Context: an optimization exercise on an open-source flow, tuned for small area, a short achievable clock period and few clock cycles per item. The choices shown serve that exercise and are no tape-out recipe.
The RTL was checked by simulation tests, not by an equivalence proof against the original design.
Not every run is shown, and edits may drop behaviour that the tests do not exercise.
Treat power and IR drop as tool artefacts here; the default activity estimate runs too high for this design.

### The routed nets, run 1

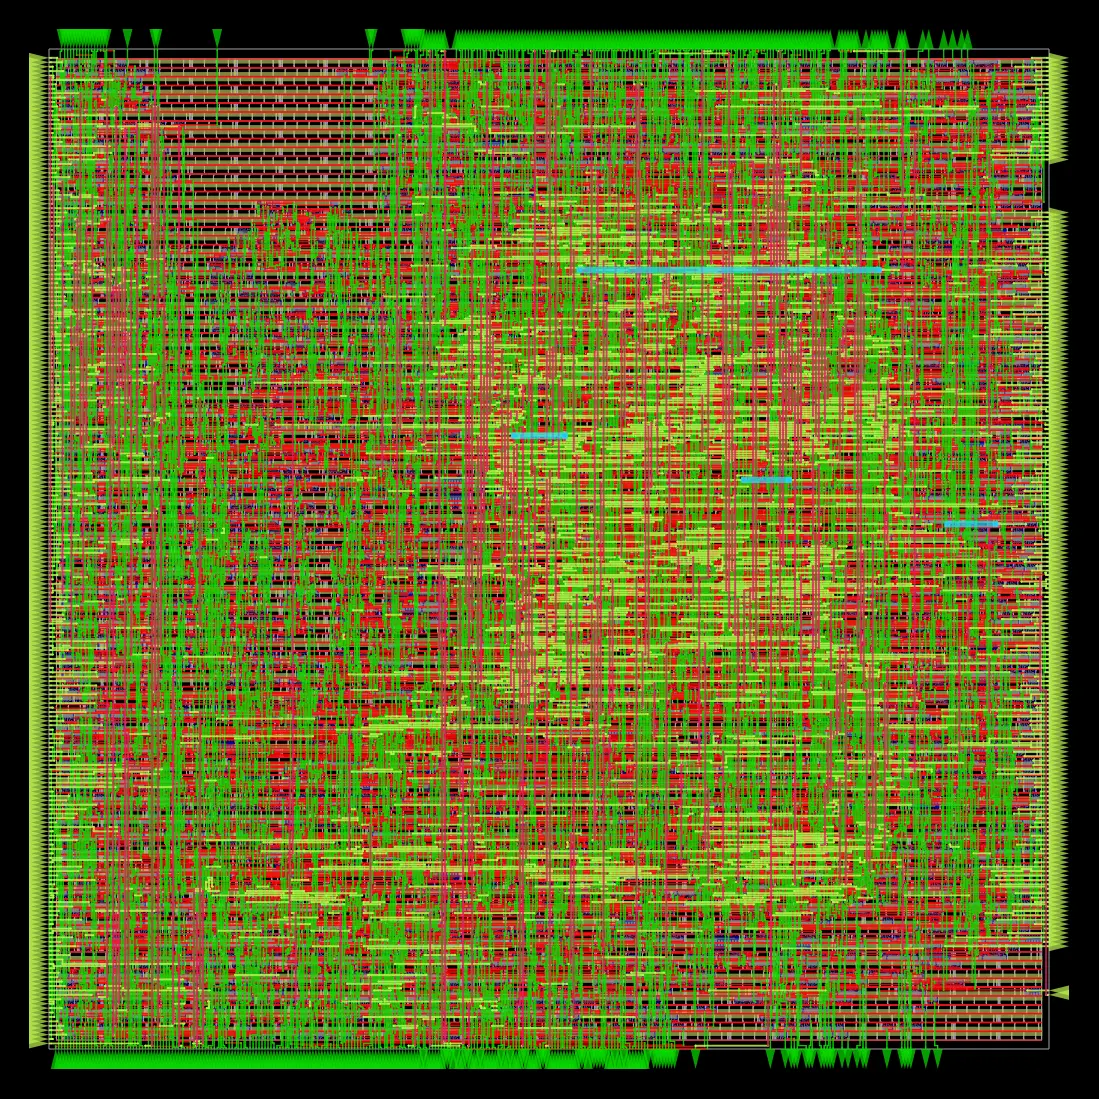
### Static IR drop, run 1

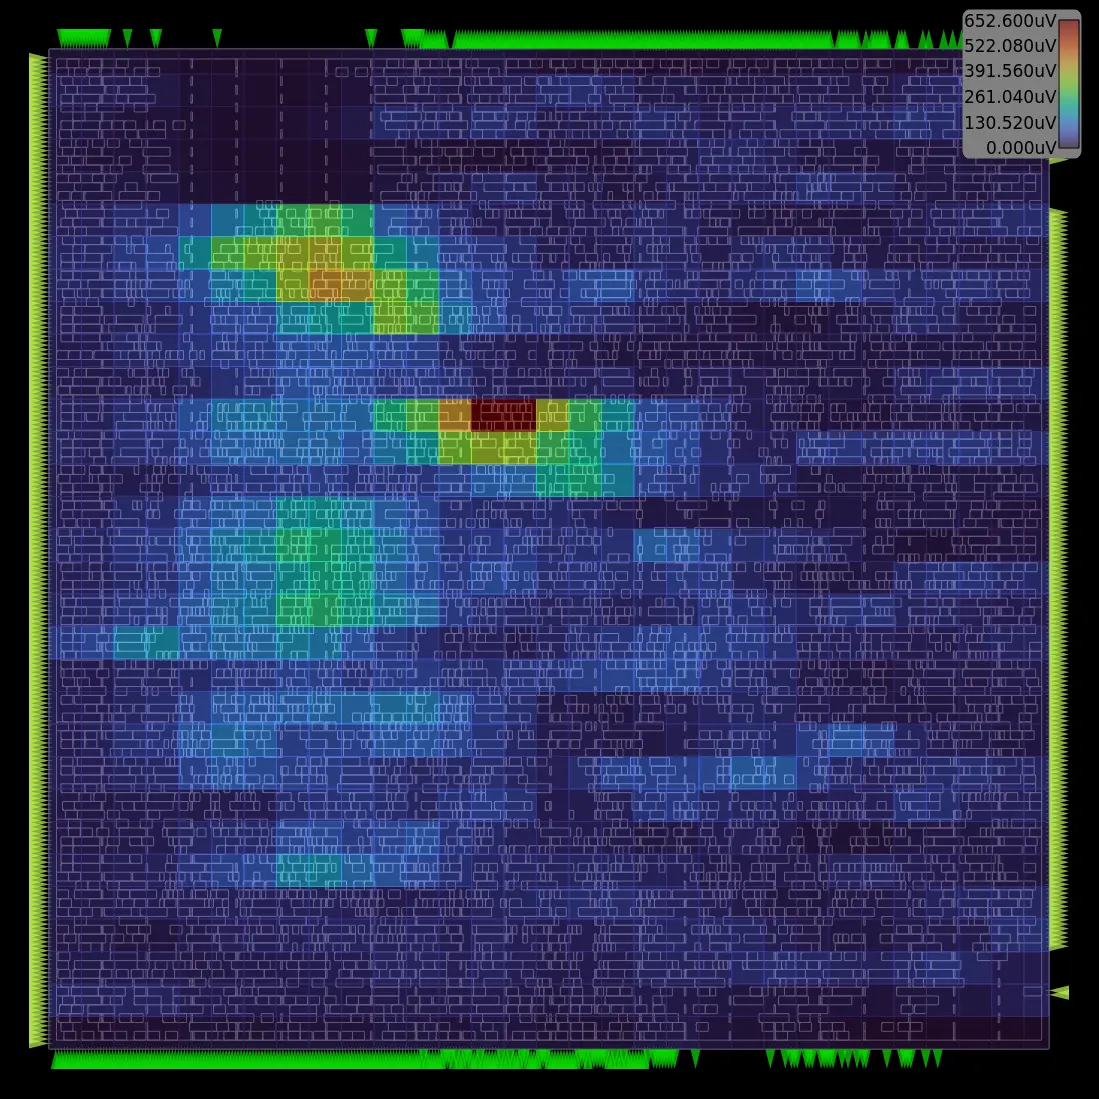
### M2 wires, run 1

Scale bar: 100 µm.
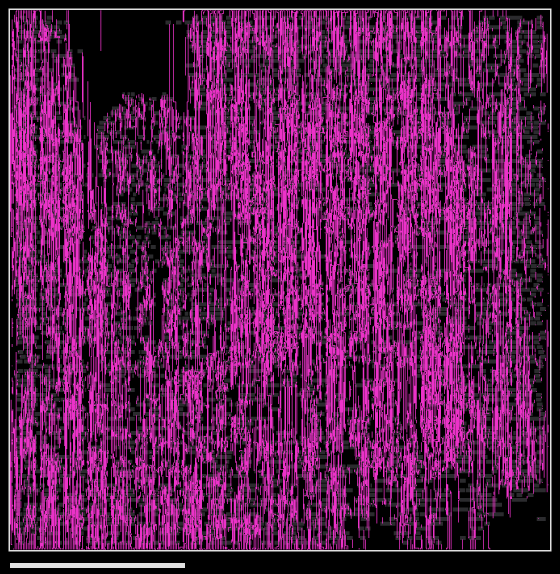
**flow/run.sh**
```bash
#!/bin/bash
# synth_recipe.tcl (not shown) runs the flow's synth.tcl, then flattens the netlist and writes it again
# the make line also repeats each setting of config.mk as NAME=value (left out here)
make -C /OpenROAD-flow-scripts/flow DESIGN_CONFIG=/design/flow/config.mk WORK_HOME=/design/flow/orfs CLKGATE_MAP_FILE= SYNTH_SCRIPT=/design/flow/synth_recipe.tcl finish
```
**flow/config.mk**
```make
export PLATFORM = sky130hd
export DESIGN_NAME = matrix_alu
export DESIGN_NICKNAME = matrix_alu
export VERILOG_FILES = /design/flow/design.v
export SDC_FILE = /design/flow/constraint.sdc
export NUM_CORES = 4
export LEC_CHECK = 0
export CAP_MARGIN = 20
export CORE_MARGIN = 2
export CORE_UTILIZATION = 40
export PLACE_DENSITY = 0.6
export SLEW_MARGIN = 20
```
**flow/constraint.sdc**
```tcl
create_clock -name core_clock -period 11.0 [get_ports {clk}]
set_input_delay 2.2000 -clock core_clock [delete_from_list [all_inputs] [get_ports {clk}]]
set_output_delay 2.2000 -clock core_clock [all_outputs]
set_load 0.01 [all_outputs]
```
**flow/design.v**
```verilog
module matrix_alu (
    input wire clk,
    input wire rst_n,
    input wire [2:0] op_code,
    input wire start,
    input wire [199:0] matrix_a_flat,
    input wire [2:0] m_a,
    input wire [2:0] n_a,
    input wire [199:0] matrix_b_flat,
    input wire [2:0] m_b,
    input wire [2:0] n_b,
    input wire [7:0] scalar,
    output reg [399:0] result_flat,
    output reg [2:0] result_m,
    output reg [2:0] result_n,
    output reg done,
    output reg valid,
    output reg busy
);
localparam OP_TRANSPOSE = 3'd0;
localparam OP_SCALAR    = 3'd1;
localparam OP_ADD       = 3'd2;
localparam OP_MULTIPLY  = 3'd3;
localparam IDLE    = 2'd0;
localparam COMPUTE = 2'd1;
localparam FINISH  = 2'd2;
reg [1:0] state;
reg [2:0] i, j;
reg [3:0] k;                 
reg [15:0] temp_sum;
reg [2:0] m_len, n_len;      
reg [2:0] mb_len;           
reg [2:0] nb_len;            
reg [15:0] mult_result_pipe1;
reg [15:0] sum_pipe2;
reg        valid_pipe1, valid_pipe2;
wire [7:0] a_elem, b_elem;
assign a_elem = matrix_a_flat[((i)*n_len+(j))*8 +: 8];
assign b_elem = matrix_b_flat[((i)*n_len+(j))*8 +: 8];
wire [7:0] a_ik, b_kj;
assign a_ik = (k[2:0] < n_len) ? matrix_a_flat[((i)*n_len+(k[2:0]))*8 +: 8] : 8'd0;
assign b_kj = (k[2:0] < mb_len) ? matrix_b_flat[((k[2:0])*nb_len+(j))*8 +: 8] : 8'd0;
wire [15:0] add_tmp, scalar_tmp, mul_tmp;
assign add_tmp = {8'd0, a_elem} + {8'd0, b_elem};
assign scalar_tmp = a_elem * scalar;
assign mul_tmp = a_ik * b_kj;
always @(posedge clk or negedge rst_n) begin
    if (!rst_n) begin
        state <= IDLE;
        done <= 1'b0;
        busy <= 1'b0;
        valid <= 1'b1;
        i <= 3'd0;
        j <= 3'd0;
        k <= 3'd0;
        temp_sum <= 16'd0;
        mb_len <= 3'd0;
        nb_len <= 3'd0;
        result_flat <= 400'd0;
        result_m <= 3'd0;
        result_n <= 3'd0;
        m_len <= 3'd0;
        n_len <= 3'd0;
        mult_result_pipe1 <= 16'd0;
        sum_pipe2 <= 16'd0;
        valid_pipe1 <= 1'b0;
        valid_pipe2 <= 1'b0;
    end else begin
        case (state)
            IDLE: begin
                done <= 1'b0;
                busy <= 1'b0;
                if (start) begin
                    case (op_code)
                        OP_TRANSPOSE: valid <= m_a >= 3'd1 && n_a >= 3'd1 && m_a <= 3'd5 && n_a <= 3'd5;
                        OP_ADD:       valid <= (m_a == m_b) && (n_a == n_b) && m_a >= 3'd1 && n_a >= 3'd1 && m_a <= 3'd5 && n_a <= 3'd5;
                        OP_SCALAR:    valid <= m_a >= 3'd1 && n_a >= 3'd1 && m_a <= 3'd5 && n_a <= 3'd5;
                        OP_MULTIPLY:  valid <= (n_a == m_b) && m_a >= 3'd1 && n_a >= 3'd1 && m_b >= 3'd1 && n_b >= 3'd1 &&
                                              m_a <= 3'd5 && n_a <= 3'd5 && m_b <= 3'd5 && n_b <= 3'd5;
                        default:      valid <= 1'b0;
                    endcase
                    busy <= 1'b1;
                    state <= COMPUTE;
                    i <= 3'd0;
                    j <= 3'd0;
                    k <= 4'd0;
                    temp_sum <= 16'd0;
                    m_len <= m_a;
                    n_len <= n_a;
                    mb_len <= m_b;
                    nb_len <= n_b;
                end
            end
            COMPUTE: begin
                if (!valid) begin
                    state <= FINISH;
                end else begin
                    case (op_code)
                        OP_TRANSPOSE: begin
                            result_flat[((j)*m_len+(i))*16 +: 16] <= {8'd0, a_elem};
                            if (j == n_len - 1) begin
                                j <= 3'd0;
                                if (i == m_len - 1) begin
                                    result_m <= n_len;
                                    result_n <= m_len;
                                    state <= FINISH;
                                end else begin
                                    i <= i + 1'b1;
                                end
                            end else begin
                                j <= j + 1'b1;
                            end
                        end
                        OP_ADD: begin
                            result_flat[((i)*n_len+(j))*16 +: 16] <= (add_tmp > 16'd255) ? 16'd255 : add_tmp;
                            if (j == n_len - 1) begin
                                j <= 3'd0;
                                if (i == m_len - 1) begin
                                    result_m <= m_len;
                                    result_n <= n_len;
                                    state <= FINISH;
                                end else begin
                                    i <= i + 1'b1;
                                end
                            end else begin
                                j <= j + 1'b1;
                            end
                        end
                        OP_SCALAR: begin
                            result_flat[((i)*n_len+(j))*16 +: 16] <= (scalar_tmp > 16'd255) ? 16'd255 : scalar_tmp;
                            if (j == n_len - 1) begin
                                j <= 3'd0;
                                if (i == m_len - 1) begin
                                    result_m <= m_len;
                                    result_n <= n_len;
                                    state <= FINISH;
                                end else begin
                                    i <= i + 1'b1;
                                end
                            end else begin
                                j <= j + 1'b1;
                            end
                        end
                        OP_MULTIPLY: begin
                            if (k < n_len) begin
                                if (k == 4'd0)
                                    temp_sum <= a_ik * b_kj;           
                                else
                                    temp_sum <= temp_sum + a_ik * b_kj;  
                                k <= k + 1'b1;
                            end else begin
                                result_flat[((i)*nb_len+(j))*16 +: 16] <= temp_sum;
                                k <= 4'd0;
                                temp_sum <= 16'd0;
                                if (j == nb_len - 1) begin
                                    j <= 3'd0;
                                    if (i == m_len - 1) begin
                                        result_m <= m_len;
                                        result_n <= nb_len;
                                        state <= FINISH;
                                    end else begin
                                        i <= i + 1'b1;
                                    end
                                end else begin
                                    j <= j + 1'b1;
                                end
                            end
                        end
                        default: state <= FINISH;
                    endcase
                end
            end
            FINISH: begin
                done <= 1'b1;
                busy <= 1'b0;
                state <= IDLE;
            end
            default: state <= IDLE;
        endcase
    end
end
endmodule
```
==> flow_summary.ini, run 1 <==
[outcome]
status = no timing/DRC/antenna violations

[cells_and_area]
multi_input_area_share_pct = 49.4
sh_seq_area_pct = 23.0
nNonClkInverters = 184
clk_share_pct = 3.39
largest_cell_class = multi-input gates
layout_common_cells = clkdlybuf4s50_1 (833), nand2_1 (476), dfrtp_1 (448)
largest_reg_flops = 400
buffers_excl_clock = 995
fillCellCount = 8406
comb.multi_input.count = 2999
finalNetCount = 5343
syn_to_final_growth_pct = 32.3
reg.largest.list = result_flat (400), temp_sum (16), k (4)
multi_input_area_um2 = 24100
seq_area_um2 = 11200
seq_cells = 449
final_common_cell = clkdlybuf4s50_1
nClkBuffers = 64
antenna_cells = 14
bufAreaShareNonClock_pct = 19.7

[timing]
tightest_slew_ns = 1.38
finalCritPeriodShare_pct = 94.3
holdWs_ns = 0.479
hold_viol_final = 0
slew_viol_final = 0
slew_headroom_pct = 7.37
final.min_clock_period_ns = 10.37
clock.fmax_mhz = 96.4
tns_ns = 0
rsz0062_at_grt = false
setup_violations = 0

[critical_path]
critPathKind = flip-flop to flip-flop
path_max_fanout = 14
rr_worst_depth = 32
crit_top_cell = fa_1
critPathLaunchType = flip-flop
crit_buf_inv = 9
endpoint_kind = flip-flop
crit_arrival_ns = 10.82
required_ns = 11.45
crit_path_max_incr_delay_ns = 0.90

[grt]
grt_pass1_vias = 37700
grt-ovfl-total = 0
antenna_found_initial = 17
grt_start_max_net_pins = 147
grt_util_met1_pct = 48.0
grtUsageMet3_pct = 8.77
grt_busiest_layer = met2

[logic_synthesis]
synthArstFlopShare_pct = 100
syn_inst = 3917
ys_types = 99
ys_seq_elements = 449
synthXorXnorAreaFrac_pct = 2.05
netlist.top_cell.by_area = dfrtp_1
synth_mux_area_share_pct = 14.1
postSynthAreaPerCell_um2 = 9.42
synth_fa_ha_area_share_pct = 9.91
synth_warnings = 1
yosysMostFrequentCell = nand2_1
synth-simple-area-share_pct = 15.0
synthTopCellsByArea = dfrtp_1 (30%), mux4_2 (13%), ha_1 (5.2%)
synth_flop_cell = dfrtp_1
yosys-top-cells-count = nand2_1 (476), dfrtp_1 (448), o21ai_0 (303)
syn_nets = 4583

[detailed_routing]
wl_per_cell_um = 32.1
antenna_left = 0
drt_iter0_drc = 5205
routed.top_layer = met5
route.detailed.drc = 0
viasPerCell = 6.54
wl_met2_um = 86500
dr.pass1.iters = 12
met1_length_um = 69500

[clock_network]
postCtsSetupRepairBufs = 0
clock-root-buffer = clkbuf_16
clk_pin_slew_worst_paths_ns = 0.06
cts_buffers = 48
cts.sink_count = 449
clk_latency_ns = 0.63
cts_tree = built
clockBufferDepth = 3
htree_levels = 2
cts_resized = 0
postCtsHoldBufs = 0

[placement]
gp_congestion = 1.05
io_buffers = 834

[floorplan]
die_h_um = 308
die_x_um = 308
core_area_um2 = 91500
taps = 1186
start_util_pct = 40.3
die_area_um2 = 94700
ios = 835
rows = 111

[min_path]
hold_path_class = flip-flop to flip-flop
whs_path_depth = 2

[flow_run]
drv_cap = 0
Testbench counts for the RTL of run 1, summed over its fixed seeds: cycles 35,114, ops 2,000.
About 'The routed nets':
routed wire length: 190000 µm
met3 WL: 19500 µm

About 'Static IR drop':

About 'M2 wires':
longest straight run: 110 µm
main direction: vertical
wire length on this layer: 86.5 mm
nets with wire on the layer: 4562
share of all routed wire: 46%
Vias: 38700
M2 GR Usage: 62.7%

[run 1: worst paths after layout]
kind                                                end  slack [ns]                          from
max in group asynchronous   result_flat[88]$_DFFE_PN0P_        7.08                         rst_n
setup reg to reg           result_flat[199]$_DFFE_PN0P_        0.63              i[1]$_DFFE_PN0P_
setup / recovery           result_flat[199]$_DFFE_PN0P_        0.63              i[1]$_DFFE_PN0P_
hold reg to reg            result_flat[184]$_DFFE_PN0P_        0.48  result_flat[184]$_DFFE_PN0P_
min in group asynchronous  result_flat[200]$_DFFE_PN0P_        1.62                         rst_n
hold / removal             result_flat[184]$_DFFE_PN0P_        0.48  result_flat[184]$_DFFE_PN0P_
[run 1: stage by stage]
stage,instances,setup slack (ns),utilization (%),instance area (µm²)
2_1_floorplan,3917,1.86,-,36900
3_3_place_gp,5810,0.801,51.4,47100
3_5_place_dp,5810,0.706,51.4,47100
4_1_cts,5899,0.803,53.3,48700
5_1_grt,5915,0.174,53.3,48800
6_report,5916,0.630,53.3,48800
### Where the registers sit, run 1

Scale bar: 100 µm. Other sequential cells in the stronger gray, the rest of the logic in the fainter gray.
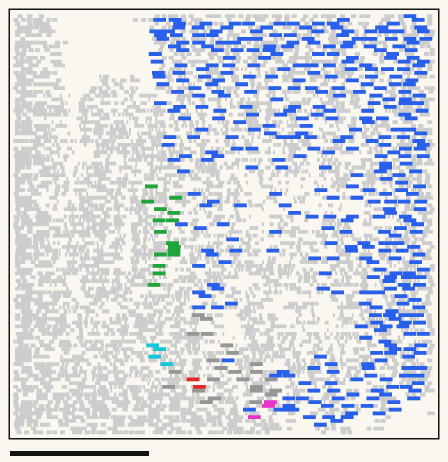

==> run 2: changes to the inputs <==
==> flow/design.v (replaced) <==
module matrix_alu (
    input wire clk,
    input wire rst_n,
    input wire [2:0] op_code,
    input wire start,
    input wire [199:0] matrix_a_flat,
    input wire [2:0] m_a,
    input wire [2:0] n_a,
    input wire [199:0] matrix_b_flat,
    input wire [2:0] m_b,
    input wire [2:0] n_b,
    input wire [7:0] scalar,
    output reg [399:0] result_flat,
    output reg [2:0] result_m,
    output reg [2:0] result_n,
    output reg done,
    output reg valid,
    output reg busy
);
localparam OP_TRANSPOSE = 3'd0;
localparam OP_SCALAR    = 3'd1;
localparam OP_ADD       = 3'd2;
localparam OP_MULTIPLY  = 3'd3;
wire a_ok  = m_a >= 3'd1 && m_a <= 3'd5 && n_a >= 3'd1 && n_a <= 3'd5;
wire b_ok  = m_b >= 3'd1 && m_b <= 3'd5 && n_b >= 3'd1 && n_b <= 3'd5;
reg  legal;
always @* begin
    case (op_code)
        OP_TRANSPOSE: legal = a_ok;
        OP_SCALAR:    legal = a_ok;
        OP_ADD:       legal = a_ok && m_a == m_b && n_a == n_b;
        OP_MULTIPLY:  legal = a_ok && b_ok && n_a == m_b;
        default:      legal = 1'b0;
    endcase
end
wire is_tr  = op_code == OP_TRANSPOSE;
wire is_sc  = op_code == OP_SCALAR;
wire is_add = op_code == OP_ADD;
wire is_mul = op_code == OP_MULTIPLY;
reg [2:0] k;
wire last  = (k == n_a - 3'd1);
wire multi = is_mul && legal && n_a != 3'd1;
wire first = !busy;
reg [7:0] ag [0:24];
reg [7:0] bg [0:24];
integer r, c, nn;
always @* begin
    for (r = 0; r < 5; r = r + 1)
        for (c = 0; c < 5; c = c + 1) begin
            ag[r*5+c] = matrix_a_flat[(r*5+c)*8 +: 8];
            bg[r*5+c] = matrix_b_flat[(r*5+c)*8 +: 8];
            for (nn = 1; nn < 5; nn = nn + 1)
                if (c < nn) begin
                    if (n_a == nn) ag[r*5+c] = matrix_a_flat[(r*nn+c)*8 +: 8];
                    if (n_b == nn) bg[r*5+c] = matrix_b_flat[(r*nn+c)*8 +: 8];
                end
        end
end
reg [7:0] va [0:4];
reg [7:0] vb [0:4];
always @* begin
    for (r = 0; r < 5; r = r + 1) begin
        va[r] = ag[r*5+4];
        vb[r] = bg[20+r];
        for (nn = 0; nn < 4; nn = nn + 1)
            if (k == nn) begin
                va[r] = ag[r*5+nn];
                vb[r] = bg[nn*5+r];
            end
    end
end
reg [15:0] acc [0:24];
genvar gr, gc;
generate
for (gr = 0; gr < 5; gr = gr + 1) begin : row
    for (gc = 0; gc < 5; gc = gc + 1) begin : col
        wire [7:0]  x = is_mul ? va[gr] : ag[gr*5+gc];
        wire [7:0]  y = is_mul ? vb[gc] : (is_add ? 8'd1 : scalar);
        wire [15:0] z = is_mul ? (first ? 16'd0 : acc[gr*5+gc]) :
                        (is_add ? {8'd0, bg[gr*5+gc]} : 16'd0);
        wire [15:0] v = x * y + z;
        always @(posedge clk) begin
            if (is_tr)
                acc[gr*5+gc] <= {8'd0, ag[gc*5+gr]};
            else if (!is_mul && v[15:8] != 8'd0)
                acc[gr*5+gc] <= 16'd255;
            else
                acc[gr*5+gc] <= v;
        end
    end
end
endgenerate
always @(posedge clk or negedge rst_n) begin
    if (!rst_n) begin
        busy <= 1'b0;
        done <= 1'b0;
        k    <= 3'd0;
    end else if (busy) begin
        busy <= !last;
        done <= last;
        k    <= last ? 3'd0 : k + 3'd1;
    end else begin
        busy <= start && multi;
        done <= start && !multi;
        k    <= (start && multi) ? 3'd1 : 3'd0;
    end
end
always @(posedge clk) begin
    valid    <= legal;
    result_m <= is_tr ? n_a : m_a;
    result_n <= is_tr ? m_a : (is_mul ? n_b : n_a);
end
integer e;
always @* begin
    for (e = 0; e < 25; e = e + 1) begin
        result_flat[e*16 +: 16] = acc[e];
        for (nn = 1; nn < 5; nn = nn + 1)
            if (e < 5*nn && result_n == nn)
                result_flat[e*16 +: 16] = acc[(e/nn)*5 + e%nn];
    end
end
endmodule
### Where the registers sit, run 2

Scale bar: 200 µm. Other sequential cells in the stronger gray, the rest of the logic in the fainter gray.
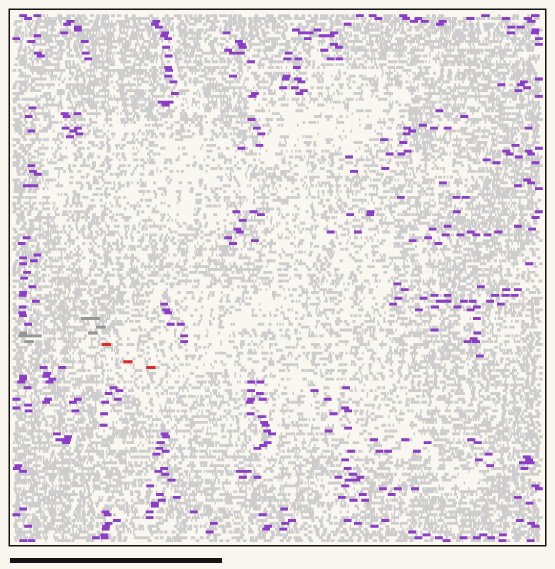
[purple] acc | flops: 400 | where: all over the die
[red] result_n | flops: 3
not colored: 9
sequential cell area share: 6.98%
Final Util: 47.8%
Sequential Area: 8300 µm²

### Cell density map, run 2

Scale bar: 200 µm. 25 x 25 tiles, from white (low) to dark blue (high), 0 to 100% covered.
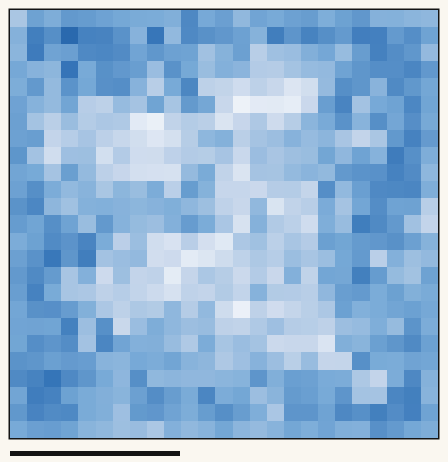
tiles over 75% full: 0.20%
fullest tile: 77%
mean over tiles: 45%
Initial Utilization: 40.2%
core area: 249000 µm²

==> run 2 against run 1 <==
Setup slack got worse by 0.021 ns. Non-clock buffer count increased by 570. Largest cell class unchanged. Clock skew rose by 0.012 ns. Via count increased to 2.9 times the previous value. Highest routed layer unchanged. Cell count increased to 3.0 times the previous value. Still clean. Critical endpoint is now acc[16][4]$_DFF_P_. First-iteration DRC count rose to 3.1 times the previous value.
==> flow_summary.ini, run 2 <==
[grt]
grt_pass1_wl_um = 907000
track_usage_pct = 52.4
grt_start_max_net_pins = 186
antenna_found_initial = 247
grt-ovfl-total = 0
grt_pass1_vias = 103000

[logic_synthesis]
ys_seq_area_share_pct = 8.26
netlist.top_cell.by_area = fa_1
yosysTopAreaCellShare_pct = 25.0
ys_seq_elements = 412
ys_types = 112
synth_area_um2 = 100000
synth_top_family_by_area = adder cells
synth_flop_cell = dfxtp_1
synth_warnings = 6
yosys-top-cells-count = inv_1 (2185), nand2_1 (1657), fa_1 (1250)
synth_edf_count = 0
synth_compound_area_share_pct = 17.6
syn_inst = 13000
synthArstFlopShare_pct = 1.21
synthTopCellsByArea = fa_1 (25%), ha_1 (11%), inv_1 (8.2%)
postSynthAreaPerCell_um2 = 7.73
synth_fa_ha_area_share_pct = 36.0
syn_nets = 15500
synth_mux_area_share_pct = 6.00
synthXorXnorAreaFrac_pct = 2.15
yosysMostFrequentCell = inv_1
synth-simple-area-share_pct = 18.7

[clock_network]
clk_latency_ns = 0.75
cts_resized = 0
cts.sink_count = 412
cts_buffers = 68
clockBufferDepth = 3
htree_levels = 3
postCtsHoldBufs = 0
cts_tree = built
clk_pin_slew_worst_paths_ns = 0.06
postCtsSetupRepairBufs = 0
clock-root-buffer = clkbuf_16

[timing]
rsz0062_at_grt = false
holdWs_ns = 0.613
slew_viol_final = 0
setup_violations = 0
finalCritPeriodShare_pct = 94.5
skew_ns = 0.0510
fin_ws_ns = 0.609
slew_headroom_pct = 13.0
tns_ns = 0
clock.fmax_mhz = 96.2
tightest_slew_ns = 1.29
hold_viol_final = 0
final.min_clock_period_ns = 10.39

[cells_and_area]
final_area_um2 = 119000
multi_input_area_um2 = 81200
regMostFlops = acc
largest_reg_flops = 400
syn_to_final_growth_pct = 18.8
final_cells = 17500
fillCellCount = 25300
drive_above_1_share_pct = 9.13
finalNetCount = 16500
layout_common_cells = inv_1 (2185), nand2_1 (1655), fa_1 (1250)
final_common_cell = inv_1

[detailed_routing]
vias = 111000
drt_wl_total_um = 688000
antenna_left = 0
drt_iter0_drc = 15900
wl_per_cell_um = 39.3
viasPerCell = 6.33
route.detailed.drc = 0
dr.pass1.iters = 9

[floorplan]
die_x_um = 504
rows = 183
die_h_um = 504
ios = 835
die_area_um2 = 254000

[critical_path]
required_ns = 11.57
critPathLaunchType = input pin
cp_slowest_cell = mux2i_2
path_delay_family = adder cells
path_depth = 27
worst_setup_path_endpoint = acc[16][4]$_DFF_P_
path_max_fanout = 43
crit_buf_inv = 7
rr_worst_depth = 29
crit_arrival_ns = 10.96
critPathKind = input pin to flip-flop
reg2reg_slack_ns = 1.49
crit_path_max_incr_delay_ns = 0.74
r2r_start = k[0]$_DFF_PN0_
reg2reg_to = acc[19][5]$_DFF_P_
crit_path_start = n_a[1]
endpoint_kind = flip-flop

[flow_run]
drv_cap = 0

[min_path]
hold_path_class = flip-flop to flip-flop
hp-start = k[0]$_DFF_PN0_

[placement]
dp_slack_ns = 0.127
io_buffers = 834
gp_congestion = 1.14
dp.cells = 17200
dpl.hpwl_um = 571000
place_area_um2 = 116000

[outcome]
status = no timing/DRC/antenna violations
Testbench counts for the RTL of run 2, summed over its fixed seeds: cycles 2,909, ops 2,000.
==> run 2: how the worst min path moves through the flow <==
stage / to / slack (ns) / depth (start not counted)
6_report: k[0]$_DFF_PN0_ / 0.61 / 1
5_1_grt: k[0]$_DFF_PN0_ / 0.64 / 1
3_3_place_gp: k[0]$_DFF_PN0_ / 0.58 / 1
2_1_floorplan: acc[17][15]$_SDFF_PP0_ / 0.52 / 3
4_1_cts: k[0]$_DFF_PN0_ / 0.60 / 1
3_5_place_dp: k[0]$_DFF_PN0_ / 0.59 / 1
==> run 2: layout make-up <==
type / count / share of cell area, %
clock buffers: 93 / 1.65
clock inverters: 32 / 0.352
flip-flops and latches: 412 / 6.98
well taps: 3330 / 3.50
repair buffers: 1565 / 12.0
inverters: 2185 / 6.89
diodes: 202 / 0.425
multi-input cells: 9691 / 68.2
==> run 2: routing by layer <==
metal | global-route usage (%) | share of wire, % | vias to the layer above
met1 | 62.4 | 36 | 54400
met5 | 0 | 0.079 | -
met2 | 70.7 | 39 | 9056
li1 | - | - | 44800
met4 | 47.3 | 10 | 78
met3 | 22.5 | 14 | 2502
### Static IR drop, run 2

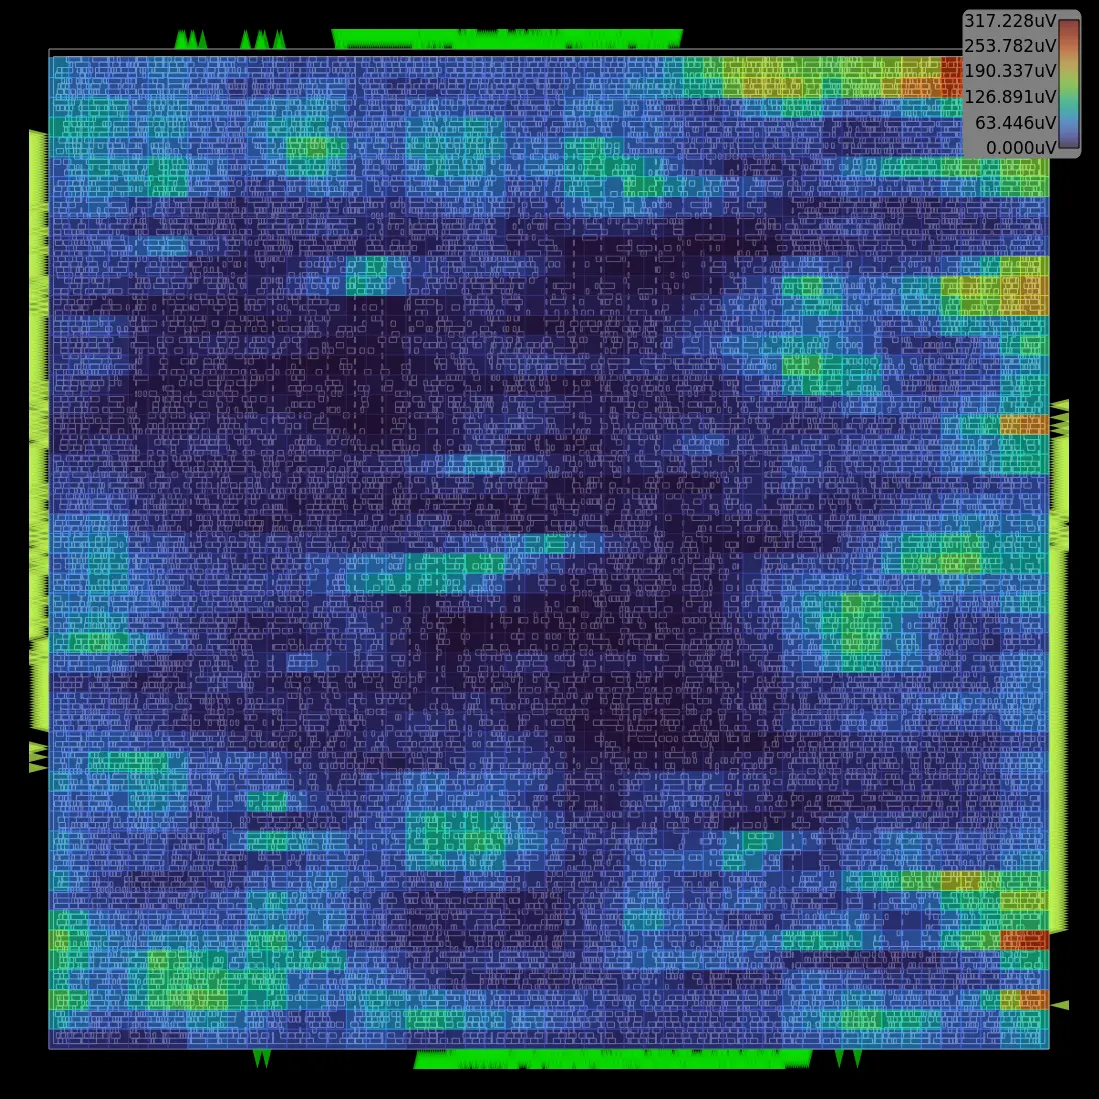

==> run 3: a larger rewrite; changed files in full <==
==> flow/design.v <==
module matrix_alu (
    input wire clk,
    input wire rst_n,
    input wire [2:0] op_code,
    input wire start,
    input wire [199:0] matrix_a_flat,
    input wire [2:0] m_a,
    input wire [2:0] n_a,
    input wire [199:0] matrix_b_flat,
    input wire [2:0] m_b,
    input wire [2:0] n_b,
    input wire [7:0] scalar,
    output reg [399:0] result_flat,
    output reg [2:0] result_m,
    output reg [2:0] result_n,
    output reg done,
    output reg valid,
    output reg busy
);
localparam OP_TRANSPOSE = 3'd0;
localparam OP_SCALAR    = 3'd1;
localparam OP_ADD       = 3'd2;
localparam OP_MULTIPLY  = 3'd3;
wire a_ok  = m_a >= 3'd1 && m_a <= 3'd5 && n_a >= 3'd1 && n_a <= 3'd5;
wire b_ok  = m_b >= 3'd1 && m_b <= 3'd5 && n_b >= 3'd1 && n_b <= 3'd5;
reg  legal;
always @* begin
    case (op_code)
        OP_TRANSPOSE: legal = a_ok;
        OP_SCALAR:    legal = a_ok;
        OP_ADD:       legal = a_ok && m_a == m_b && n_a == n_b;
        OP_MULTIPLY:  legal = a_ok && b_ok && n_a == m_b;
        default:      legal = 1'b0;
    endcase
end
wire is_tr  = op_code == OP_TRANSPOSE;
wire is_sc  = op_code == OP_SCALAR;
wire is_add = op_code == OP_ADD;
wire is_mul = op_code == OP_MULTIPLY;
reg [2:0] k;
wire last  = (k == n_a - 3'd1);
wire multi = is_mul && legal && n_a != 3'd1;
wire first = !busy;
reg [7:0] ag [0:24];
integer r, c, nn, kk, ix;
always @* begin
    for (r = 0; r < 5; r = r + 1)
        for (c = 0; c < 5; c = c + 1) begin
            ag[r*5+c] = matrix_a_flat[(r*5+c)*8 +: 8];
            for (nn = 1; nn < 5; nn = nn + 1)
                if (c < nn && n_a == nn) ag[r*5+c] = matrix_a_flat[(r*nn+c)*8 +: 8];
        end
end
reg [7:0] va_n [0:4];
reg [7:0] vb_n [0:4];
reg [24:0] bsel [0:4];
always @* begin
    for (r = 0; r < 5; r = r + 1) begin
        va_n[r] = ag[r*5+4];
        for (kk = 0; kk < 3; kk = kk + 1)
            if (k == kk) va_n[r] = ag[r*5+kk+1];
    end
    for (c = 0; c < 5; c = c + 1) begin
        bsel[c] = 25'd0;
        for (nn = 1; nn <= 5; nn = nn + 1)
            for (kk = 1; kk < 5; kk = kk + 1)
                if (c < nn && k == kk - 1 && n_b == nn) bsel[c][kk*nn+c] = 1'b1;
        vb_n[c] = 8'd0;
        for (ix = 0; ix < 25; ix = ix + 1)
            vb_n[c] = vb_n[c] | (matrix_b_flat[ix*8 +: 8] & {8{bsel[c][ix]}});
    end
end
reg [7:0] va_q [0:4];
reg [7:0] vb_q [0:4];
always @(posedge clk) begin
    for (r = 0; r < 5; r = r + 1) begin
        va_q[r] <= va_n[r];
        vb_q[r] <= vb_n[r];
    end
end
reg [7:0] xa [0:4];
always @* begin
    for (r = 0; r < 5; r = r + 1)
        xa[r] = first ? ag[r*5] : va_q[r];
end
reg [7:0] yc [0:4];
always @* begin
    for (c = 0; c < 5; c = c + 1)
        yc[c] = is_mul ? (first ? matrix_b_flat[c*8 +: 8] : vb_q[c]) : (is_sc ? scalar : {7'd0, is_add});
end
reg [15:0] acc [0:24];
wire [15:0] res [0:24];
reg satm;
genvar gr, gc;
generate
for (gr = 0; gr < 5; gr = gr + 1) begin : row
    for (gc = 0; gc < 5; gc = gc + 1) begin : col
        wire [7:0]  x = is_mul ? xa[gr] : matrix_a_flat[(gr*5+gc)*8 +: 8];
        wire [15:0] z;
        assign z[15:8] = acc[gr*5+gc][15:8] & {8{is_mul && !first}};
        assign z[7:0]  = (acc[gr*5+gc][7:0] & {8{is_mul && !first}}) |
                         (matrix_b_flat[(gr*5+gc)*8 +: 8] & {8{is_add}}) |
                         (ag[gc*5+gr] & {8{is_tr}});
        wire [15:0] v;
        mac_unit u (.x(x), .y(yc[gc]), .z(z), .v(v));
        always @(posedge clk)
            acc[gr*5+gc] <= v;
        wire ovf = satm && acc[gr*5+gc][15:8] != 8'd0;
        assign res[gr*5+gc] = {acc[gr*5+gc][15:8] & {8{!satm}}, acc[gr*5+gc][7:0] | {8{ovf}}};
    end
end
endgenerate
always @(posedge clk or negedge rst_n) begin
    if (!rst_n) begin
        busy <= 1'b0;
        done <= 1'b0;
        k    <= 3'd0;
    end else if (busy) begin
        busy <= !last;
        done <= last;
        k    <= last ? 3'd0 : k + 3'd1;
    end else begin
        busy <= start && multi;
        done <= start && !multi;
        k    <= (start && multi) ? 3'd1 : 3'd0;
    end
end
reg [2:0] pk;
always @(posedge clk) begin
    valid    <= legal;
    result_m <= is_tr ? n_a : m_a;
    result_n <= is_tr ? m_a : (is_mul ? n_b : n_a);
    pk       <= is_tr ? m_a : (is_mul ? n_b : 3'd5);
    satm     <= is_sc || is_add;
end
integer e;
always @* begin
    for (e = 0; e < 25; e = e + 1) begin
        result_flat[e*16 +: 16] = res[e];
        for (nn = 1; nn < 5; nn = nn + 1)
            if (e < 5*nn && pk == nn)
                result_flat[e*16 +: 16] = res[(e/nn)*5 + e%nn];
    end
end
endmodule
module mac_unit (input wire [7:0] x, input wire [7:0] y, input wire [15:0] z, output wire [15:0] v);
wire pp0_0 = x[0] & y[0];
wire pp0_1 = x[0] & y[1];
wire pp0_2 = x[0] & y[2];
wire pp0_3 = x[0] & y[3];
wire pp0_4 = x[0] & y[4];
wire pp0_5 = x[0] & y[5];
wire pp0_6 = x[0] & y[6];
wire pp0_7 = x[0] & y[7];
wire pp1_0 = x[1] & y[0];
wire pp1_1 = x[1] & y[1];
wire pp1_2 = x[1] & y[2];
wire pp1_3 = x[1] & y[3];
wire pp1_4 = x[1] & y[4];
wire pp1_5 = x[1] & y[5];
wire pp1_6 = x[1] & y[6];
wire pp1_7 = x[1] & y[7];
wire pp2_0 = x[2] & y[0];
wire pp2_1 = x[2] & y[1];
wire pp2_2 = x[2] & y[2];
wire pp2_3 = x[2] & y[3];
wire pp2_4 = x[2] & y[4];
wire pp2_5 = x[2] & y[5];
wire pp2_6 = x[2] & y[6];
wire pp2_7 = x[2] & y[7];
wire pp3_0 = x[3] & y[0];
wire pp3_1 = x[3] & y[1];
wire pp3_2 = x[3] & y[2];
wire pp3_3 = x[3] & y[3];
wire pp3_4 = x[3] & y[4];
wire pp3_5 = x[3] & y[5];
wire pp3_6 = x[3] & y[6];
wire pp3_7 = x[3] & y[7];
wire pp4_0 = x[4] & y[0];
wire pp4_1 = x[4] & y[1];
wire pp4_2 = x[4] & y[2];
wire pp4_3 = x[4] & y[3];
wire pp4_4 = x[4] & y[4];
wire pp4_5 = x[4] & y[5];
wire pp4_6 = x[4] & y[6];
wire pp4_7 = x[4] & y[7];
wire pp5_0 = x[5] & y[0];
wire pp5_1 = x[5] & y[1];
wire pp5_2 = x[5] & y[2];
wire pp5_3 = x[5] & y[3];
wire pp5_4 = x[5] & y[4];
wire pp5_5 = x[5] & y[5];
wire pp5_6 = x[5] & y[6];
wire pp5_7 = x[5] & y[7];
wire pp6_0 = x[6] & y[0];
wire pp6_1 = x[6] & y[1];
wire pp6_2 = x[6] & y[2];
wire pp6_3 = x[6] & y[3];
wire pp6_4 = x[6] & y[4];
wire pp6_5 = x[6] & y[5];
wire pp6_6 = x[6] & y[6];
wire pp6_7 = x[6] & y[7];
wire pp7_0 = x[7] & y[0];
wire pp7_1 = x[7] & y[1];
wire pp7_2 = x[7] & y[2];
wire pp7_3 = x[7] & y[3];
wire pp7_4 = x[7] & y[4];
wire pp7_5 = x[7] & y[5];
wire pp7_6 = x[7] & y[6];
wire pp7_7 = x[7] & y[7];
wire n1 = pp0_5 ^ pp1_4;
wire n2 = pp0_5 & pp1_4;
wire n3 = pp0_6 ^ pp1_5 ^ pp2_4;
wire n4 = (pp0_6 & pp1_5) | (pp0_6 & pp2_4) | (pp1_5 & pp2_4);
wire n5 = pp3_3 ^ pp4_2;
wire n6 = pp3_3 & pp4_2;
wire n7 = pp0_7 ^ pp1_6 ^ pp2_5;
wire n8 = (pp0_7 & pp1_6) | (pp0_7 & pp2_5) | (pp1_6 & pp2_5);
wire n9 = pp3_4 ^ pp4_3 ^ pp5_2;
wire n10 = (pp3_4 & pp4_3) | (pp3_4 & pp5_2) | (pp4_3 & pp5_2);
wire n11 = pp6_1 ^ pp7_0;
wire n12 = pp6_1 & pp7_0;
wire n13 = pp1_7 ^ pp2_6 ^ pp3_5;
wire n14 = (pp1_7 & pp2_6) | (pp1_7 & pp3_5) | (pp2_6 & pp3_5);
wire n15 = pp4_4 ^ pp5_3 ^ pp6_2;
wire n16 = (pp4_4 & pp5_3) | (pp4_4 & pp6_2) | (pp5_3 & pp6_2);
wire n17 = pp7_1 ^ z[8];
wire n18 = pp7_1 & z[8];
wire n19 = pp2_7 ^ pp3_6 ^ pp4_5;
wire n20 = (pp2_7 & pp3_6) | (pp2_7 & pp4_5) | (pp3_6 & pp4_5);
wire n21 = pp5_4 ^ pp6_3 ^ pp7_2;
wire n22 = (pp5_4 & pp6_3) | (pp5_4 & pp7_2) | (pp6_3 & pp7_2);
wire n23 = pp3_7 ^ pp4_6 ^ pp5_5;
wire n24 = (pp3_7 & pp4_6) | (pp3_7 & pp5_5) | (pp4_6 & pp5_5);
wire n25 = pp0_3 ^ pp1_2;
wire n26 = pp0_3 & pp1_2;
wire n27 = pp0_4 ^ pp1_3 ^ pp2_2;
wire n28 = (pp0_4 & pp1_3) | (pp0_4 & pp2_2) | (pp1_3 & pp2_2);
wire n29 = pp3_1 ^ pp4_0;
wire n30 = pp3_1 & pp4_0;
wire n31 = pp2_3 ^ pp3_2 ^ pp4_1;
wire n32 = (pp2_3 & pp3_2) | (pp2_3 & pp4_1) | (pp3_2 & pp4_1);
wire n33 = pp5_0 ^ z[5] ^ n1;
wire n34 = (pp5_0 & z[5]) | (pp5_0 & n1) | (z[5] & n1);
wire n35 = pp5_1 ^ pp6_0 ^ z[6];
wire n36 = (pp5_1 & pp6_0) | (pp5_1 & z[6]) | (pp6_0 & z[6]);
wire n37 = n3 ^ n5 ^ n2;
wire n38 = (n3 & n5) | (n3 & n2) | (n5 & n2);
wire n39 = z[7] ^ n7 ^ n9;
wire n40 = (z[7] & n7) | (z[7] & n9) | (n7 & n9);
wire n41 = n11 ^ n4 ^ n6;
wire n42 = (n11 & n4) | (n11 & n6) | (n4 & n6);
wire n43 = n13 ^ n15 ^ n17;
wire n44 = (n13 & n15) | (n13 & n17) | (n15 & n17);
wire n45 = n8 ^ n10 ^ n12;
wire n46 = (n8 & n10) | (n8 & n12) | (n10 & n12);
wire n47 = z[9] ^ n19 ^ n21;
wire n48 = (z[9] & n19) | (z[9] & n21) | (n19 & n21);
wire n49 = n14 ^ n16 ^ n18;
wire n50 = (n14 & n16) | (n14 & n18) | (n16 & n18);
wire n51 = pp6_4 ^ pp7_3 ^ z[10];
wire n52 = (pp6_4 & pp7_3) | (pp6_4 & z[10]) | (pp7_3 & z[10]);
wire n53 = n23 ^ n20 ^ n22;
wire n54 = (n23 & n20) | (n23 & n22) | (n20 & n22);
wire n55 = pp4_7 ^ pp5_6 ^ pp6_5;
wire n56 = (pp4_7 & pp5_6) | (pp4_7 & pp6_5) | (pp5_6 & pp6_5);
wire n57 = pp7_4 ^ z[11] ^ n24;
wire n58 = (pp7_4 & z[11]) | (pp7_4 & n24) | (z[11] & n24);
wire n59 = pp5_7 ^ pp6_6 ^ pp7_5;
wire n60 = (pp5_7 & pp6_6) | (pp5_7 & pp7_5) | (pp6_6 & pp7_5);
wire n61 = pp0_2 ^ pp1_1;
wire n62 = pp0_2 & pp1_1;
wire n63 = pp2_1 ^ pp3_0 ^ z[3];
wire n64 = (pp2_1 & pp3_0) | (pp2_1 & z[3]) | (pp3_0 & z[3]);
wire n65 = z[4] ^ n27 ^ n29;
wire n66 = (z[4] & n27) | (z[4] & n29) | (n27 & n29);
wire n67 = n31 ^ n33 ^ n28;
wire n68 = (n31 & n33) | (n31 & n28) | (n33 & n28);
wire n69 = n35 ^ n37 ^ n32;
wire n70 = (n35 & n37) | (n35 & n32) | (n37 & n32);
wire n71 = n39 ^ n41 ^ n36;
wire n72 = (n39 & n41) | (n39 & n36) | (n41 & n36);
wire n73 = n43 ^ n45 ^ n40;
wire n74 = (n43 & n45) | (n43 & n40) | (n45 & n40);
wire n75 = n47 ^ n49 ^ n44;
wire n76 = (n47 & n49) | (n47 & n44) | (n49 & n44);
wire n77 = n51 ^ n53 ^ n48;
wire n78 = (n51 & n53) | (n51 & n48) | (n53 & n48);
wire n79 = n55 ^ n57 ^ n52;
wire n80 = (n55 & n57) | (n55 & n52) | (n57 & n52);
wire n81 = z[12] ^ n59 ^ n56;
wire n82 = (z[12] & n59) | (z[12] & n56) | (n59 & n56);
wire n83 = pp6_7 ^ pp7_6 ^ z[13];
wire n84 = (pp6_7 & pp7_6) | (pp6_7 & z[13]) | (pp7_6 & z[13]);
wire n85 = pp0_1 ^ pp1_0;
wire n86 = pp0_1 & pp1_0;
wire n87 = pp2_0 ^ z[2] ^ n61;
wire n88 = (pp2_0 & z[2]) | (pp2_0 & n61) | (z[2] & n61);
wire n89 = n25 ^ n63 ^ n62;
wire n90 = (n25 & n63) | (n25 & n62) | (n63 & n62);
wire n91 = n26 ^ n65 ^ n64;
wire n92 = (n26 & n65) | (n26 & n64) | (n65 & n64);
wire n93 = n30 ^ n67 ^ n66;
wire n94 = (n30 & n67) | (n30 & n66) | (n67 & n66);
wire n95 = n34 ^ n69 ^ n68;
wire n96 = (n34 & n69) | (n34 & n68) | (n69 & n68);
wire n97 = n38 ^ n71 ^ n70;
wire n98 = (n38 & n71) | (n38 & n70) | (n71 & n70);
wire n99 = n42 ^ n73 ^ n72;
wire n100 = (n42 & n73) | (n42 & n72) | (n73 & n72);
wire n101 = n46 ^ n75 ^ n74;
wire n102 = (n46 & n75) | (n46 & n74) | (n75 & n74);
wire n103 = n50 ^ n77 ^ n76;
wire n104 = (n50 & n77) | (n50 & n76) | (n77 & n76);
wire n105 = n54 ^ n79 ^ n78;
wire n106 = (n54 & n79) | (n54 & n78) | (n79 & n78);
wire n107 = n58 ^ n81 ^ n80;
wire n108 = (n58 & n81) | (n58 & n80) | (n81 & n80);
wire n109 = n60 ^ n83 ^ n82;
wire n110 = (n60 & n83) | (n60 & n82) | (n83 & n82);
wire n111 = pp7_7 ^ z[14] ^ n84;
wire n112 = (pp7_7 & z[14]) | (pp7_7 & n84) | (z[14] & n84);
wire [15:0] ra = {z[15], n111, n109, n107, n105, n103, n101, n99, n97, n95, n93, n91, n89, n87, z[1], pp0_0};
wire [15:0] rb = {n112, n110, n108, n106, n104, n102, n100, n98, n96, n94, n92, n90, n88, n86, n85, z[0]};
assign v = ra + rb;
endmodule
### Static IR drop, run 3

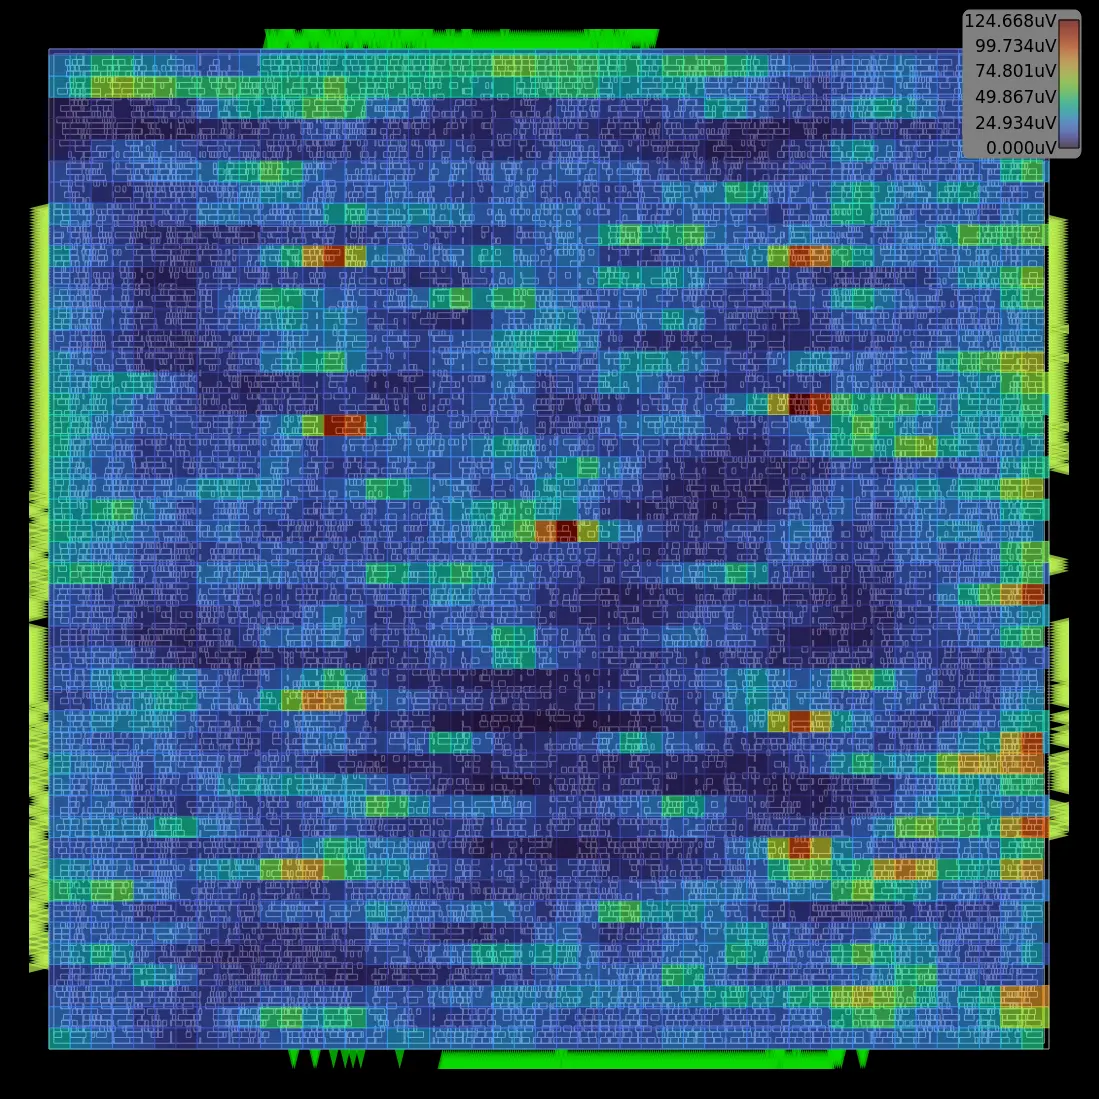

==> run 3 against run 2 <==
Now fails the layout checks on max-capacitance violations. Critical path depth down 2. Die area down 12%. Via count shrank 8.2%. Flip-flop and latch count increased by 84. Largest cell class unchanged.
==> flow_summary.ini, run 3 <==
[critical_path]
cp_slowest_cell = o211ai_2
path_max_fanout = 34
critPathLaunchType = input pin
rr_worst_depth = 18
path_delay_family = compound AO/OA/AOI/OAI gates
reg2reg_to = acc[17][15]$_DFF_P_
crit_arrival_ns = 10.72
crit_path_start = n_a[0]
endpoint_kind = flip-flop
r2r_start = busy$_DFF_PN0_
worst_setup_path_endpoint = acc[19][15]$_DFF_P_
critPathKind = input pin to flip-flop

[clock_network]
postCtsSetupRepairBufs = 0
cts.sink_count = 496
clockBufferDepth = 3
htree_levels = 3
postCtsHoldBufs = 0
clk_pin_slew_worst_paths_ns = 0.05

[flow_run]
drv_cap = 1

[cells_and_area]
layout_common_cells = inv_1 (1428), nor2_1 (1408), nand2_1 (1292)
final_common_cell = inv_1
regMostFlops = acc
final_area_um2 = 105000
seq_area_um2 = 9980
fillCellCount = 21800
final_cells = 15000
syn_to_final_growth_pct = 19.3
largest_reg_flops = 400
fin_util_pct = 47.9

[logic_synthesis]
synth_warnings = 19
postSynthAreaPerCell_um2 = 7.96
synth_edf_count = 0
ys_types = 88
netlist.top_cell.by_area = fa_1
synthArstFlopShare_pct = 1.01
yosys-top-cells-count = inv_1 (1429), nor2_1 (1427), nand2_1 (1297)
ys_seq_elements = 496
ys_seq_area_share_pct = 11.3
syn_inst = 11000
syn_nets = 13300
synth_flop_cell = dfxtp_1

[floorplan]
rows = 172
start_util_pct = 40.1
die_area_um2 = 224000
die_x_um = 473
ios = 835
core_area_um2 = 219000
die_h_um = 473

[placement]
place_area_um2 = 101000
dp.cells = 14600
gp_congestion = 1.16
dpl.hpwl_um = 510000
dp_slack_ns = 0.728
io_buffers = 834

[outcome]
status = failed layout checks
so_faults = max-capacitance violations

[detailed_routing]
route.detailed.drc = 0
wl_per_cell_um = 42.8
antenna_left = 0
drt_iter0_drc = 17800
dr.pass1.iters = 14

[grt]
grt-ovfl-total = 0
track_usage_pct = 56.0

[timing]
hold_viol_final = 0
tns_ns = 0
skew_ns = 0.0454
holdWs_ns = 0.641
finalCritPeriodShare_pct = 91.5
slew_headroom_pct = -4.66
slew_viol_final = 12
rsz0062_at_grt = false
tightest_slew_ns = 1.56
final.min_clock_period_ns = 10.06
setup_violations = 0

[min_path]
hold_end = acc[24][0]$_DFF_P_
whs_path_depth = 3
Testbench counts for the RTL of run 3, summed over its fixed seeds: cycles 2,909, ops 2,000.
### M2 wires, run 3

Scale bar: 100 µm.
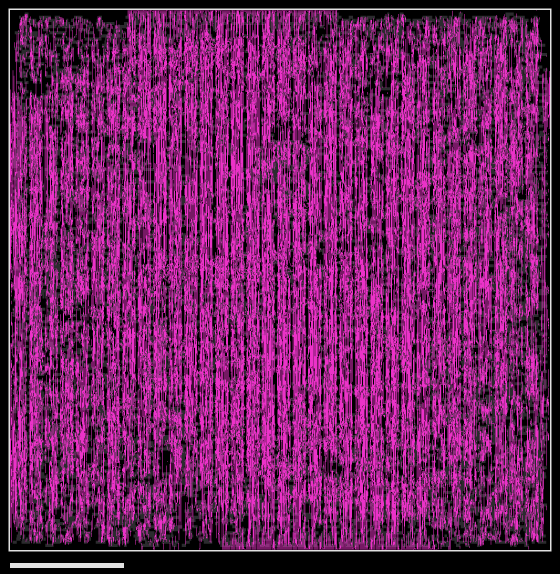
share of all routed wire: 38%
wire length on this layer: 245 mm
main direction: vertical
longest straight run: 222 µm

-- run 3: area by class of cell --
class,count,area share (%)
Multi-Input combinational cell,8531,67.4
Timing Repair Buffer,1299,11.5
Sequential cell,496,9.51
Inverter,1430,5.12
Tap cell,2871,3.42
Clock buffer,106,2.17
Clock inverter,40,0.477
Antenna cell,195,0.465
-- run 3: kinds of logic after synthesis --
family	share of synthesized area, %
multiplexers	2.24
adder cells (fa/ha/maj)	36.2
flip-flops	11.3
AO/OA/AOI/OAI	19.2
AND/OR/NAND/NOR	18.9
buffers and inverters	8.84
XOR/XNOR	3.32
-- run 3: per-layer routing --
layer	GRT usage (%)	part of all wire (%)	wire length [µm]	vias up
li1	-	-	-	39000
met1	62.1	33	214000	49900
met2	74.4	38	245000	9691
met3	29.1	16	101000	3025
met4	56.2	12	78800	78
met5	2.38	0.16	1050	-
### Where the registers sit, run 3

Scale bar: 100 µm. Other sequential cells in the stronger gray, the rest of the logic in the fainter gray.
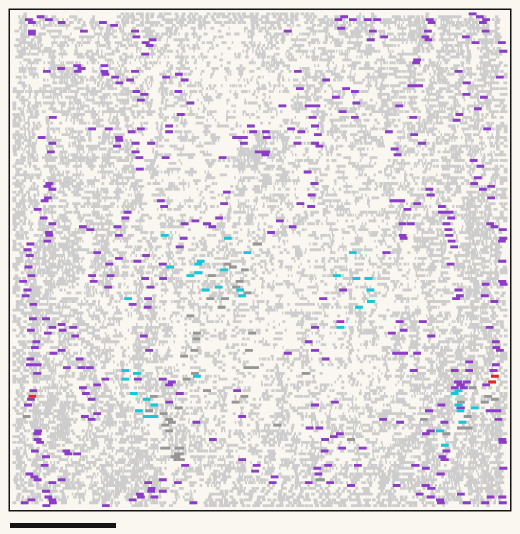

--- run 4 (changed files replaced; the others as in run 3) ---
removed: flow/run.sh
==> flow/design.v <==
module matrix_alu (
    input wire clk,
    input wire rst_n,
    input wire [2:0] op_code,
    input wire start,
    input wire [199:0] matrix_a_flat,
    input wire [2:0] m_a,
    input wire [2:0] n_a,
    input wire [199:0] matrix_b_flat,
    input wire [2:0] m_b,
    input wire [2:0] n_b,
    input wire [7:0] scalar,
    output reg [399:0] result_flat,
    output reg [2:0] result_m,
    output reg [2:0] result_n,
    output reg done,
    output reg valid,
    output reg busy
);
localparam OP_TRANSPOSE = 3'd0;
localparam OP_SCALAR    = 3'd1;
localparam OP_ADD       = 3'd2;
localparam OP_MULTIPLY  = 3'd3;
wire a_ok  = m_a >= 3'd1 && m_a <= 3'd5 && n_a >= 3'd1 && n_a <= 3'd5;
wire b_ok  = m_b >= 3'd1 && m_b <= 3'd5 && n_b >= 3'd1 && n_b <= 3'd5;
reg  legal;
always @* begin
    case (op_code)
        OP_TRANSPOSE: legal = a_ok;
        OP_SCALAR:    legal = a_ok;
        OP_ADD:       legal = a_ok && m_a == m_b && n_a == n_b;
        OP_MULTIPLY:  legal = a_ok && b_ok && n_a == m_b;
        default:      legal = 1'b0;
    endcase
end
wire is_tr  = op_code == OP_TRANSPOSE;
wire is_sc  = op_code == OP_SCALAR;
wire is_add = op_code == OP_ADD;
wire is_mul = op_code == OP_MULTIPLY;
reg [2:0] k;
wire last  = (k == n_a - 3'd1);
wire multi = is_mul && legal && n_a != 3'd1;
wire first = !busy;
reg [7:0] ag [0:24];
reg [5:1] na_is;
integer r, c, nn, kk, ix;
always @* begin
    for (nn = 1; nn <= 5; nn = nn + 1)
        na_is[nn] = n_a == nn;
    for (r = 0; r < 5; r = r + 1)
        for (c = 0; c < 5; c = c + 1) begin
            ag[r*5+c] = 8'd0;
            for (nn = 1; nn <= 5; nn = nn + 1)
                if (c < nn)
                    ag[r*5+c] = ag[r*5+c] | (matrix_a_flat[(r*nn+c)*8 +: 8] & {8{na_is[nn]}});
        end
end
reg [7:0] va_n [0:4];
reg [7:0] vb_n [0:4];
reg [24:0] bsel [0:4];
always @* begin
    for (r = 0; r < 5; r = r + 1) begin
        va_n[r] = ag[r*5+4];
        for (kk = 0; kk < 3; kk = kk + 1)
            if (k == kk) va_n[r] = ag[r*5+kk+1];
    end
    for (c = 0; c < 5; c = c + 1) begin
        bsel[c] = 25'd0;
        for (nn = 1; nn <= 5; nn = nn + 1)
            for (kk = 1; kk < 5; kk = kk + 1)
                if (c < nn && k == kk - 1 && n_b == nn) bsel[c][kk*nn+c] = 1'b1;
        vb_n[c] = 8'd0;
        for (ix = 0; ix < 25; ix = ix + 1)
            vb_n[c] = vb_n[c] | (matrix_b_flat[ix*8 +: 8] & {8{bsel[c][ix]}});
    end
end
reg [7:0] va_q [0:4];
reg [7:0] vb_q [0:4];
always @(posedge clk) begin
    for (r = 0; r < 5; r = r + 1) begin
        va_q[r] <= va_n[r];
        vb_q[r] <= vb_n[r];
    end
end
reg [7:0] xa [0:4];
always @* begin
    for (r = 0; r < 5; r = r + 1)
        xa[r] = first ? ag[r*5] : va_q[r];
end
reg [7:0] yc [0:4];
always @* begin
    for (c = 0; c < 5; c = c + 1)
        yc[c] = is_mul ? (first ? matrix_b_flat[c*8 +: 8] : vb_q[c]) : (is_sc ? scalar : {7'd0, is_add});
end
reg [15:0] acc [0:24];
reg satm;
genvar gr, gc;
generate
for (gr = 0; gr < 5; gr = gr + 1) begin : row
    for (gc = 0; gc < 5; gc = gc + 1) begin : col
        wire [7:0]  x = is_mul ? xa[gr] : matrix_a_flat[(gr*5+gc)*8 +: 8];
        wire [15:0] z;
        assign z[15:8] = acc[gr*5+gc][15:8] & {8{is_mul && !first}};
        assign z[7:0]  = (acc[gr*5+gc][7:0] & {8{is_mul && !first}}) |
                         (matrix_b_flat[(gr*5+gc)*8 +: 8] & {8{is_add}}) |
                         (ag[gc*5+gr] & {8{is_tr}});
        wire [15:0] v;
        mac_unit u (.x(x), .y(yc[gc]), .z(z), .v(v));
        always @(posedge clk)
            acc[gr*5+gc] <= v;
    end
end
endgenerate
always @(posedge clk or negedge rst_n) begin
    if (!rst_n) begin
        busy <= 1'b0;
        done <= 1'b0;
        k    <= 3'd0;
    end else if (busy) begin
        busy <= !last;
        done <= last;
        k    <= last ? 3'd0 : k + 3'd1;
    end else begin
        busy <= start && multi;
        done <= start && !multi;
        k    <= (start && multi) ? 3'd1 : 3'd0;
    end
end
reg [5:1] ps;    
always @(posedge clk) begin
    valid    <= legal;
    result_m <= is_tr ? n_a : m_a;
    result_n <= is_tr ? m_a : (is_mul ? n_b : n_a);
    for (nn = 1; nn <= 5; nn = nn + 1)
        ps[nn] <= (is_tr && m_a == nn) || (is_mul && n_b == nn);
    satm     <= is_sc || is_add;
end
integer e;
reg [7:0] lo, hi;
always @* begin
    for (e = 0; e < 25; e = e + 1) begin
        lo = {8{satm && acc[e][15:8] != 8'd0}};
        hi = 8'd0;
        for (nn = 1; nn <= 5; nn = nn + 1)
            if (e < 5*nn) begin
                lo = lo | (acc[(e/nn)*5 + e%nn][7:0]  & {8{ps[nn] || (nn == 5 && satm)}});
                hi = hi | (acc[(e/nn)*5 + e%nn][15:8] & {8{ps[nn]}});
            end
        result_flat[e*16 +: 16] = {hi, lo};
    end
end
endmodule
module mac_unit (input wire [7:0] x, input wire [7:0] y, input wire [15:0] z, output wire [15:0] v);
wire pp0_0 = x[0] & y[0];
wire pp0_1 = x[0] & y[1];
wire pp0_2 = x[0] & y[2];
wire pp0_3 = x[0] & y[3];
wire pp0_4 = x[0] & y[4];
wire pp0_5 = x[0] & y[5];
wire pp0_6 = x[0] & y[6];
wire pp0_7 = x[0] & y[7];
wire pp1_0 = x[1] & y[0];
wire pp1_1 = x[1] & y[1];
wire pp1_2 = x[1] & y[2];
wire pp1_3 = x[1] & y[3];
wire pp1_4 = x[1] & y[4];
wire pp1_5 = x[1] & y[5];
wire pp1_6 = x[1] & y[6];
wire pp1_7 = x[1] & y[7];
wire pp2_0 = x[2] & y[0];
wire pp2_1 = x[2] & y[1];
wire pp2_2 = x[2] & y[2];
wire pp2_3 = x[2] & y[3];
wire pp2_4 = x[2] & y[4];
wire pp2_5 = x[2] & y[5];
wire pp2_6 = x[2] & y[6];
wire pp2_7 = x[2] & y[7];
wire pp3_0 = x[3] & y[0];
wire pp3_1 = x[3] & y[1];
wire pp3_2 = x[3] & y[2];
wire pp3_3 = x[3] & y[3];
wire pp3_4 = x[3] & y[4];
wire pp3_5 = x[3] & y[5];
wire pp3_6 = x[3] & y[6];
wire pp3_7 = x[3] & y[7];
wire pp4_0 = x[4] & y[0];
wire pp4_1 = x[4] & y[1];
wire pp4_2 = x[4] & y[2];
wire pp4_3 = x[4] & y[3];
wire pp4_4 = x[4] & y[4];
wire pp4_5 = x[4] & y[5];
wire pp4_6 = x[4] & y[6];
wire pp4_7 = x[4] & y[7];
wire pp5_0 = x[5] & y[0];
wire pp5_1 = x[5] & y[1];
wire pp5_2 = x[5] & y[2];
wire pp5_3 = x[5] & y[3];
wire pp5_4 = x[5] & y[4];
wire pp5_5 = x[5] & y[5];
wire pp5_6 = x[5] & y[6];
wire pp5_7 = x[5] & y[7];
wire pp6_0 = x[6] & y[0];
wire pp6_1 = x[6] & y[1];
wire pp6_2 = x[6] & y[2];
wire pp6_3 = x[6] & y[3];
wire pp6_4 = x[6] & y[4];
wire pp6_5 = x[6] & y[5];
wire pp6_6 = x[6] & y[6];
wire pp6_7 = x[6] & y[7];
wire pp7_0 = x[7] & y[0];
wire pp7_1 = x[7] & y[1];
wire pp7_2 = x[7] & y[2];
wire pp7_3 = x[7] & y[3];
wire pp7_4 = x[7] & y[4];
wire pp7_5 = x[7] & y[5];
wire pp7_6 = x[7] & y[6];
wire pp7_7 = x[7] & y[7];
wire n1, n2;
mac_ha hn1 (.a(pp0_5), .b(pp1_4), .s(n1), .co(n2));
wire n3, n4;
mac_fa fn3 (.a(pp0_6), .b(pp1_5), .c(pp2_4), .s(n3), .co(n4));
wire n5, n6;
mac_ha hn5 (.a(pp3_3), .b(pp4_2), .s(n5), .co(n6));
wire n7, n8;
mac_fa fn7 (.a(pp0_7), .b(pp1_6), .c(pp2_5), .s(n7), .co(n8));
wire n9, n10;
mac_fa fn9 (.a(pp3_4), .b(pp4_3), .c(pp5_2), .s(n9), .co(n10));
wire n11, n12;
mac_ha hn11 (.a(pp6_1), .b(pp7_0), .s(n11), .co(n12));
wire n13, n14;
mac_fa fn13 (.a(pp1_7), .b(pp2_6), .c(pp3_5), .s(n13), .co(n14));
wire n15, n16;
mac_fa fn15 (.a(pp4_4), .b(pp5_3), .c(pp6_2), .s(n15), .co(n16));
wire n17, n18;
mac_ha hn17 (.a(pp7_1), .b(z[8]), .s(n17), .co(n18));
wire n19, n20;
mac_fa fn19 (.a(pp2_7), .b(pp3_6), .c(pp4_5), .s(n19), .co(n20));
wire n21, n22;
mac_fa fn21 (.a(pp5_4), .b(pp6_3), .c(pp7_2), .s(n21), .co(n22));
wire n23, n24;
mac_fa fn23 (.a(pp3_7), .b(pp4_6), .c(pp5_5), .s(n23), .co(n24));
wire n25, n26;
mac_ha hn25 (.a(pp0_3), .b(pp1_2), .s(n25), .co(n26));
wire n27, n28;
mac_fa fn27 (.a(pp0_4), .b(pp1_3), .c(pp2_2), .s(n27), .co(n28));
wire n29, n30;
mac_ha hn29 (.a(pp3_1), .b(pp4_0), .s(n29), .co(n30));
wire n31, n32;
mac_fa fn31 (.a(pp2_3), .b(pp3_2), .c(pp4_1), .s(n31), .co(n32));
wire n33, n34;
mac_fa fn33 (.a(pp5_0), .b(z[5]), .c(n1), .s(n33), .co(n34));
wire n35, n36;
mac_fa fn35 (.a(pp5_1), .b(pp6_0), .c(z[6]), .s(n35), .co(n36));
wire n37, n38;
mac_fa fn37 (.a(n3), .b(n5), .c(n2), .s(n37), .co(n38));
wire n39, n40;
mac_fa fn39 (.a(z[7]), .b(n7), .c(n9), .s(n39), .co(n40));
wire n41, n42;
mac_fa fn41 (.a(n11), .b(n4), .c(n6), .s(n41), .co(n42));
wire n43, n44;
mac_fa fn43 (.a(n13), .b(n15), .c(n17), .s(n43), .co(n44));
wire n45, n46;
mac_fa fn45 (.a(n8), .b(n10), .c(n12), .s(n45), .co(n46));
wire n47, n48;
mac_fa fn47 (.a(z[9]), .b(n19), .c(n21), .s(n47), .co(n48));
wire n49, n50;
mac_fa fn49 (.a(n14), .b(n16), .c(n18), .s(n49), .co(n50));
wire n51, n52;
mac_fa fn51 (.a(pp6_4), .b(pp7_3), .c(z[10]), .s(n51), .co(n52));
wire n53, n54;
mac_fa fn53 (.a(n23), .b(n20), .c(n22), .s(n53), .co(n54));
wire n55, n56;
mac_fa fn55 (.a(pp4_7), .b(pp5_6), .c(pp6_5), .s(n55), .co(n56));
wire n57, n58;
mac_fa fn57 (.a(pp7_4), .b(z[11]), .c(n24), .s(n57), .co(n58));
wire n59, n60;
mac_fa fn59 (.a(pp5_7), .b(pp6_6), .c(pp7_5), .s(n59), .co(n60));
wire n61, n62;
mac_ha hn61 (.a(pp0_2), .b(pp1_1), .s(n61), .co(n62));
wire n63, n64;
mac_fa fn63 (.a(pp2_1), .b(pp3_0), .c(z[3]), .s(n63), .co(n64));
wire n65, n66;
mac_fa fn65 (.a(z[4]), .b(n27), .c(n29), .s(n65), .co(n66));
wire n67, n68;
mac_fa fn67 (.a(n31), .b(n33), .c(n28), .s(n67), .co(n68));
wire n69, n70;
mac_fa fn69 (.a(n35), .b(n37), .c(n32), .s(n69), .co(n70));
wire n71, n72;
mac_fa fn71 (.a(n39), .b(n41), .c(n36), .s(n71), .co(n72));
wire n73, n74;
mac_fa fn73 (.a(n43), .b(n45), .c(n40), .s(n73), .co(n74));
wire n75, n76;
mac_fa fn75 (.a(n47), .b(n49), .c(n44), .s(n75), .co(n76));
wire n77, n78;
mac_fa fn77 (.a(n51), .b(n53), .c(n48), .s(n77), .co(n78));
wire n79, n80;
mac_fa fn79 (.a(n55), .b(n57), .c(n52), .s(n79), .co(n80));
wire n81, n82;
mac_fa fn81 (.a(z[12]), .b(n59), .c(n56), .s(n81), .co(n82));
wire n83, n84;
mac_fa fn83 (.a(pp6_7), .b(pp7_6), .c(z[13]), .s(n83), .co(n84));
wire n85, n86;
mac_ha hn85 (.a(pp0_1), .b(pp1_0), .s(n85), .co(n86));
wire n87, n88;
mac_fa fn87 (.a(pp2_0), .b(z[2]), .c(n61), .s(n87), .co(n88));
wire n89, n90;
mac_fa fn89 (.a(n25), .b(n63), .c(n62), .s(n89), .co(n90));
wire n91, n92;
mac_fa fn91 (.a(n26), .b(n65), .c(n64), .s(n91), .co(n92));
wire n93, n94;
mac_fa fn93 (.a(n30), .b(n67), .c(n66), .s(n93), .co(n94));
wire n95, n96;
mac_fa fn95 (.a(n34), .b(n69), .c(n68), .s(n95), .co(n96));
wire n97, n98;
mac_fa fn97 (.a(n38), .b(n71), .c(n70), .s(n97), .co(n98));
wire n99, n100;
mac_fa fn99 (.a(n42), .b(n73), .c(n72), .s(n99), .co(n100));
wire n101, n102;
mac_fa fn101 (.a(n46), .b(n75), .c(n74), .s(n101), .co(n102));
wire n103, n104;
mac_fa fn103 (.a(n50), .b(n77), .c(n76), .s(n103), .co(n104));
wire n105, n106;
mac_fa fn105 (.a(n54), .b(n79), .c(n78), .s(n105), .co(n106));
wire n107, n108;
mac_fa fn107 (.a(n58), .b(n81), .c(n80), .s(n107), .co(n108));
wire n109, n110;
mac_fa fn109 (.a(n60), .b(n83), .c(n82), .s(n109), .co(n110));
wire n111, n112;
mac_fa fn111 (.a(pp7_7), .b(z[14]), .c(n84), .s(n111), .co(n112));
wire [15:0] ra = {z[15], n111, n109, n107, n105, n103, n101, n99, n97, n95, n93, n91, n89, n87, z[1], pp0_0};
wire [15:0] rb = {n112, n110, n108, n106, n104, n102, n100, n98, n96, n94, n92, n90, n88, n86, n85, z[0]};
wire [15:0] p0 = ra ^ rb;
wire [15:0] g0 = ra & rb;
wire gg1 = g0[1] | (p0[1] & g0[0]);
wire pp_1 = p0[1] & p0[0];
wire gg2 = g0[3] | (p0[3] & g0[2]);
wire pp_2 = p0[3] & p0[2];
wire gg3 = g0[5] | (p0[5] & g0[4]);
wire pp_3 = p0[5] & p0[4];
wire gg4 = g0[7] | (p0[7] & g0[6]);
wire pp_4 = p0[7] & p0[6];
wire gg5 = g0[9] | (p0[9] & g0[8]);
wire pp_5 = p0[9] & p0[8];
wire gg6 = g0[11] | (p0[11] & g0[10]);
wire pp_6 = p0[11] & p0[10];
wire gg7 = g0[13] | (p0[13] & g0[12]);
wire pp_7 = p0[13] & p0[12];
wire gg8 = g0[15] | (p0[15] & g0[14]);
wire pp_8 = p0[15] & p0[14];
wire gg9 = gg2 | (pp_2 & gg1);
wire pp_9 = pp_2 & pp_1;
wire gg10 = gg4 | (pp_4 & gg3);
wire pp_10 = pp_4 & pp_3;
wire gg11 = gg6 | (pp_6 & gg5);
wire pp_11 = pp_6 & pp_5;
wire gg12 = gg8 | (pp_8 & gg7);
wire pp_12 = pp_8 & pp_7;
wire gg13 = gg10 | (pp_10 & gg9);
wire pp_13 = pp_10 & pp_9;
wire gg14 = gg12 | (pp_12 & gg11);
wire pp_14 = pp_12 & pp_11;
wire gg15 = gg14 | (pp_14 & gg13);
wire pp_15 = pp_14 & pp_13;
wire gg16 = gg11 | (pp_11 & gg13);
wire pp_16 = pp_11 & pp_13;
wire gg17 = gg3 | (pp_3 & gg9);
wire pp_17 = pp_3 & pp_9;
wire gg18 = gg5 | (pp_5 & gg13);
wire pp_18 = pp_5 & pp_13;
wire gg19 = gg7 | (pp_7 & gg16);
wire pp_19 = pp_7 & pp_16;
wire gg20 = g0[2] | (p0[2] & gg1);
wire pp_20 = p0[2] & pp_1;
wire gg21 = g0[4] | (p0[4] & gg9);
wire pp_21 = p0[4] & pp_9;
wire gg22 = g0[6] | (p0[6] & gg17);
wire pp_22 = p0[6] & pp_17;
wire gg23 = g0[8] | (p0[8] & gg13);
wire pp_23 = p0[8] & pp_13;
wire gg24 = g0[10] | (p0[10] & gg18);
wire pp_24 = p0[10] & pp_18;
wire gg25 = g0[12] | (p0[12] & gg16);
wire pp_25 = p0[12] & pp_16;
wire gg26 = g0[14] | (p0[14] & gg19);
wire pp_26 = p0[14] & pp_19;
assign v = p0 ^ {gg26, gg19, gg25, gg16, gg24, gg18, gg23, gg13, gg22, gg17, gg21, gg9, gg20, gg1, g0[0], 1'b0};
endmodule
module mac_fa (input wire a, input wire b, input wire c, output wire s, output wire co);
assign s = a ^ b ^ c;
assign co = (a & b) | (a & c) | (b & c);
endmodule
module mac_ha (input wire a, input wire b, output wire s, output wire co);
assign s = a ^ b;
assign co = a & b;
endmodule
==> flow/flow/run.sh <==
#!/bin/bash
# The standard layout (standard.sh, all ORFS steps unchanged), except
# that buffer_ports buffers every input and output port with buf_1, the
# smallest buffer, instead of the delay buffer it picks on its own.
set -euo pipefail
export BUFFER_PORTS_ARGS="-buffer_cell sky130_fd_sc_hd__buf_1"
bash standard.sh > standard.log 2>&1
==> flow/standard.sh <==
#!/bin/bash
# synth_recipe.tcl (not shown) runs the flow's synth.tcl, then flattens the netlist and writes it again
# the make line also repeats each setting of config.mk as NAME=value (left out here)
make -C /OpenROAD-flow-scripts/flow DESIGN_CONFIG=/design/flow/config.mk WORK_HOME=/design/flow/orfs CLKGATE_MAP_FILE= SYNTH_SCRIPT=/design/flow/synth_recipe.tcl "${@:-finish}"
==> flow/config.mk <==
export PLATFORM = sky130hd
export DESIGN_NAME = matrix_alu
export DESIGN_NICKNAME = matrix_alu
export VERILOG_FILES = /design/flow/design.v
export SDC_FILE = /design/flow/constraint.sdc
export NUM_CORES = 4
export LEC_CHECK = 0
export CAP_MARGIN = 30
export CORE_MARGIN = 2
export CORE_UTILIZATION = 40
export PLACE_DENSITY = 0.6
export SETUP_SLACK_MARGIN = 4
export SLEW_MARGIN = 30
export SYNTH_HIERARCHICAL = 1
### Where the registers sit, run 4

Scale bar: 100 µm. Other sequential cells in the stronger gray, the rest of the logic in the fainter gray.
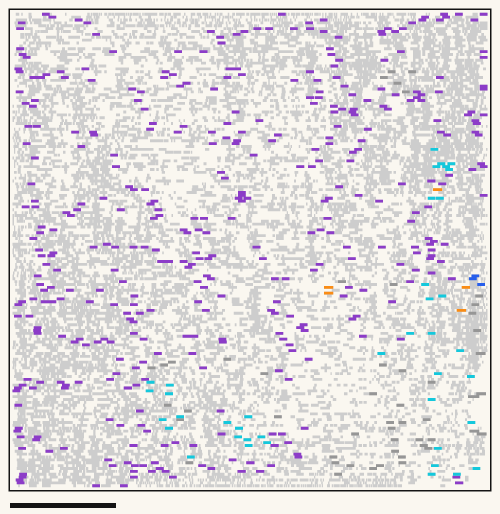
[purple] acc | flops: 400 | where: all over the die
[cyan] va_q | flops: 40
[orange] ps | flops: 5 | where: middle right
[blue] result_n | flops: 3
not colored: 50

### Static IR drop, run 4

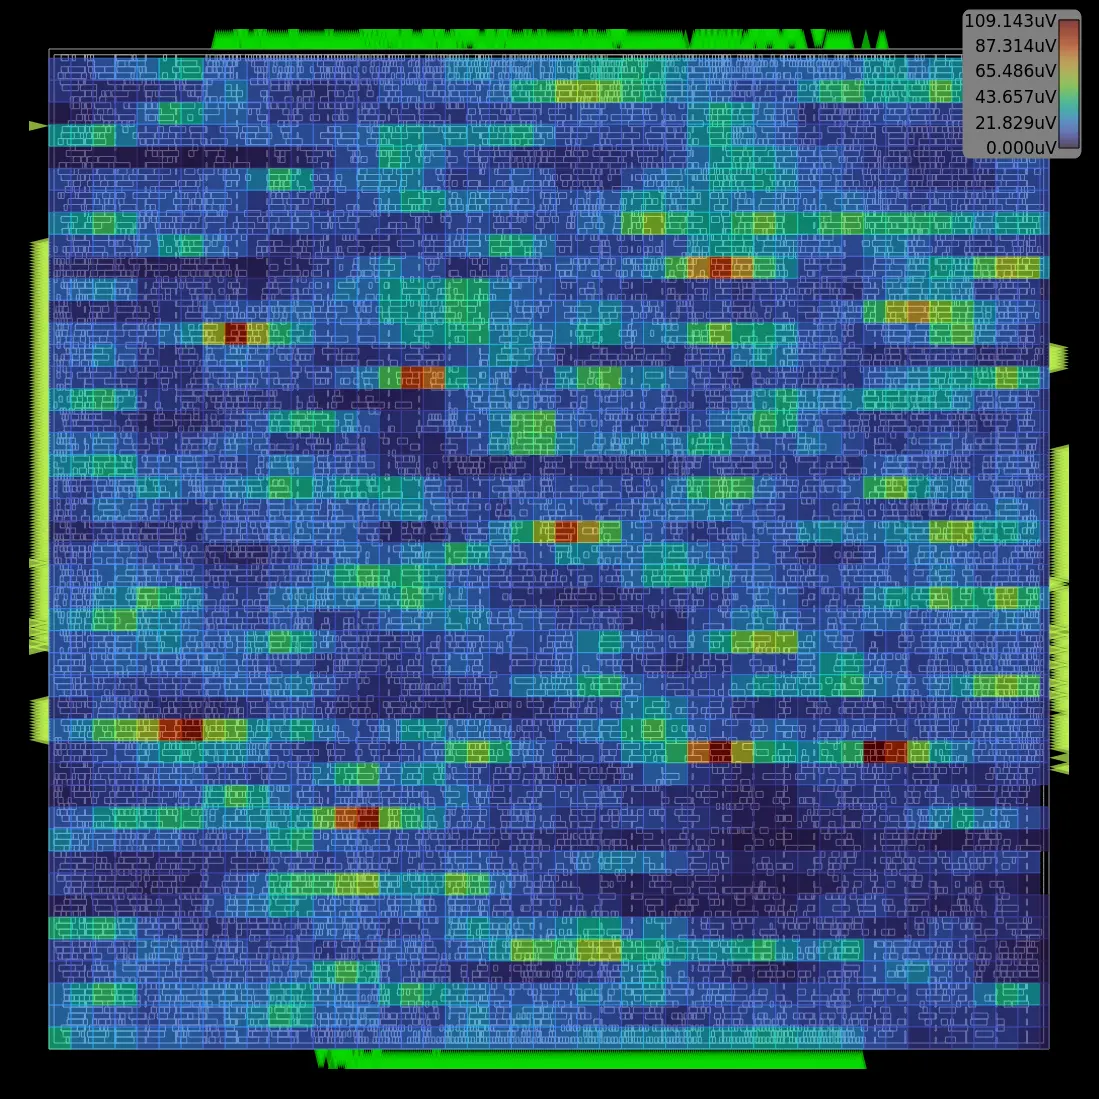

==> run 4 against run 3 <==
Now clean on timing, DRC and antenna. Count of clock-buffer cells in the layout grew 9. Die area shrank 7.8%. Global-route usage grew 1.2 points. Maximum frequency grew 25%. Clock skew is essentially flat. Worst hold slack gained 0.024 ns. Non-clock buffer count grew 246.
==> flow_summary.ini, run 4 <==
[outcome]
status = no timing/DRC/antenna violations

[critical_path]
cp_slowest_cell = a222oi_1
crit_buf_inv = 4
crit_path_max_incr_delay_ns = 1.15
worst_setup_path_endpoint = acc[20][15]$_DFF_P_
critPathLaunchType = input pin
path_delay_family = adder cells
endpoint_kind = flip-flop
crit_chain = buf_12, clkinvlp_4, ha_4, buf_16, a222oi_1, a21o_1, o21ai_1, buf_4, o21a_4, and2_4, fa_1, fa_1, fa_1, fa_1, ha_4, a21oi_4, o211ai_1, a31o_1, o31a_1, fa_2, xnor2_1
crit_path_start = n_a[1]
path_max_fanout = 8
rr_worst_depth = 16
path_depth = 21
reg2reg_to = acc[23][15]$_DFF_P_
crit_arrival_ns = 8.71
reg2reg_slack_ns = 3.63
critPathKind = input pin to flip-flop
required_ns = 11.67
r2r_start = busy$_DFF_PN0_
crit_top_cell = fa_1

[logic_synthesis]
synth_top_family_by_area = adder cells
synth_flop_cell = dfxtp_1
synth-simple-area-share_pct = 19.6
yosysMostFrequentCell = and2_1
ys_seq_elements = 498
synth_area_um2 = 81000
synth_compound_area_share_pct = 18.5
postSynthAreaPerCell_um2 = 9.82
yosysTopAreaCellShare_pct = 34.6
ys_seq_area_share_pct = 12.3
synthArstFlopShare_pct = 1.00
ys_types = 72
synth_mux_area_share_pct = 0.942
netlist.top_cell.by_area = fa_1
synth_warnings = 25
syn_nets = 10600
synthXorXnorAreaFrac_pct = 2.29
yosys-top-cells-count = and2_1 (1645), fa_1 (1400), ha_1 (535)
synth_edf_count = 0
syn_inst = 8253
synthTopCellsByArea = fa_1 (35%), and2_1 (13%), dfxtp_1 (12%)
synth_fa_ha_area_share_pct = 42.8

[placement]
dp_slack_ns = 1.40
dpl.hpwl_um = 459000
gp_congestion = 1.11
io_buffers = 834
place_area_um2 = 90500
dp.cells = 11700

[floorplan]
core_area_um2 = 202000
die_h_um = 454
die_area_um2 = 206000
ios = 835
start_util_pct = 40.2
rows = 165
die_x_um = 454

[detailed_routing]
antenna_left = 0
drt_wl_total_um = 598000
vias = 88500
route.detailed.drc = 0
drt_iter0_drc = 15700
dr.pass1.iters = 17
viasPerCell = 7.13
wl_per_cell_um = 48.2

[clock_network]
htree_levels = 3
clock-root-buffer = clkbuf_16
cts.sink_count = 498
cts_tree = built
postCtsHoldBufs = 0
cts_buffers = 80
clk_pin_slew_worst_paths_ns = 0.06
clk_latency_ns = 0.78
clockBufferDepth = 3

[timing]
finalCritPeriodShare_pct = 73.1
rsz0062_at_grt = true
slew_headroom_pct = 8.58
tightest_slew_ns = 1.37
skew_ns = 0.0454
slew_viol_final = 0
final.min_clock_period_ns = 8.04
tns_ns = 0
fin_ws_ns = 2.96
setup_violations = 0
holdWs_ns = 0.664
clock.fmax_mhz = 124
hold_viol_final = 0

[grt]
grt_start_max_net_pins = 132
grt_pass1_vias = 84600
grt_pass1_wl_um = 784000
track_usage_pct = 57.2
grt-ovfl-total = 0
antenna_found_initial = 161

[cells_and_area]
final_area_um2 = 101000
finalNetCount = 11800
fin_util_pct = 49.8
regMostFlops = acc
final_cells = 12400
drive_above_1_share_pct = 18.8
reg.largest.list = acc (400), va_q (40), vb_q (40)
largest_reg_flops = 400
final_common_cell = and2_1
layout_common_cells = and2_1 (1546), fa_1 (1241), buf_1 (813)
syn_to_final_growth_pct = 24.1

[min_path]
hold_end = acc[19][0]$_DFF_P_
whs_path_depth = 3
hp-start = acc[19][0]$_DFF_P_
hold_path_class = flip-flop to flip-flop

[flow_run]
drv_cap = 0
Testbench counts for the RTL of run 4, summed over its fixed seeds: cycles 2,909, ops 2,000.
[run 4: timing repair]
action | CTS | global route
resized for setup | 495 | 374
setup buffers | 229 | 124
gates cloned | 10 | 1
pin swaps | 287 | 462
endpoints found under the setup margin | 267 | 228
[run 4: per-layer routing]
metal / GRT usage (%) / up-vias / routed length [µm]
li1: - / 31900 / -
met1: 60.6 / 45000 / 197000
met2: 77.2 / 8399 / 238000
met3: 29.6 / 3137 / 80500
met4: 61.9 / 52 / 80700
met5: 5.43 / - / 1720
[run 4: modules after synthesis, one instance, submodules excluded]
module,area (µm²),flops+latches,times used
mac_fa,20.0,0,1200
mac_ha,12.5,0,200
mac_unit,981,0,25
matrix_alu,30000,498,1
[run 4: cell type report]
type,count,area (µm²)
Antenna cell,207,518
Clock buffer,115,2340
Clock inverter,25,329
Fill cell,19000,101000
Inverter,346,1320
Multi-Input combinational cell,7006,72900
Sequential cell,498,10000
Tap cell,2672,3340
Timing Repair Buffer,1545,9740
### Signal wires on met3, run 4

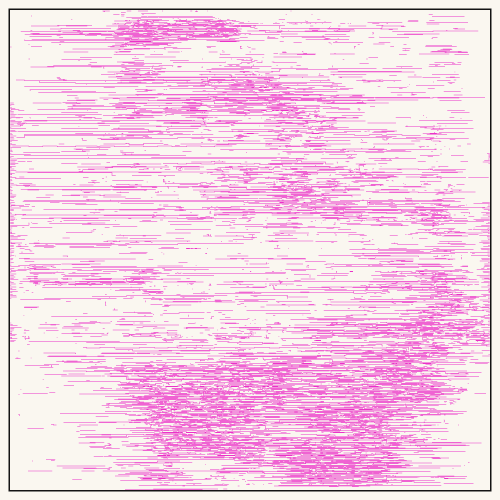

==> run 5: changes to the inputs <==
--- a/flow/design.v
+++ b/flow/design.v
@@ -38,21 +38,26 @@
 wire is_add = op_code == OP_ADD;
 wire is_mul = op_code == OP_MULTIPLY;
 reg [2:0] k;
-wire last  = (k == n_a - 3'd1);
+reg [2:0] k1;    
+wire last  = (k1 == n_a);
 wire multi = is_mul && legal && n_a != 3'd1;
 wire first = !busy;
 reg [7:0] ag [0:24];
-reg [5:1] na_is;
+wire [5:1] na_is [0:4];
+genvar gd;
+generate
+for (gd = 0; gd < 5; gd = gd + 1) begin : nadec
+    dim_dec d (.n(n_a), .is(na_is[gd]));
+end
+endgenerate
 integer r, c, nn, kk, ix;
 always @* begin
-    for (nn = 1; nn <= 5; nn = nn + 1)
-        na_is[nn] = n_a == nn;
     for (r = 0; r < 5; r = r + 1)
         for (c = 0; c < 5; c = c + 1) begin
             ag[r*5+c] = 8'd0;
             for (nn = 1; nn <= 5; nn = nn + 1)
                 if (c < nn)
-                    ag[r*5+c] = ag[r*5+c] | (matrix_a_flat[(r*nn+c)*8 +: 8] & {8{na_is[nn]}});
+                    ag[r*5+c] = ag[r*5+c] | (matrix_a_flat[(r*nn+c)*8 +: 8] & {8{na_is[r][nn]}});
         end
 end
 reg [7:0] va_n [0:4];
@@ -105,7 +110,7 @@
                          (matrix_b_flat[(gr*5+gc)*8 +: 8] & {8{is_add}}) |
                          (ag[gc*5+gr] & {8{is_tr}});
         wire [15:0] v;
-        mac_unit u (.x(x), .y(yc[gc]), .z(z), .v(v));
+        mac_unit u (.xn(~x), .yn(~yc[gc]), .z(z), .v(v));
         always @(posedge clk)
             acc[gr*5+gc] <= v;
     end
@@ -116,14 +121,17 @@
         busy <= 1'b0;
         done <= 1'b0;
         k    <= 3'd0;
+        k1   <= 3'd1;
     end else if (busy) begin
         busy <= !last;
         done <= last;
-        k    <= last ? 3'd0 : k + 3'd1;
+        k    <= last ? 3'd0 : k1;
+        k1   <= last ? 3'd1 : k1 + 3'd1;
     end else begin
         busy <= start && multi;
         done <= start && !multi;
         k    <= (start && multi) ? 3'd1 : 3'd0;
+        k1   <= (start && multi) ? 3'd2 : 3'd1;
     end
 end
 reg [5:1] ps;    
@@ -150,71 +158,78 @@
     end
 end
 endmodule
-module mac_unit (input wire [7:0] x, input wire [7:0] y, input wire [15:0] z, output wire [15:0] v);
-wire pp0_0 = x[0] & y[0];
-wire pp0_1 = x[0] & y[1];
-wire pp0_2 = x[0] & y[2];
-wire pp0_3 = x[0] & y[3];
-wire pp0_4 = x[0] & y[4];
-wire pp0_5 = x[0] & y[5];
-wire pp0_6 = x[0] & y[6];
-wire pp0_7 = x[0] & y[7];
-wire pp1_0 = x[1] & y[0];
-wire pp1_1 = x[1] & y[1];
-wire pp1_2 = x[1] & y[2];
-wire pp1_3 = x[1] & y[3];
-wire pp1_4 = x[1] & y[4];
-wire pp1_5 = x[1] & y[5];
-wire pp1_6 = x[1] & y[6];
-wire pp1_7 = x[1] & y[7];
-wire pp2_0 = x[2] & y[0];
-wire pp2_1 = x[2] & y[1];
-wire pp2_2 = x[2] & y[2];
-wire pp2_3 = x[2] & y[3];
-wire pp2_4 = x[2] & y[4];
-wire pp2_5 = x[2] & y[5];
-wire pp2_6 = x[2] & y[6];
-wire pp2_7 = x[2] & y[7];
-wire pp3_0 = x[3] & y[0];
-wire pp3_1 = x[3] & y[1];
-wire pp3_2 = x[3] & y[2];
-wire pp3_3 = x[3] & y[3];
-wire pp3_4 = x[3] & y[4];
-wire pp3_5 = x[3] & y[5];
-wire pp3_6 = x[3] & y[6];
-wire pp3_7 = x[3] & y[7];
-wire pp4_0 = x[4] & y[0];
-wire pp4_1 = x[4] & y[1];
-wire pp4_2 = x[4] & y[2];
-wire pp4_3 = x[4] & y[3];
-wire pp4_4 = x[4] & y[4];
-wire pp4_5 = x[4] & y[5];
-wire pp4_6 = x[4] & y[6];
-wire pp4_7 = x[4] & y[7];
-wire pp5_0 = x[5] & y[0];
-wire pp5_1 = x[5] & y[1];
-wire pp5_2 = x[5] & y[2];
-wire pp5_3 = x[5] & y[3];
-wire pp5_4 = x[5] & y[4];
-wire pp5_5 = x[5] & y[5];
-wire pp5_6 = x[5] & y[6];
-wire pp5_7 = x[5] & y[7];
-wire pp6_0 = x[6] & y[0];
-wire pp6_1 = x[6] & y[1];
-wire pp6_2 = x[6] & y[2];
-wire pp6_3 = x[6] & y[3];
-wire pp6_4 = x[6] & y[4];
-wire pp6_5 = x[6] & y[5];
-wire pp6_6 = x[6] & y[6];
-wire pp6_7 = x[6] & y[7];
-wire pp7_0 = x[7] & y[0];
-wire pp7_1 = x[7] & y[1];
-wire pp7_2 = x[7] & y[2];
-wire pp7_3 = x[7] & y[3];
-wire pp7_4 = x[7] & y[4];
-wire pp7_5 = x[7] & y[5];
-wire pp7_6 = x[7] & y[6];
-wire pp7_7 = x[7] & y[7];
+module dim_dec (input wire [2:0] n, output wire [5:1] is);
+assign is[1] = n == 3'd1;
+assign is[2] = n == 3'd2;
+assign is[3] = n == 3'd3;
+assign is[4] = n == 3'd4;
+assign is[5] = n == 3'd5;
+endmodule
+module mac_unit (input wire [7:0] xn, input wire [7:0] yn, input wire [15:0] z, output wire [15:0] v);
+wire pp0_0 = ~(xn[0] | yn[0]);
+wire pp0_1 = ~(xn[0] | yn[1]);
+wire pp0_2 = ~(xn[0] | yn[2]);
+wire pp0_3 = ~(xn[0] | yn[3]);
+wire pp0_4 = ~(xn[0] | yn[4]);
+wire pp0_5 = ~(xn[0] | yn[5]);
+wire pp0_6 = ~(xn[0] | yn[6]);
+wire pp0_7 = ~(xn[0] | yn[7]);
+wire pp1_0 = ~(xn[1] | yn[0]);
+wire pp1_1 = ~(xn[1] | yn[1]);
+wire pp1_2 = ~(xn[1] | yn[2]);
+wire pp1_3 = ~(xn[1] | yn[3]);
+wire pp1_4 = ~(xn[1] | yn[4]);
+wire pp1_5 = ~(xn[1] | yn[5]);
+wire pp1_6 = ~(xn[1] | yn[6]);
+wire pp1_7 = ~(xn[1] | yn[7]);
+wire pp2_0 = ~(xn[2] | yn[0]);
+wire pp2_1 = ~(xn[2] | yn[1]);
+wire pp2_2 = ~(xn[2] | yn[2]);
+wire pp2_3 = ~(xn[2] | yn[3]);
+wire pp2_4 = ~(xn[2] | yn[4]);
+wire pp2_5 = ~(xn[2] | yn[5]);
+wire pp2_6 = ~(xn[2] | yn[6]);
+wire pp2_7 = ~(xn[2] | yn[7]);
+wire pp3_0 = ~(xn[3] | yn[0]);
+wire pp3_1 = ~(xn[3] | yn[1]);
+wire pp3_2 = ~(xn[3] | yn[2]);
+wire pp3_3 = ~(xn[3] | yn[3]);
+wire pp3_4 = ~(xn[3] | yn[4]);
+wire pp3_5 = ~(xn[3] | yn[5]);
+wire pp3_6 = ~(xn[3] | yn[6]);
+wire pp3_7 = ~(xn[3] | yn[7]);
+wire pp4_0 = ~(xn[4] | yn[0]);
+wire pp4_1 = ~(xn[4] | yn[1]);
+wire pp4_2 = ~(xn[4] | yn[2]);
+wire pp4_3 = ~(xn[4] | yn[3]);
+wire pp4_4 = ~(xn[4] | yn[4]);
+wire pp4_5 = ~(xn[4] | yn[5]);
+wire pp4_6 = ~(xn[4] | yn[6]);
+wire pp4_7 = ~(xn[4] | yn[7]);
+wire pp5_0 = ~(xn[5] | yn[0]);
+wire pp5_1 = ~(xn[5] | yn[1]);
+wire pp5_2 = ~(xn[5] | yn[2]);
+wire pp5_3 = ~(xn[5] | yn[3]);
+wire pp5_4 = ~(xn[5] | yn[4]);
+wire pp5_5 = ~(xn[5] | yn[5]);
+wire pp5_6 = ~(xn[5] | yn[6]);
+wire pp5_7 = ~(xn[5] | yn[7]);
+wire pp6_0 = ~(xn[6] | yn[0]);
+wire pp6_1 = ~(xn[6] | yn[1]);
+wire pp6_2 = ~(xn[6] | yn[2]);
+wire pp6_3 = ~(xn[6] | yn[3]);
+wire pp6_4 = ~(xn[6] | yn[4]);
+wire pp6_5 = ~(xn[6] | yn[5]);
+wire pp6_6 = ~(xn[6] | yn[6]);
+wire pp6_7 = ~(xn[6] | yn[7]);
+wire pp7_0 = ~(xn[7] | yn[0]);
+wire pp7_1 = ~(xn[7] | yn[1]);
+wire pp7_2 = ~(xn[7] | yn[2]);
+wire pp7_3 = ~(xn[7] | yn[3]);
+wire pp7_4 = ~(xn[7] | yn[4]);
+wire pp7_5 = ~(xn[7] | yn[5]);
+wire pp7_6 = ~(xn[7] | yn[6]);
+wire pp7_7 = ~(xn[7] | yn[7]);
 wire n1, n2;
 mac_ha hn1 (.a(pp0_5), .b(pp1_4), .s(n1), .co(n2));
 wire n3, n4;
### Signal wires on met3, run 5

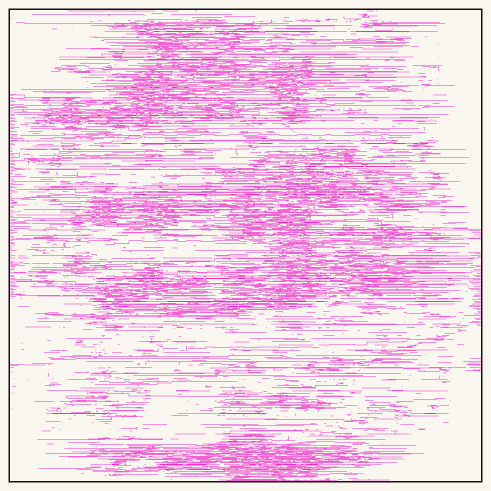
longest straight run: 275 µm
nets with wire on the layer: 2353

==> run 5 against run 4 <==
Utilization rose by 2.3 points. Routed wire length fell by 8.6%. Register-to-register slack improved by 0.28 ns. Critical endpoint is now acc[2][13]$_DFF_P_.
==> flow_summary.ini, run 5 <==
[outcome]
status = no timing/DRC/antenna violations

[detailed_routing]
wl_per_cell_um = 42.9
vias = 88800
drt_iter0_drc = 15900
dr.pass1.iters = 22
routed.top_layer = met5
met1_length_um = 178000
wl_met3_um = 82100
wl_met2_um = 212000
antenna_left = 0
viasPerCell = 6.97
drt_wl_total_um = 546000
route.detailed.drc = 0

[timing]
holdWs_ns = 0.574
hold_viol_final = 0
setup_violations = 0
slew_viol_final = 0
tightest_slew_ns = 1.35
clock.fmax_mhz = 131
skew_ns = 0.0686
fin_ws_ns = 3.38
slew_headroom_pct = 10.3
finalCritPeriodShare_pct = 69.3
tns_ns = 0
rsz0062_at_grt = true
final.min_clock_period_ns = 7.62

[logic_synthesis]
yosysTopAreaCellShare_pct = 35.9
synth_edf_count = 0
synth_warnings = 25
synthArstFlopShare_pct = 1.60
netlist.top_cell.by_area = fa_1
yosys-top-cells-count = nor2_1 (1705), fa_1 (1400), clkbuf_1 (739)
ys_seq_area_share_pct = 12.9
synth_area_um2 = 78200
synthTopCellsByArea = fa_1 (36%), dfxtp_1 (13%), ha_1 (8.4%)
ys_seq_elements = 501
syn_nets = 11000
synth_flop_cell = dfxtp_1
yosysMostFrequentCell = nor2_1
postSynthAreaPerCell_um2 = 9.06
syn_inst = 8624

[min_path]
hold_path_class = flip-flop to flip-flop
hold_end = k1[0]$_DFF_PN1_
whs_path_depth = 1
hp-start = k1[0]$_DFF_PN1_

[critical_path]
cp_slowest_cell = a222oi_1
path_max_fanout = 5
r2r_start = busy$_DFF_PN0_
path_delay_family = buffers and inverters
rr_worst_depth = 17
critPathLaunchType = input pin
crit_path_max_incr_delay_ns = 0.88
required_ns = 11.65
worst_setup_path_endpoint = acc[2][13]$_DFF_P_
path_depth = 29
crit_arrival_ns = 8.28
crit_buf_inv = 18
reg2reg_slack_ns = 3.91
crit_top_cell = buf_4
critPathKind = input pin to flip-flop
reg2reg_to = acc[1][15]$_DFF_P_
crit_path_start = n_a[0]
endpoint_kind = flip-flop

[floorplan]
die_x_um = 446
die_area_um2 = 199000
die_h_um = 446
rows = 162
ios = 835
start_util_pct = 40.2
taps = 2542
core_area_um2 = 195000

[placement]
dp_slack_ns = 1.68
gp_congestion = 1.11
dp.cells = 11600
dpl.hpwl_um = 404000
io_buffers = 834
place_area_um2 = 86200

[cells_and_area]
regMostFlops = acc
sh_seq_area_pct = 9.95
final_area_um2 = 102000
antenna_cells = 175
final_common_cell = nor2_1
fin_util_pct = 52.2
reg.largest.list = acc (400), va_q (40), vb_q (40)
bufAreaShareNonClock_pct = 14.3
drive_above_1_share_pct = 24.2
multi_input_area_share_pct = 68.3
clk_share_pct = 2.58
seq_cells = 501
multi_input_area_um2 = 69300
seq_area_um2 = 10100
fillCellCount = 18200
syn_to_final_growth_pct = 29.9
largest_reg_flops = 400
nClkBuffers = 113
final_cells = 12700
nNonClkInverters = 357
layout_common_cells = nor2_1 (1503), fa_1 (1225), buf_4 (902)
largest_cell_class = multi-input gates

[grt]
grt_busiest_layer = met2
grtUsageMet3_pct = 28.5
grt-ovfl-total = 0
antenna_found_initial = 140
grt_pass1_wl_um = 716000
grt_start_max_net_pins = 165
grt_util_met2_pct = 69.6
track_usage_pct = 53.2
grt_util_met1_pct = 58.2
grt_pass1_vias = 83400

[clock_network]
clk_pin_slew_worst_paths_ns = 0.06
clk_latency_ns = 0.82
htree_levels = 3
clock-root-buffer = clkbuf_16
cts_tree = built
clockBufferDepth = 3
cts.sink_count = 501
cts_buffers = 78

[flow_run]
drv_cap = 0
Testbench counts for the RTL of run 5, summed over its fixed seeds: cycles 2,909, ops 2,000.
### Static IR drop, run 5

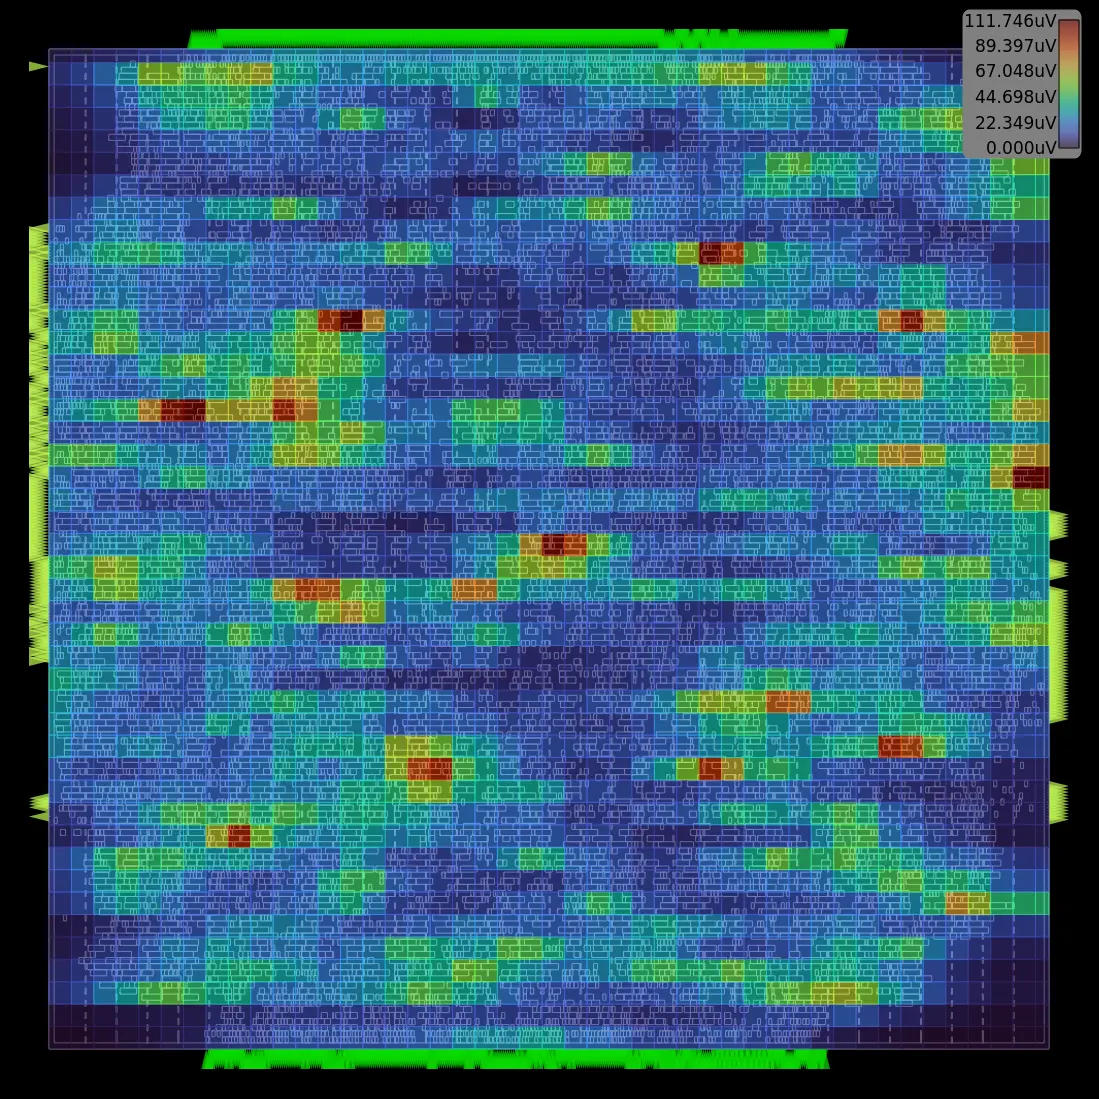

## run 5: changes by cell type after synthesis, moves of 36 or more
cell,delta
a221o_1,+55
clkbuf_1,+412
and2_1,-1604
o21ai_0,+90
mux2_2,+36
o21a_1,-164
nand3_1,+58
a32oi_1,+45
a221oi_1,-115
nor2_1,+1570
a222oi_1,+47
## run 5: worst reg2reg max path: stages, from the launching register on
cell      delay (ns)
dfrtp_4         0.59
buf_6           0.55
buf_4           0.71
mux2_2          0.50
o21ai_4         0.28
buf_4           0.40
nor2_1          0.13
fa_1            0.55
fa_1            0.45
fa_1            0.51
fa_1            0.60
ha_4            0.22
a21oi_4         0.15
o211ai_1        0.15
a31o_1          0.32
o31a_1          0.33
fa_2            0.38
xnor2_2         0.14
## run 5: cell families after synthesis
group	Yosys count	share of synthesized area [%]
muxes	83	1.14
xor gates and xnor gates	214	2.40
buffers and inverters	1157	5.64
and+or+nand+nor	2909	16.0
adders and majority gates	1926	44.3
DFF	501	12.9
AOI/OAI and AO/OA	1834	17.6
## run 5: timing repair
item                                    CTS  global route
hold endpoints to repair                  0             0
endpoints found under the setup margin  254           193
hold buffers                              0             0
cloned                                   24             2
gates resized for setup                 720           529
pin swaps                               321           557
buffers inserted                        564           245

==> layout pictures side by side <==
Cell density map.
panel A
Scale bar: 100 µm. 24 x 24 tiles, from white (low) to dark blue (high), 0 to 100% covered.
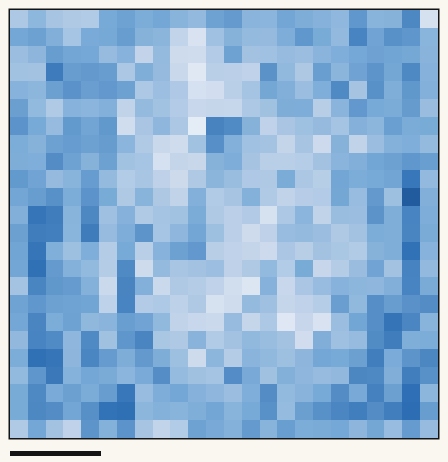
panel B
Scale bar: 100 µm. 23 x 23 tiles, from white (low) to dark blue (high), 0 to 100% covered.
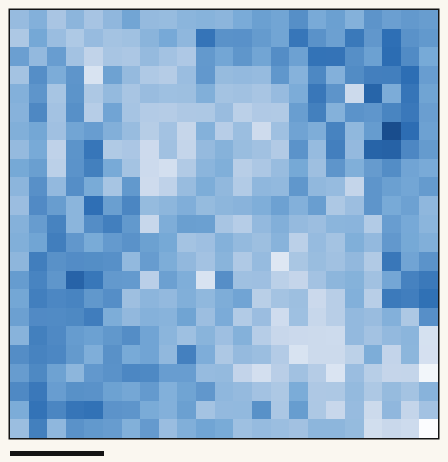
panel C
Scale bar: 100 µm. 22 x 22 tiles, from white (low) to dark blue (high), 0 to 100% covered.
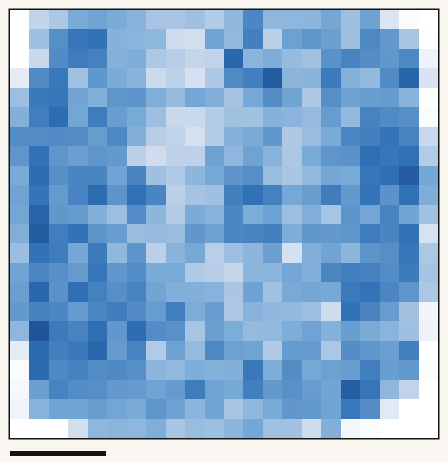
panel D
Scale bar: 100 µm. 31 x 31 tiles, from white (low) to dark blue (high), 0 to 100% covered.
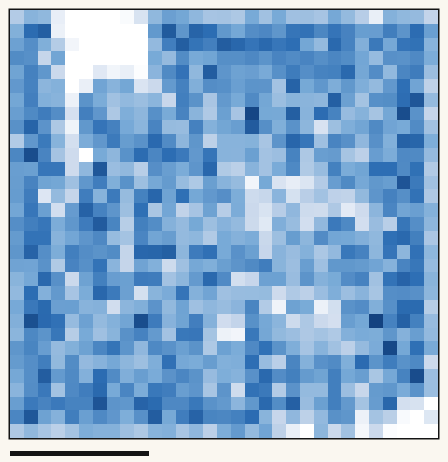
- panel B = run 4
- panel D = run 1
- panel A = run 3
- panel C = run 5
The one with the smallest die is panel D.


==> gallery <==
The routed nets.
picture 1
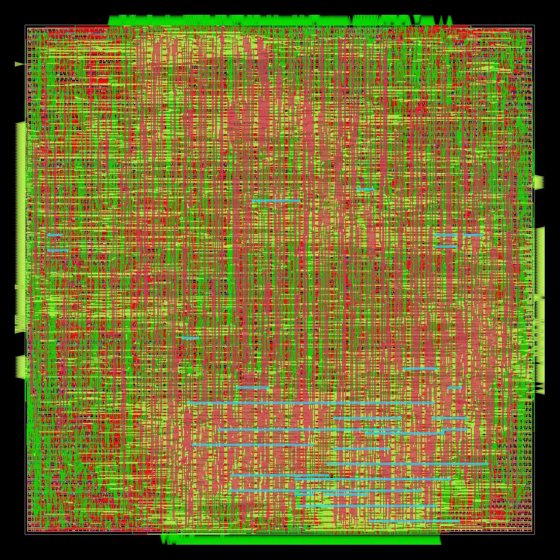
picture 2
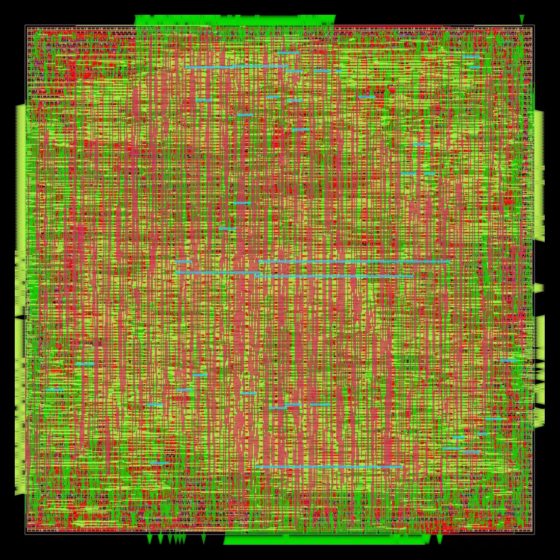
picture 3
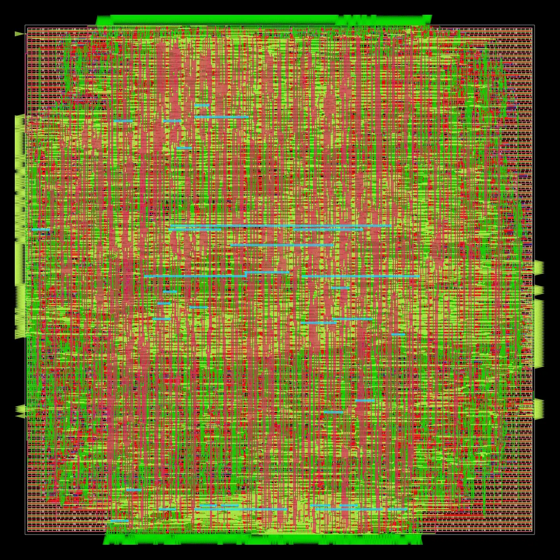
picture 4
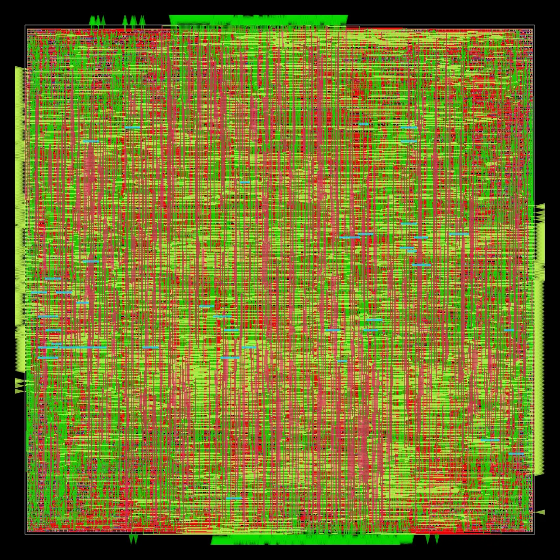
Run 2 is picture 4.
Run 4 is picture 1.
Run 3 is picture 2.
Run 5 is picture 3.

-- separate check: timing with driven ports --
The flow's constraints put no driver on any port. The routed layouts listed below were extracted and timed again, unchanged, in two steps. Step 1 sets driving cells, clkbuf_16 on the clock port and buf_2 on the other inputs (assumed; they add their load-dependent delay and slew). Step 2 moves the port delays by t, midway between the first and last clock arrival at a register: inputs arrive t later, outputs are due t later. That takes back most of the time a late clock gives input paths. Slacks: ideal ports / drivers / drivers and shift; pairs: ideal ports / drivers.
| run | t, ns | slack for setup (ns) | pins driven straight from the clock port |
|---|---|---|---|
| run 1 | 0.679 | 0.630 / 0.630 / 0.573 | 1 |
| run 2 | 0.832 | 0.609 / 0.695 / -0.136 | 1 |
| run 3 | 0.874 | 0.937 / 1.019 / 0.145 | 1 |
| run 4 | 0.865 | 2.963 / 2.993 / 2.129 | 1 |
| run 5 | 0.891 | 3.375 / 3.207 / 2.317 | 1 |
With both steps, setup timing fails in run 2, where it was met with ideal ports. For run 5, which loses most, drivers alone change the setup slack by -0.168 ns; drivers and shift together by -1.058 ns.
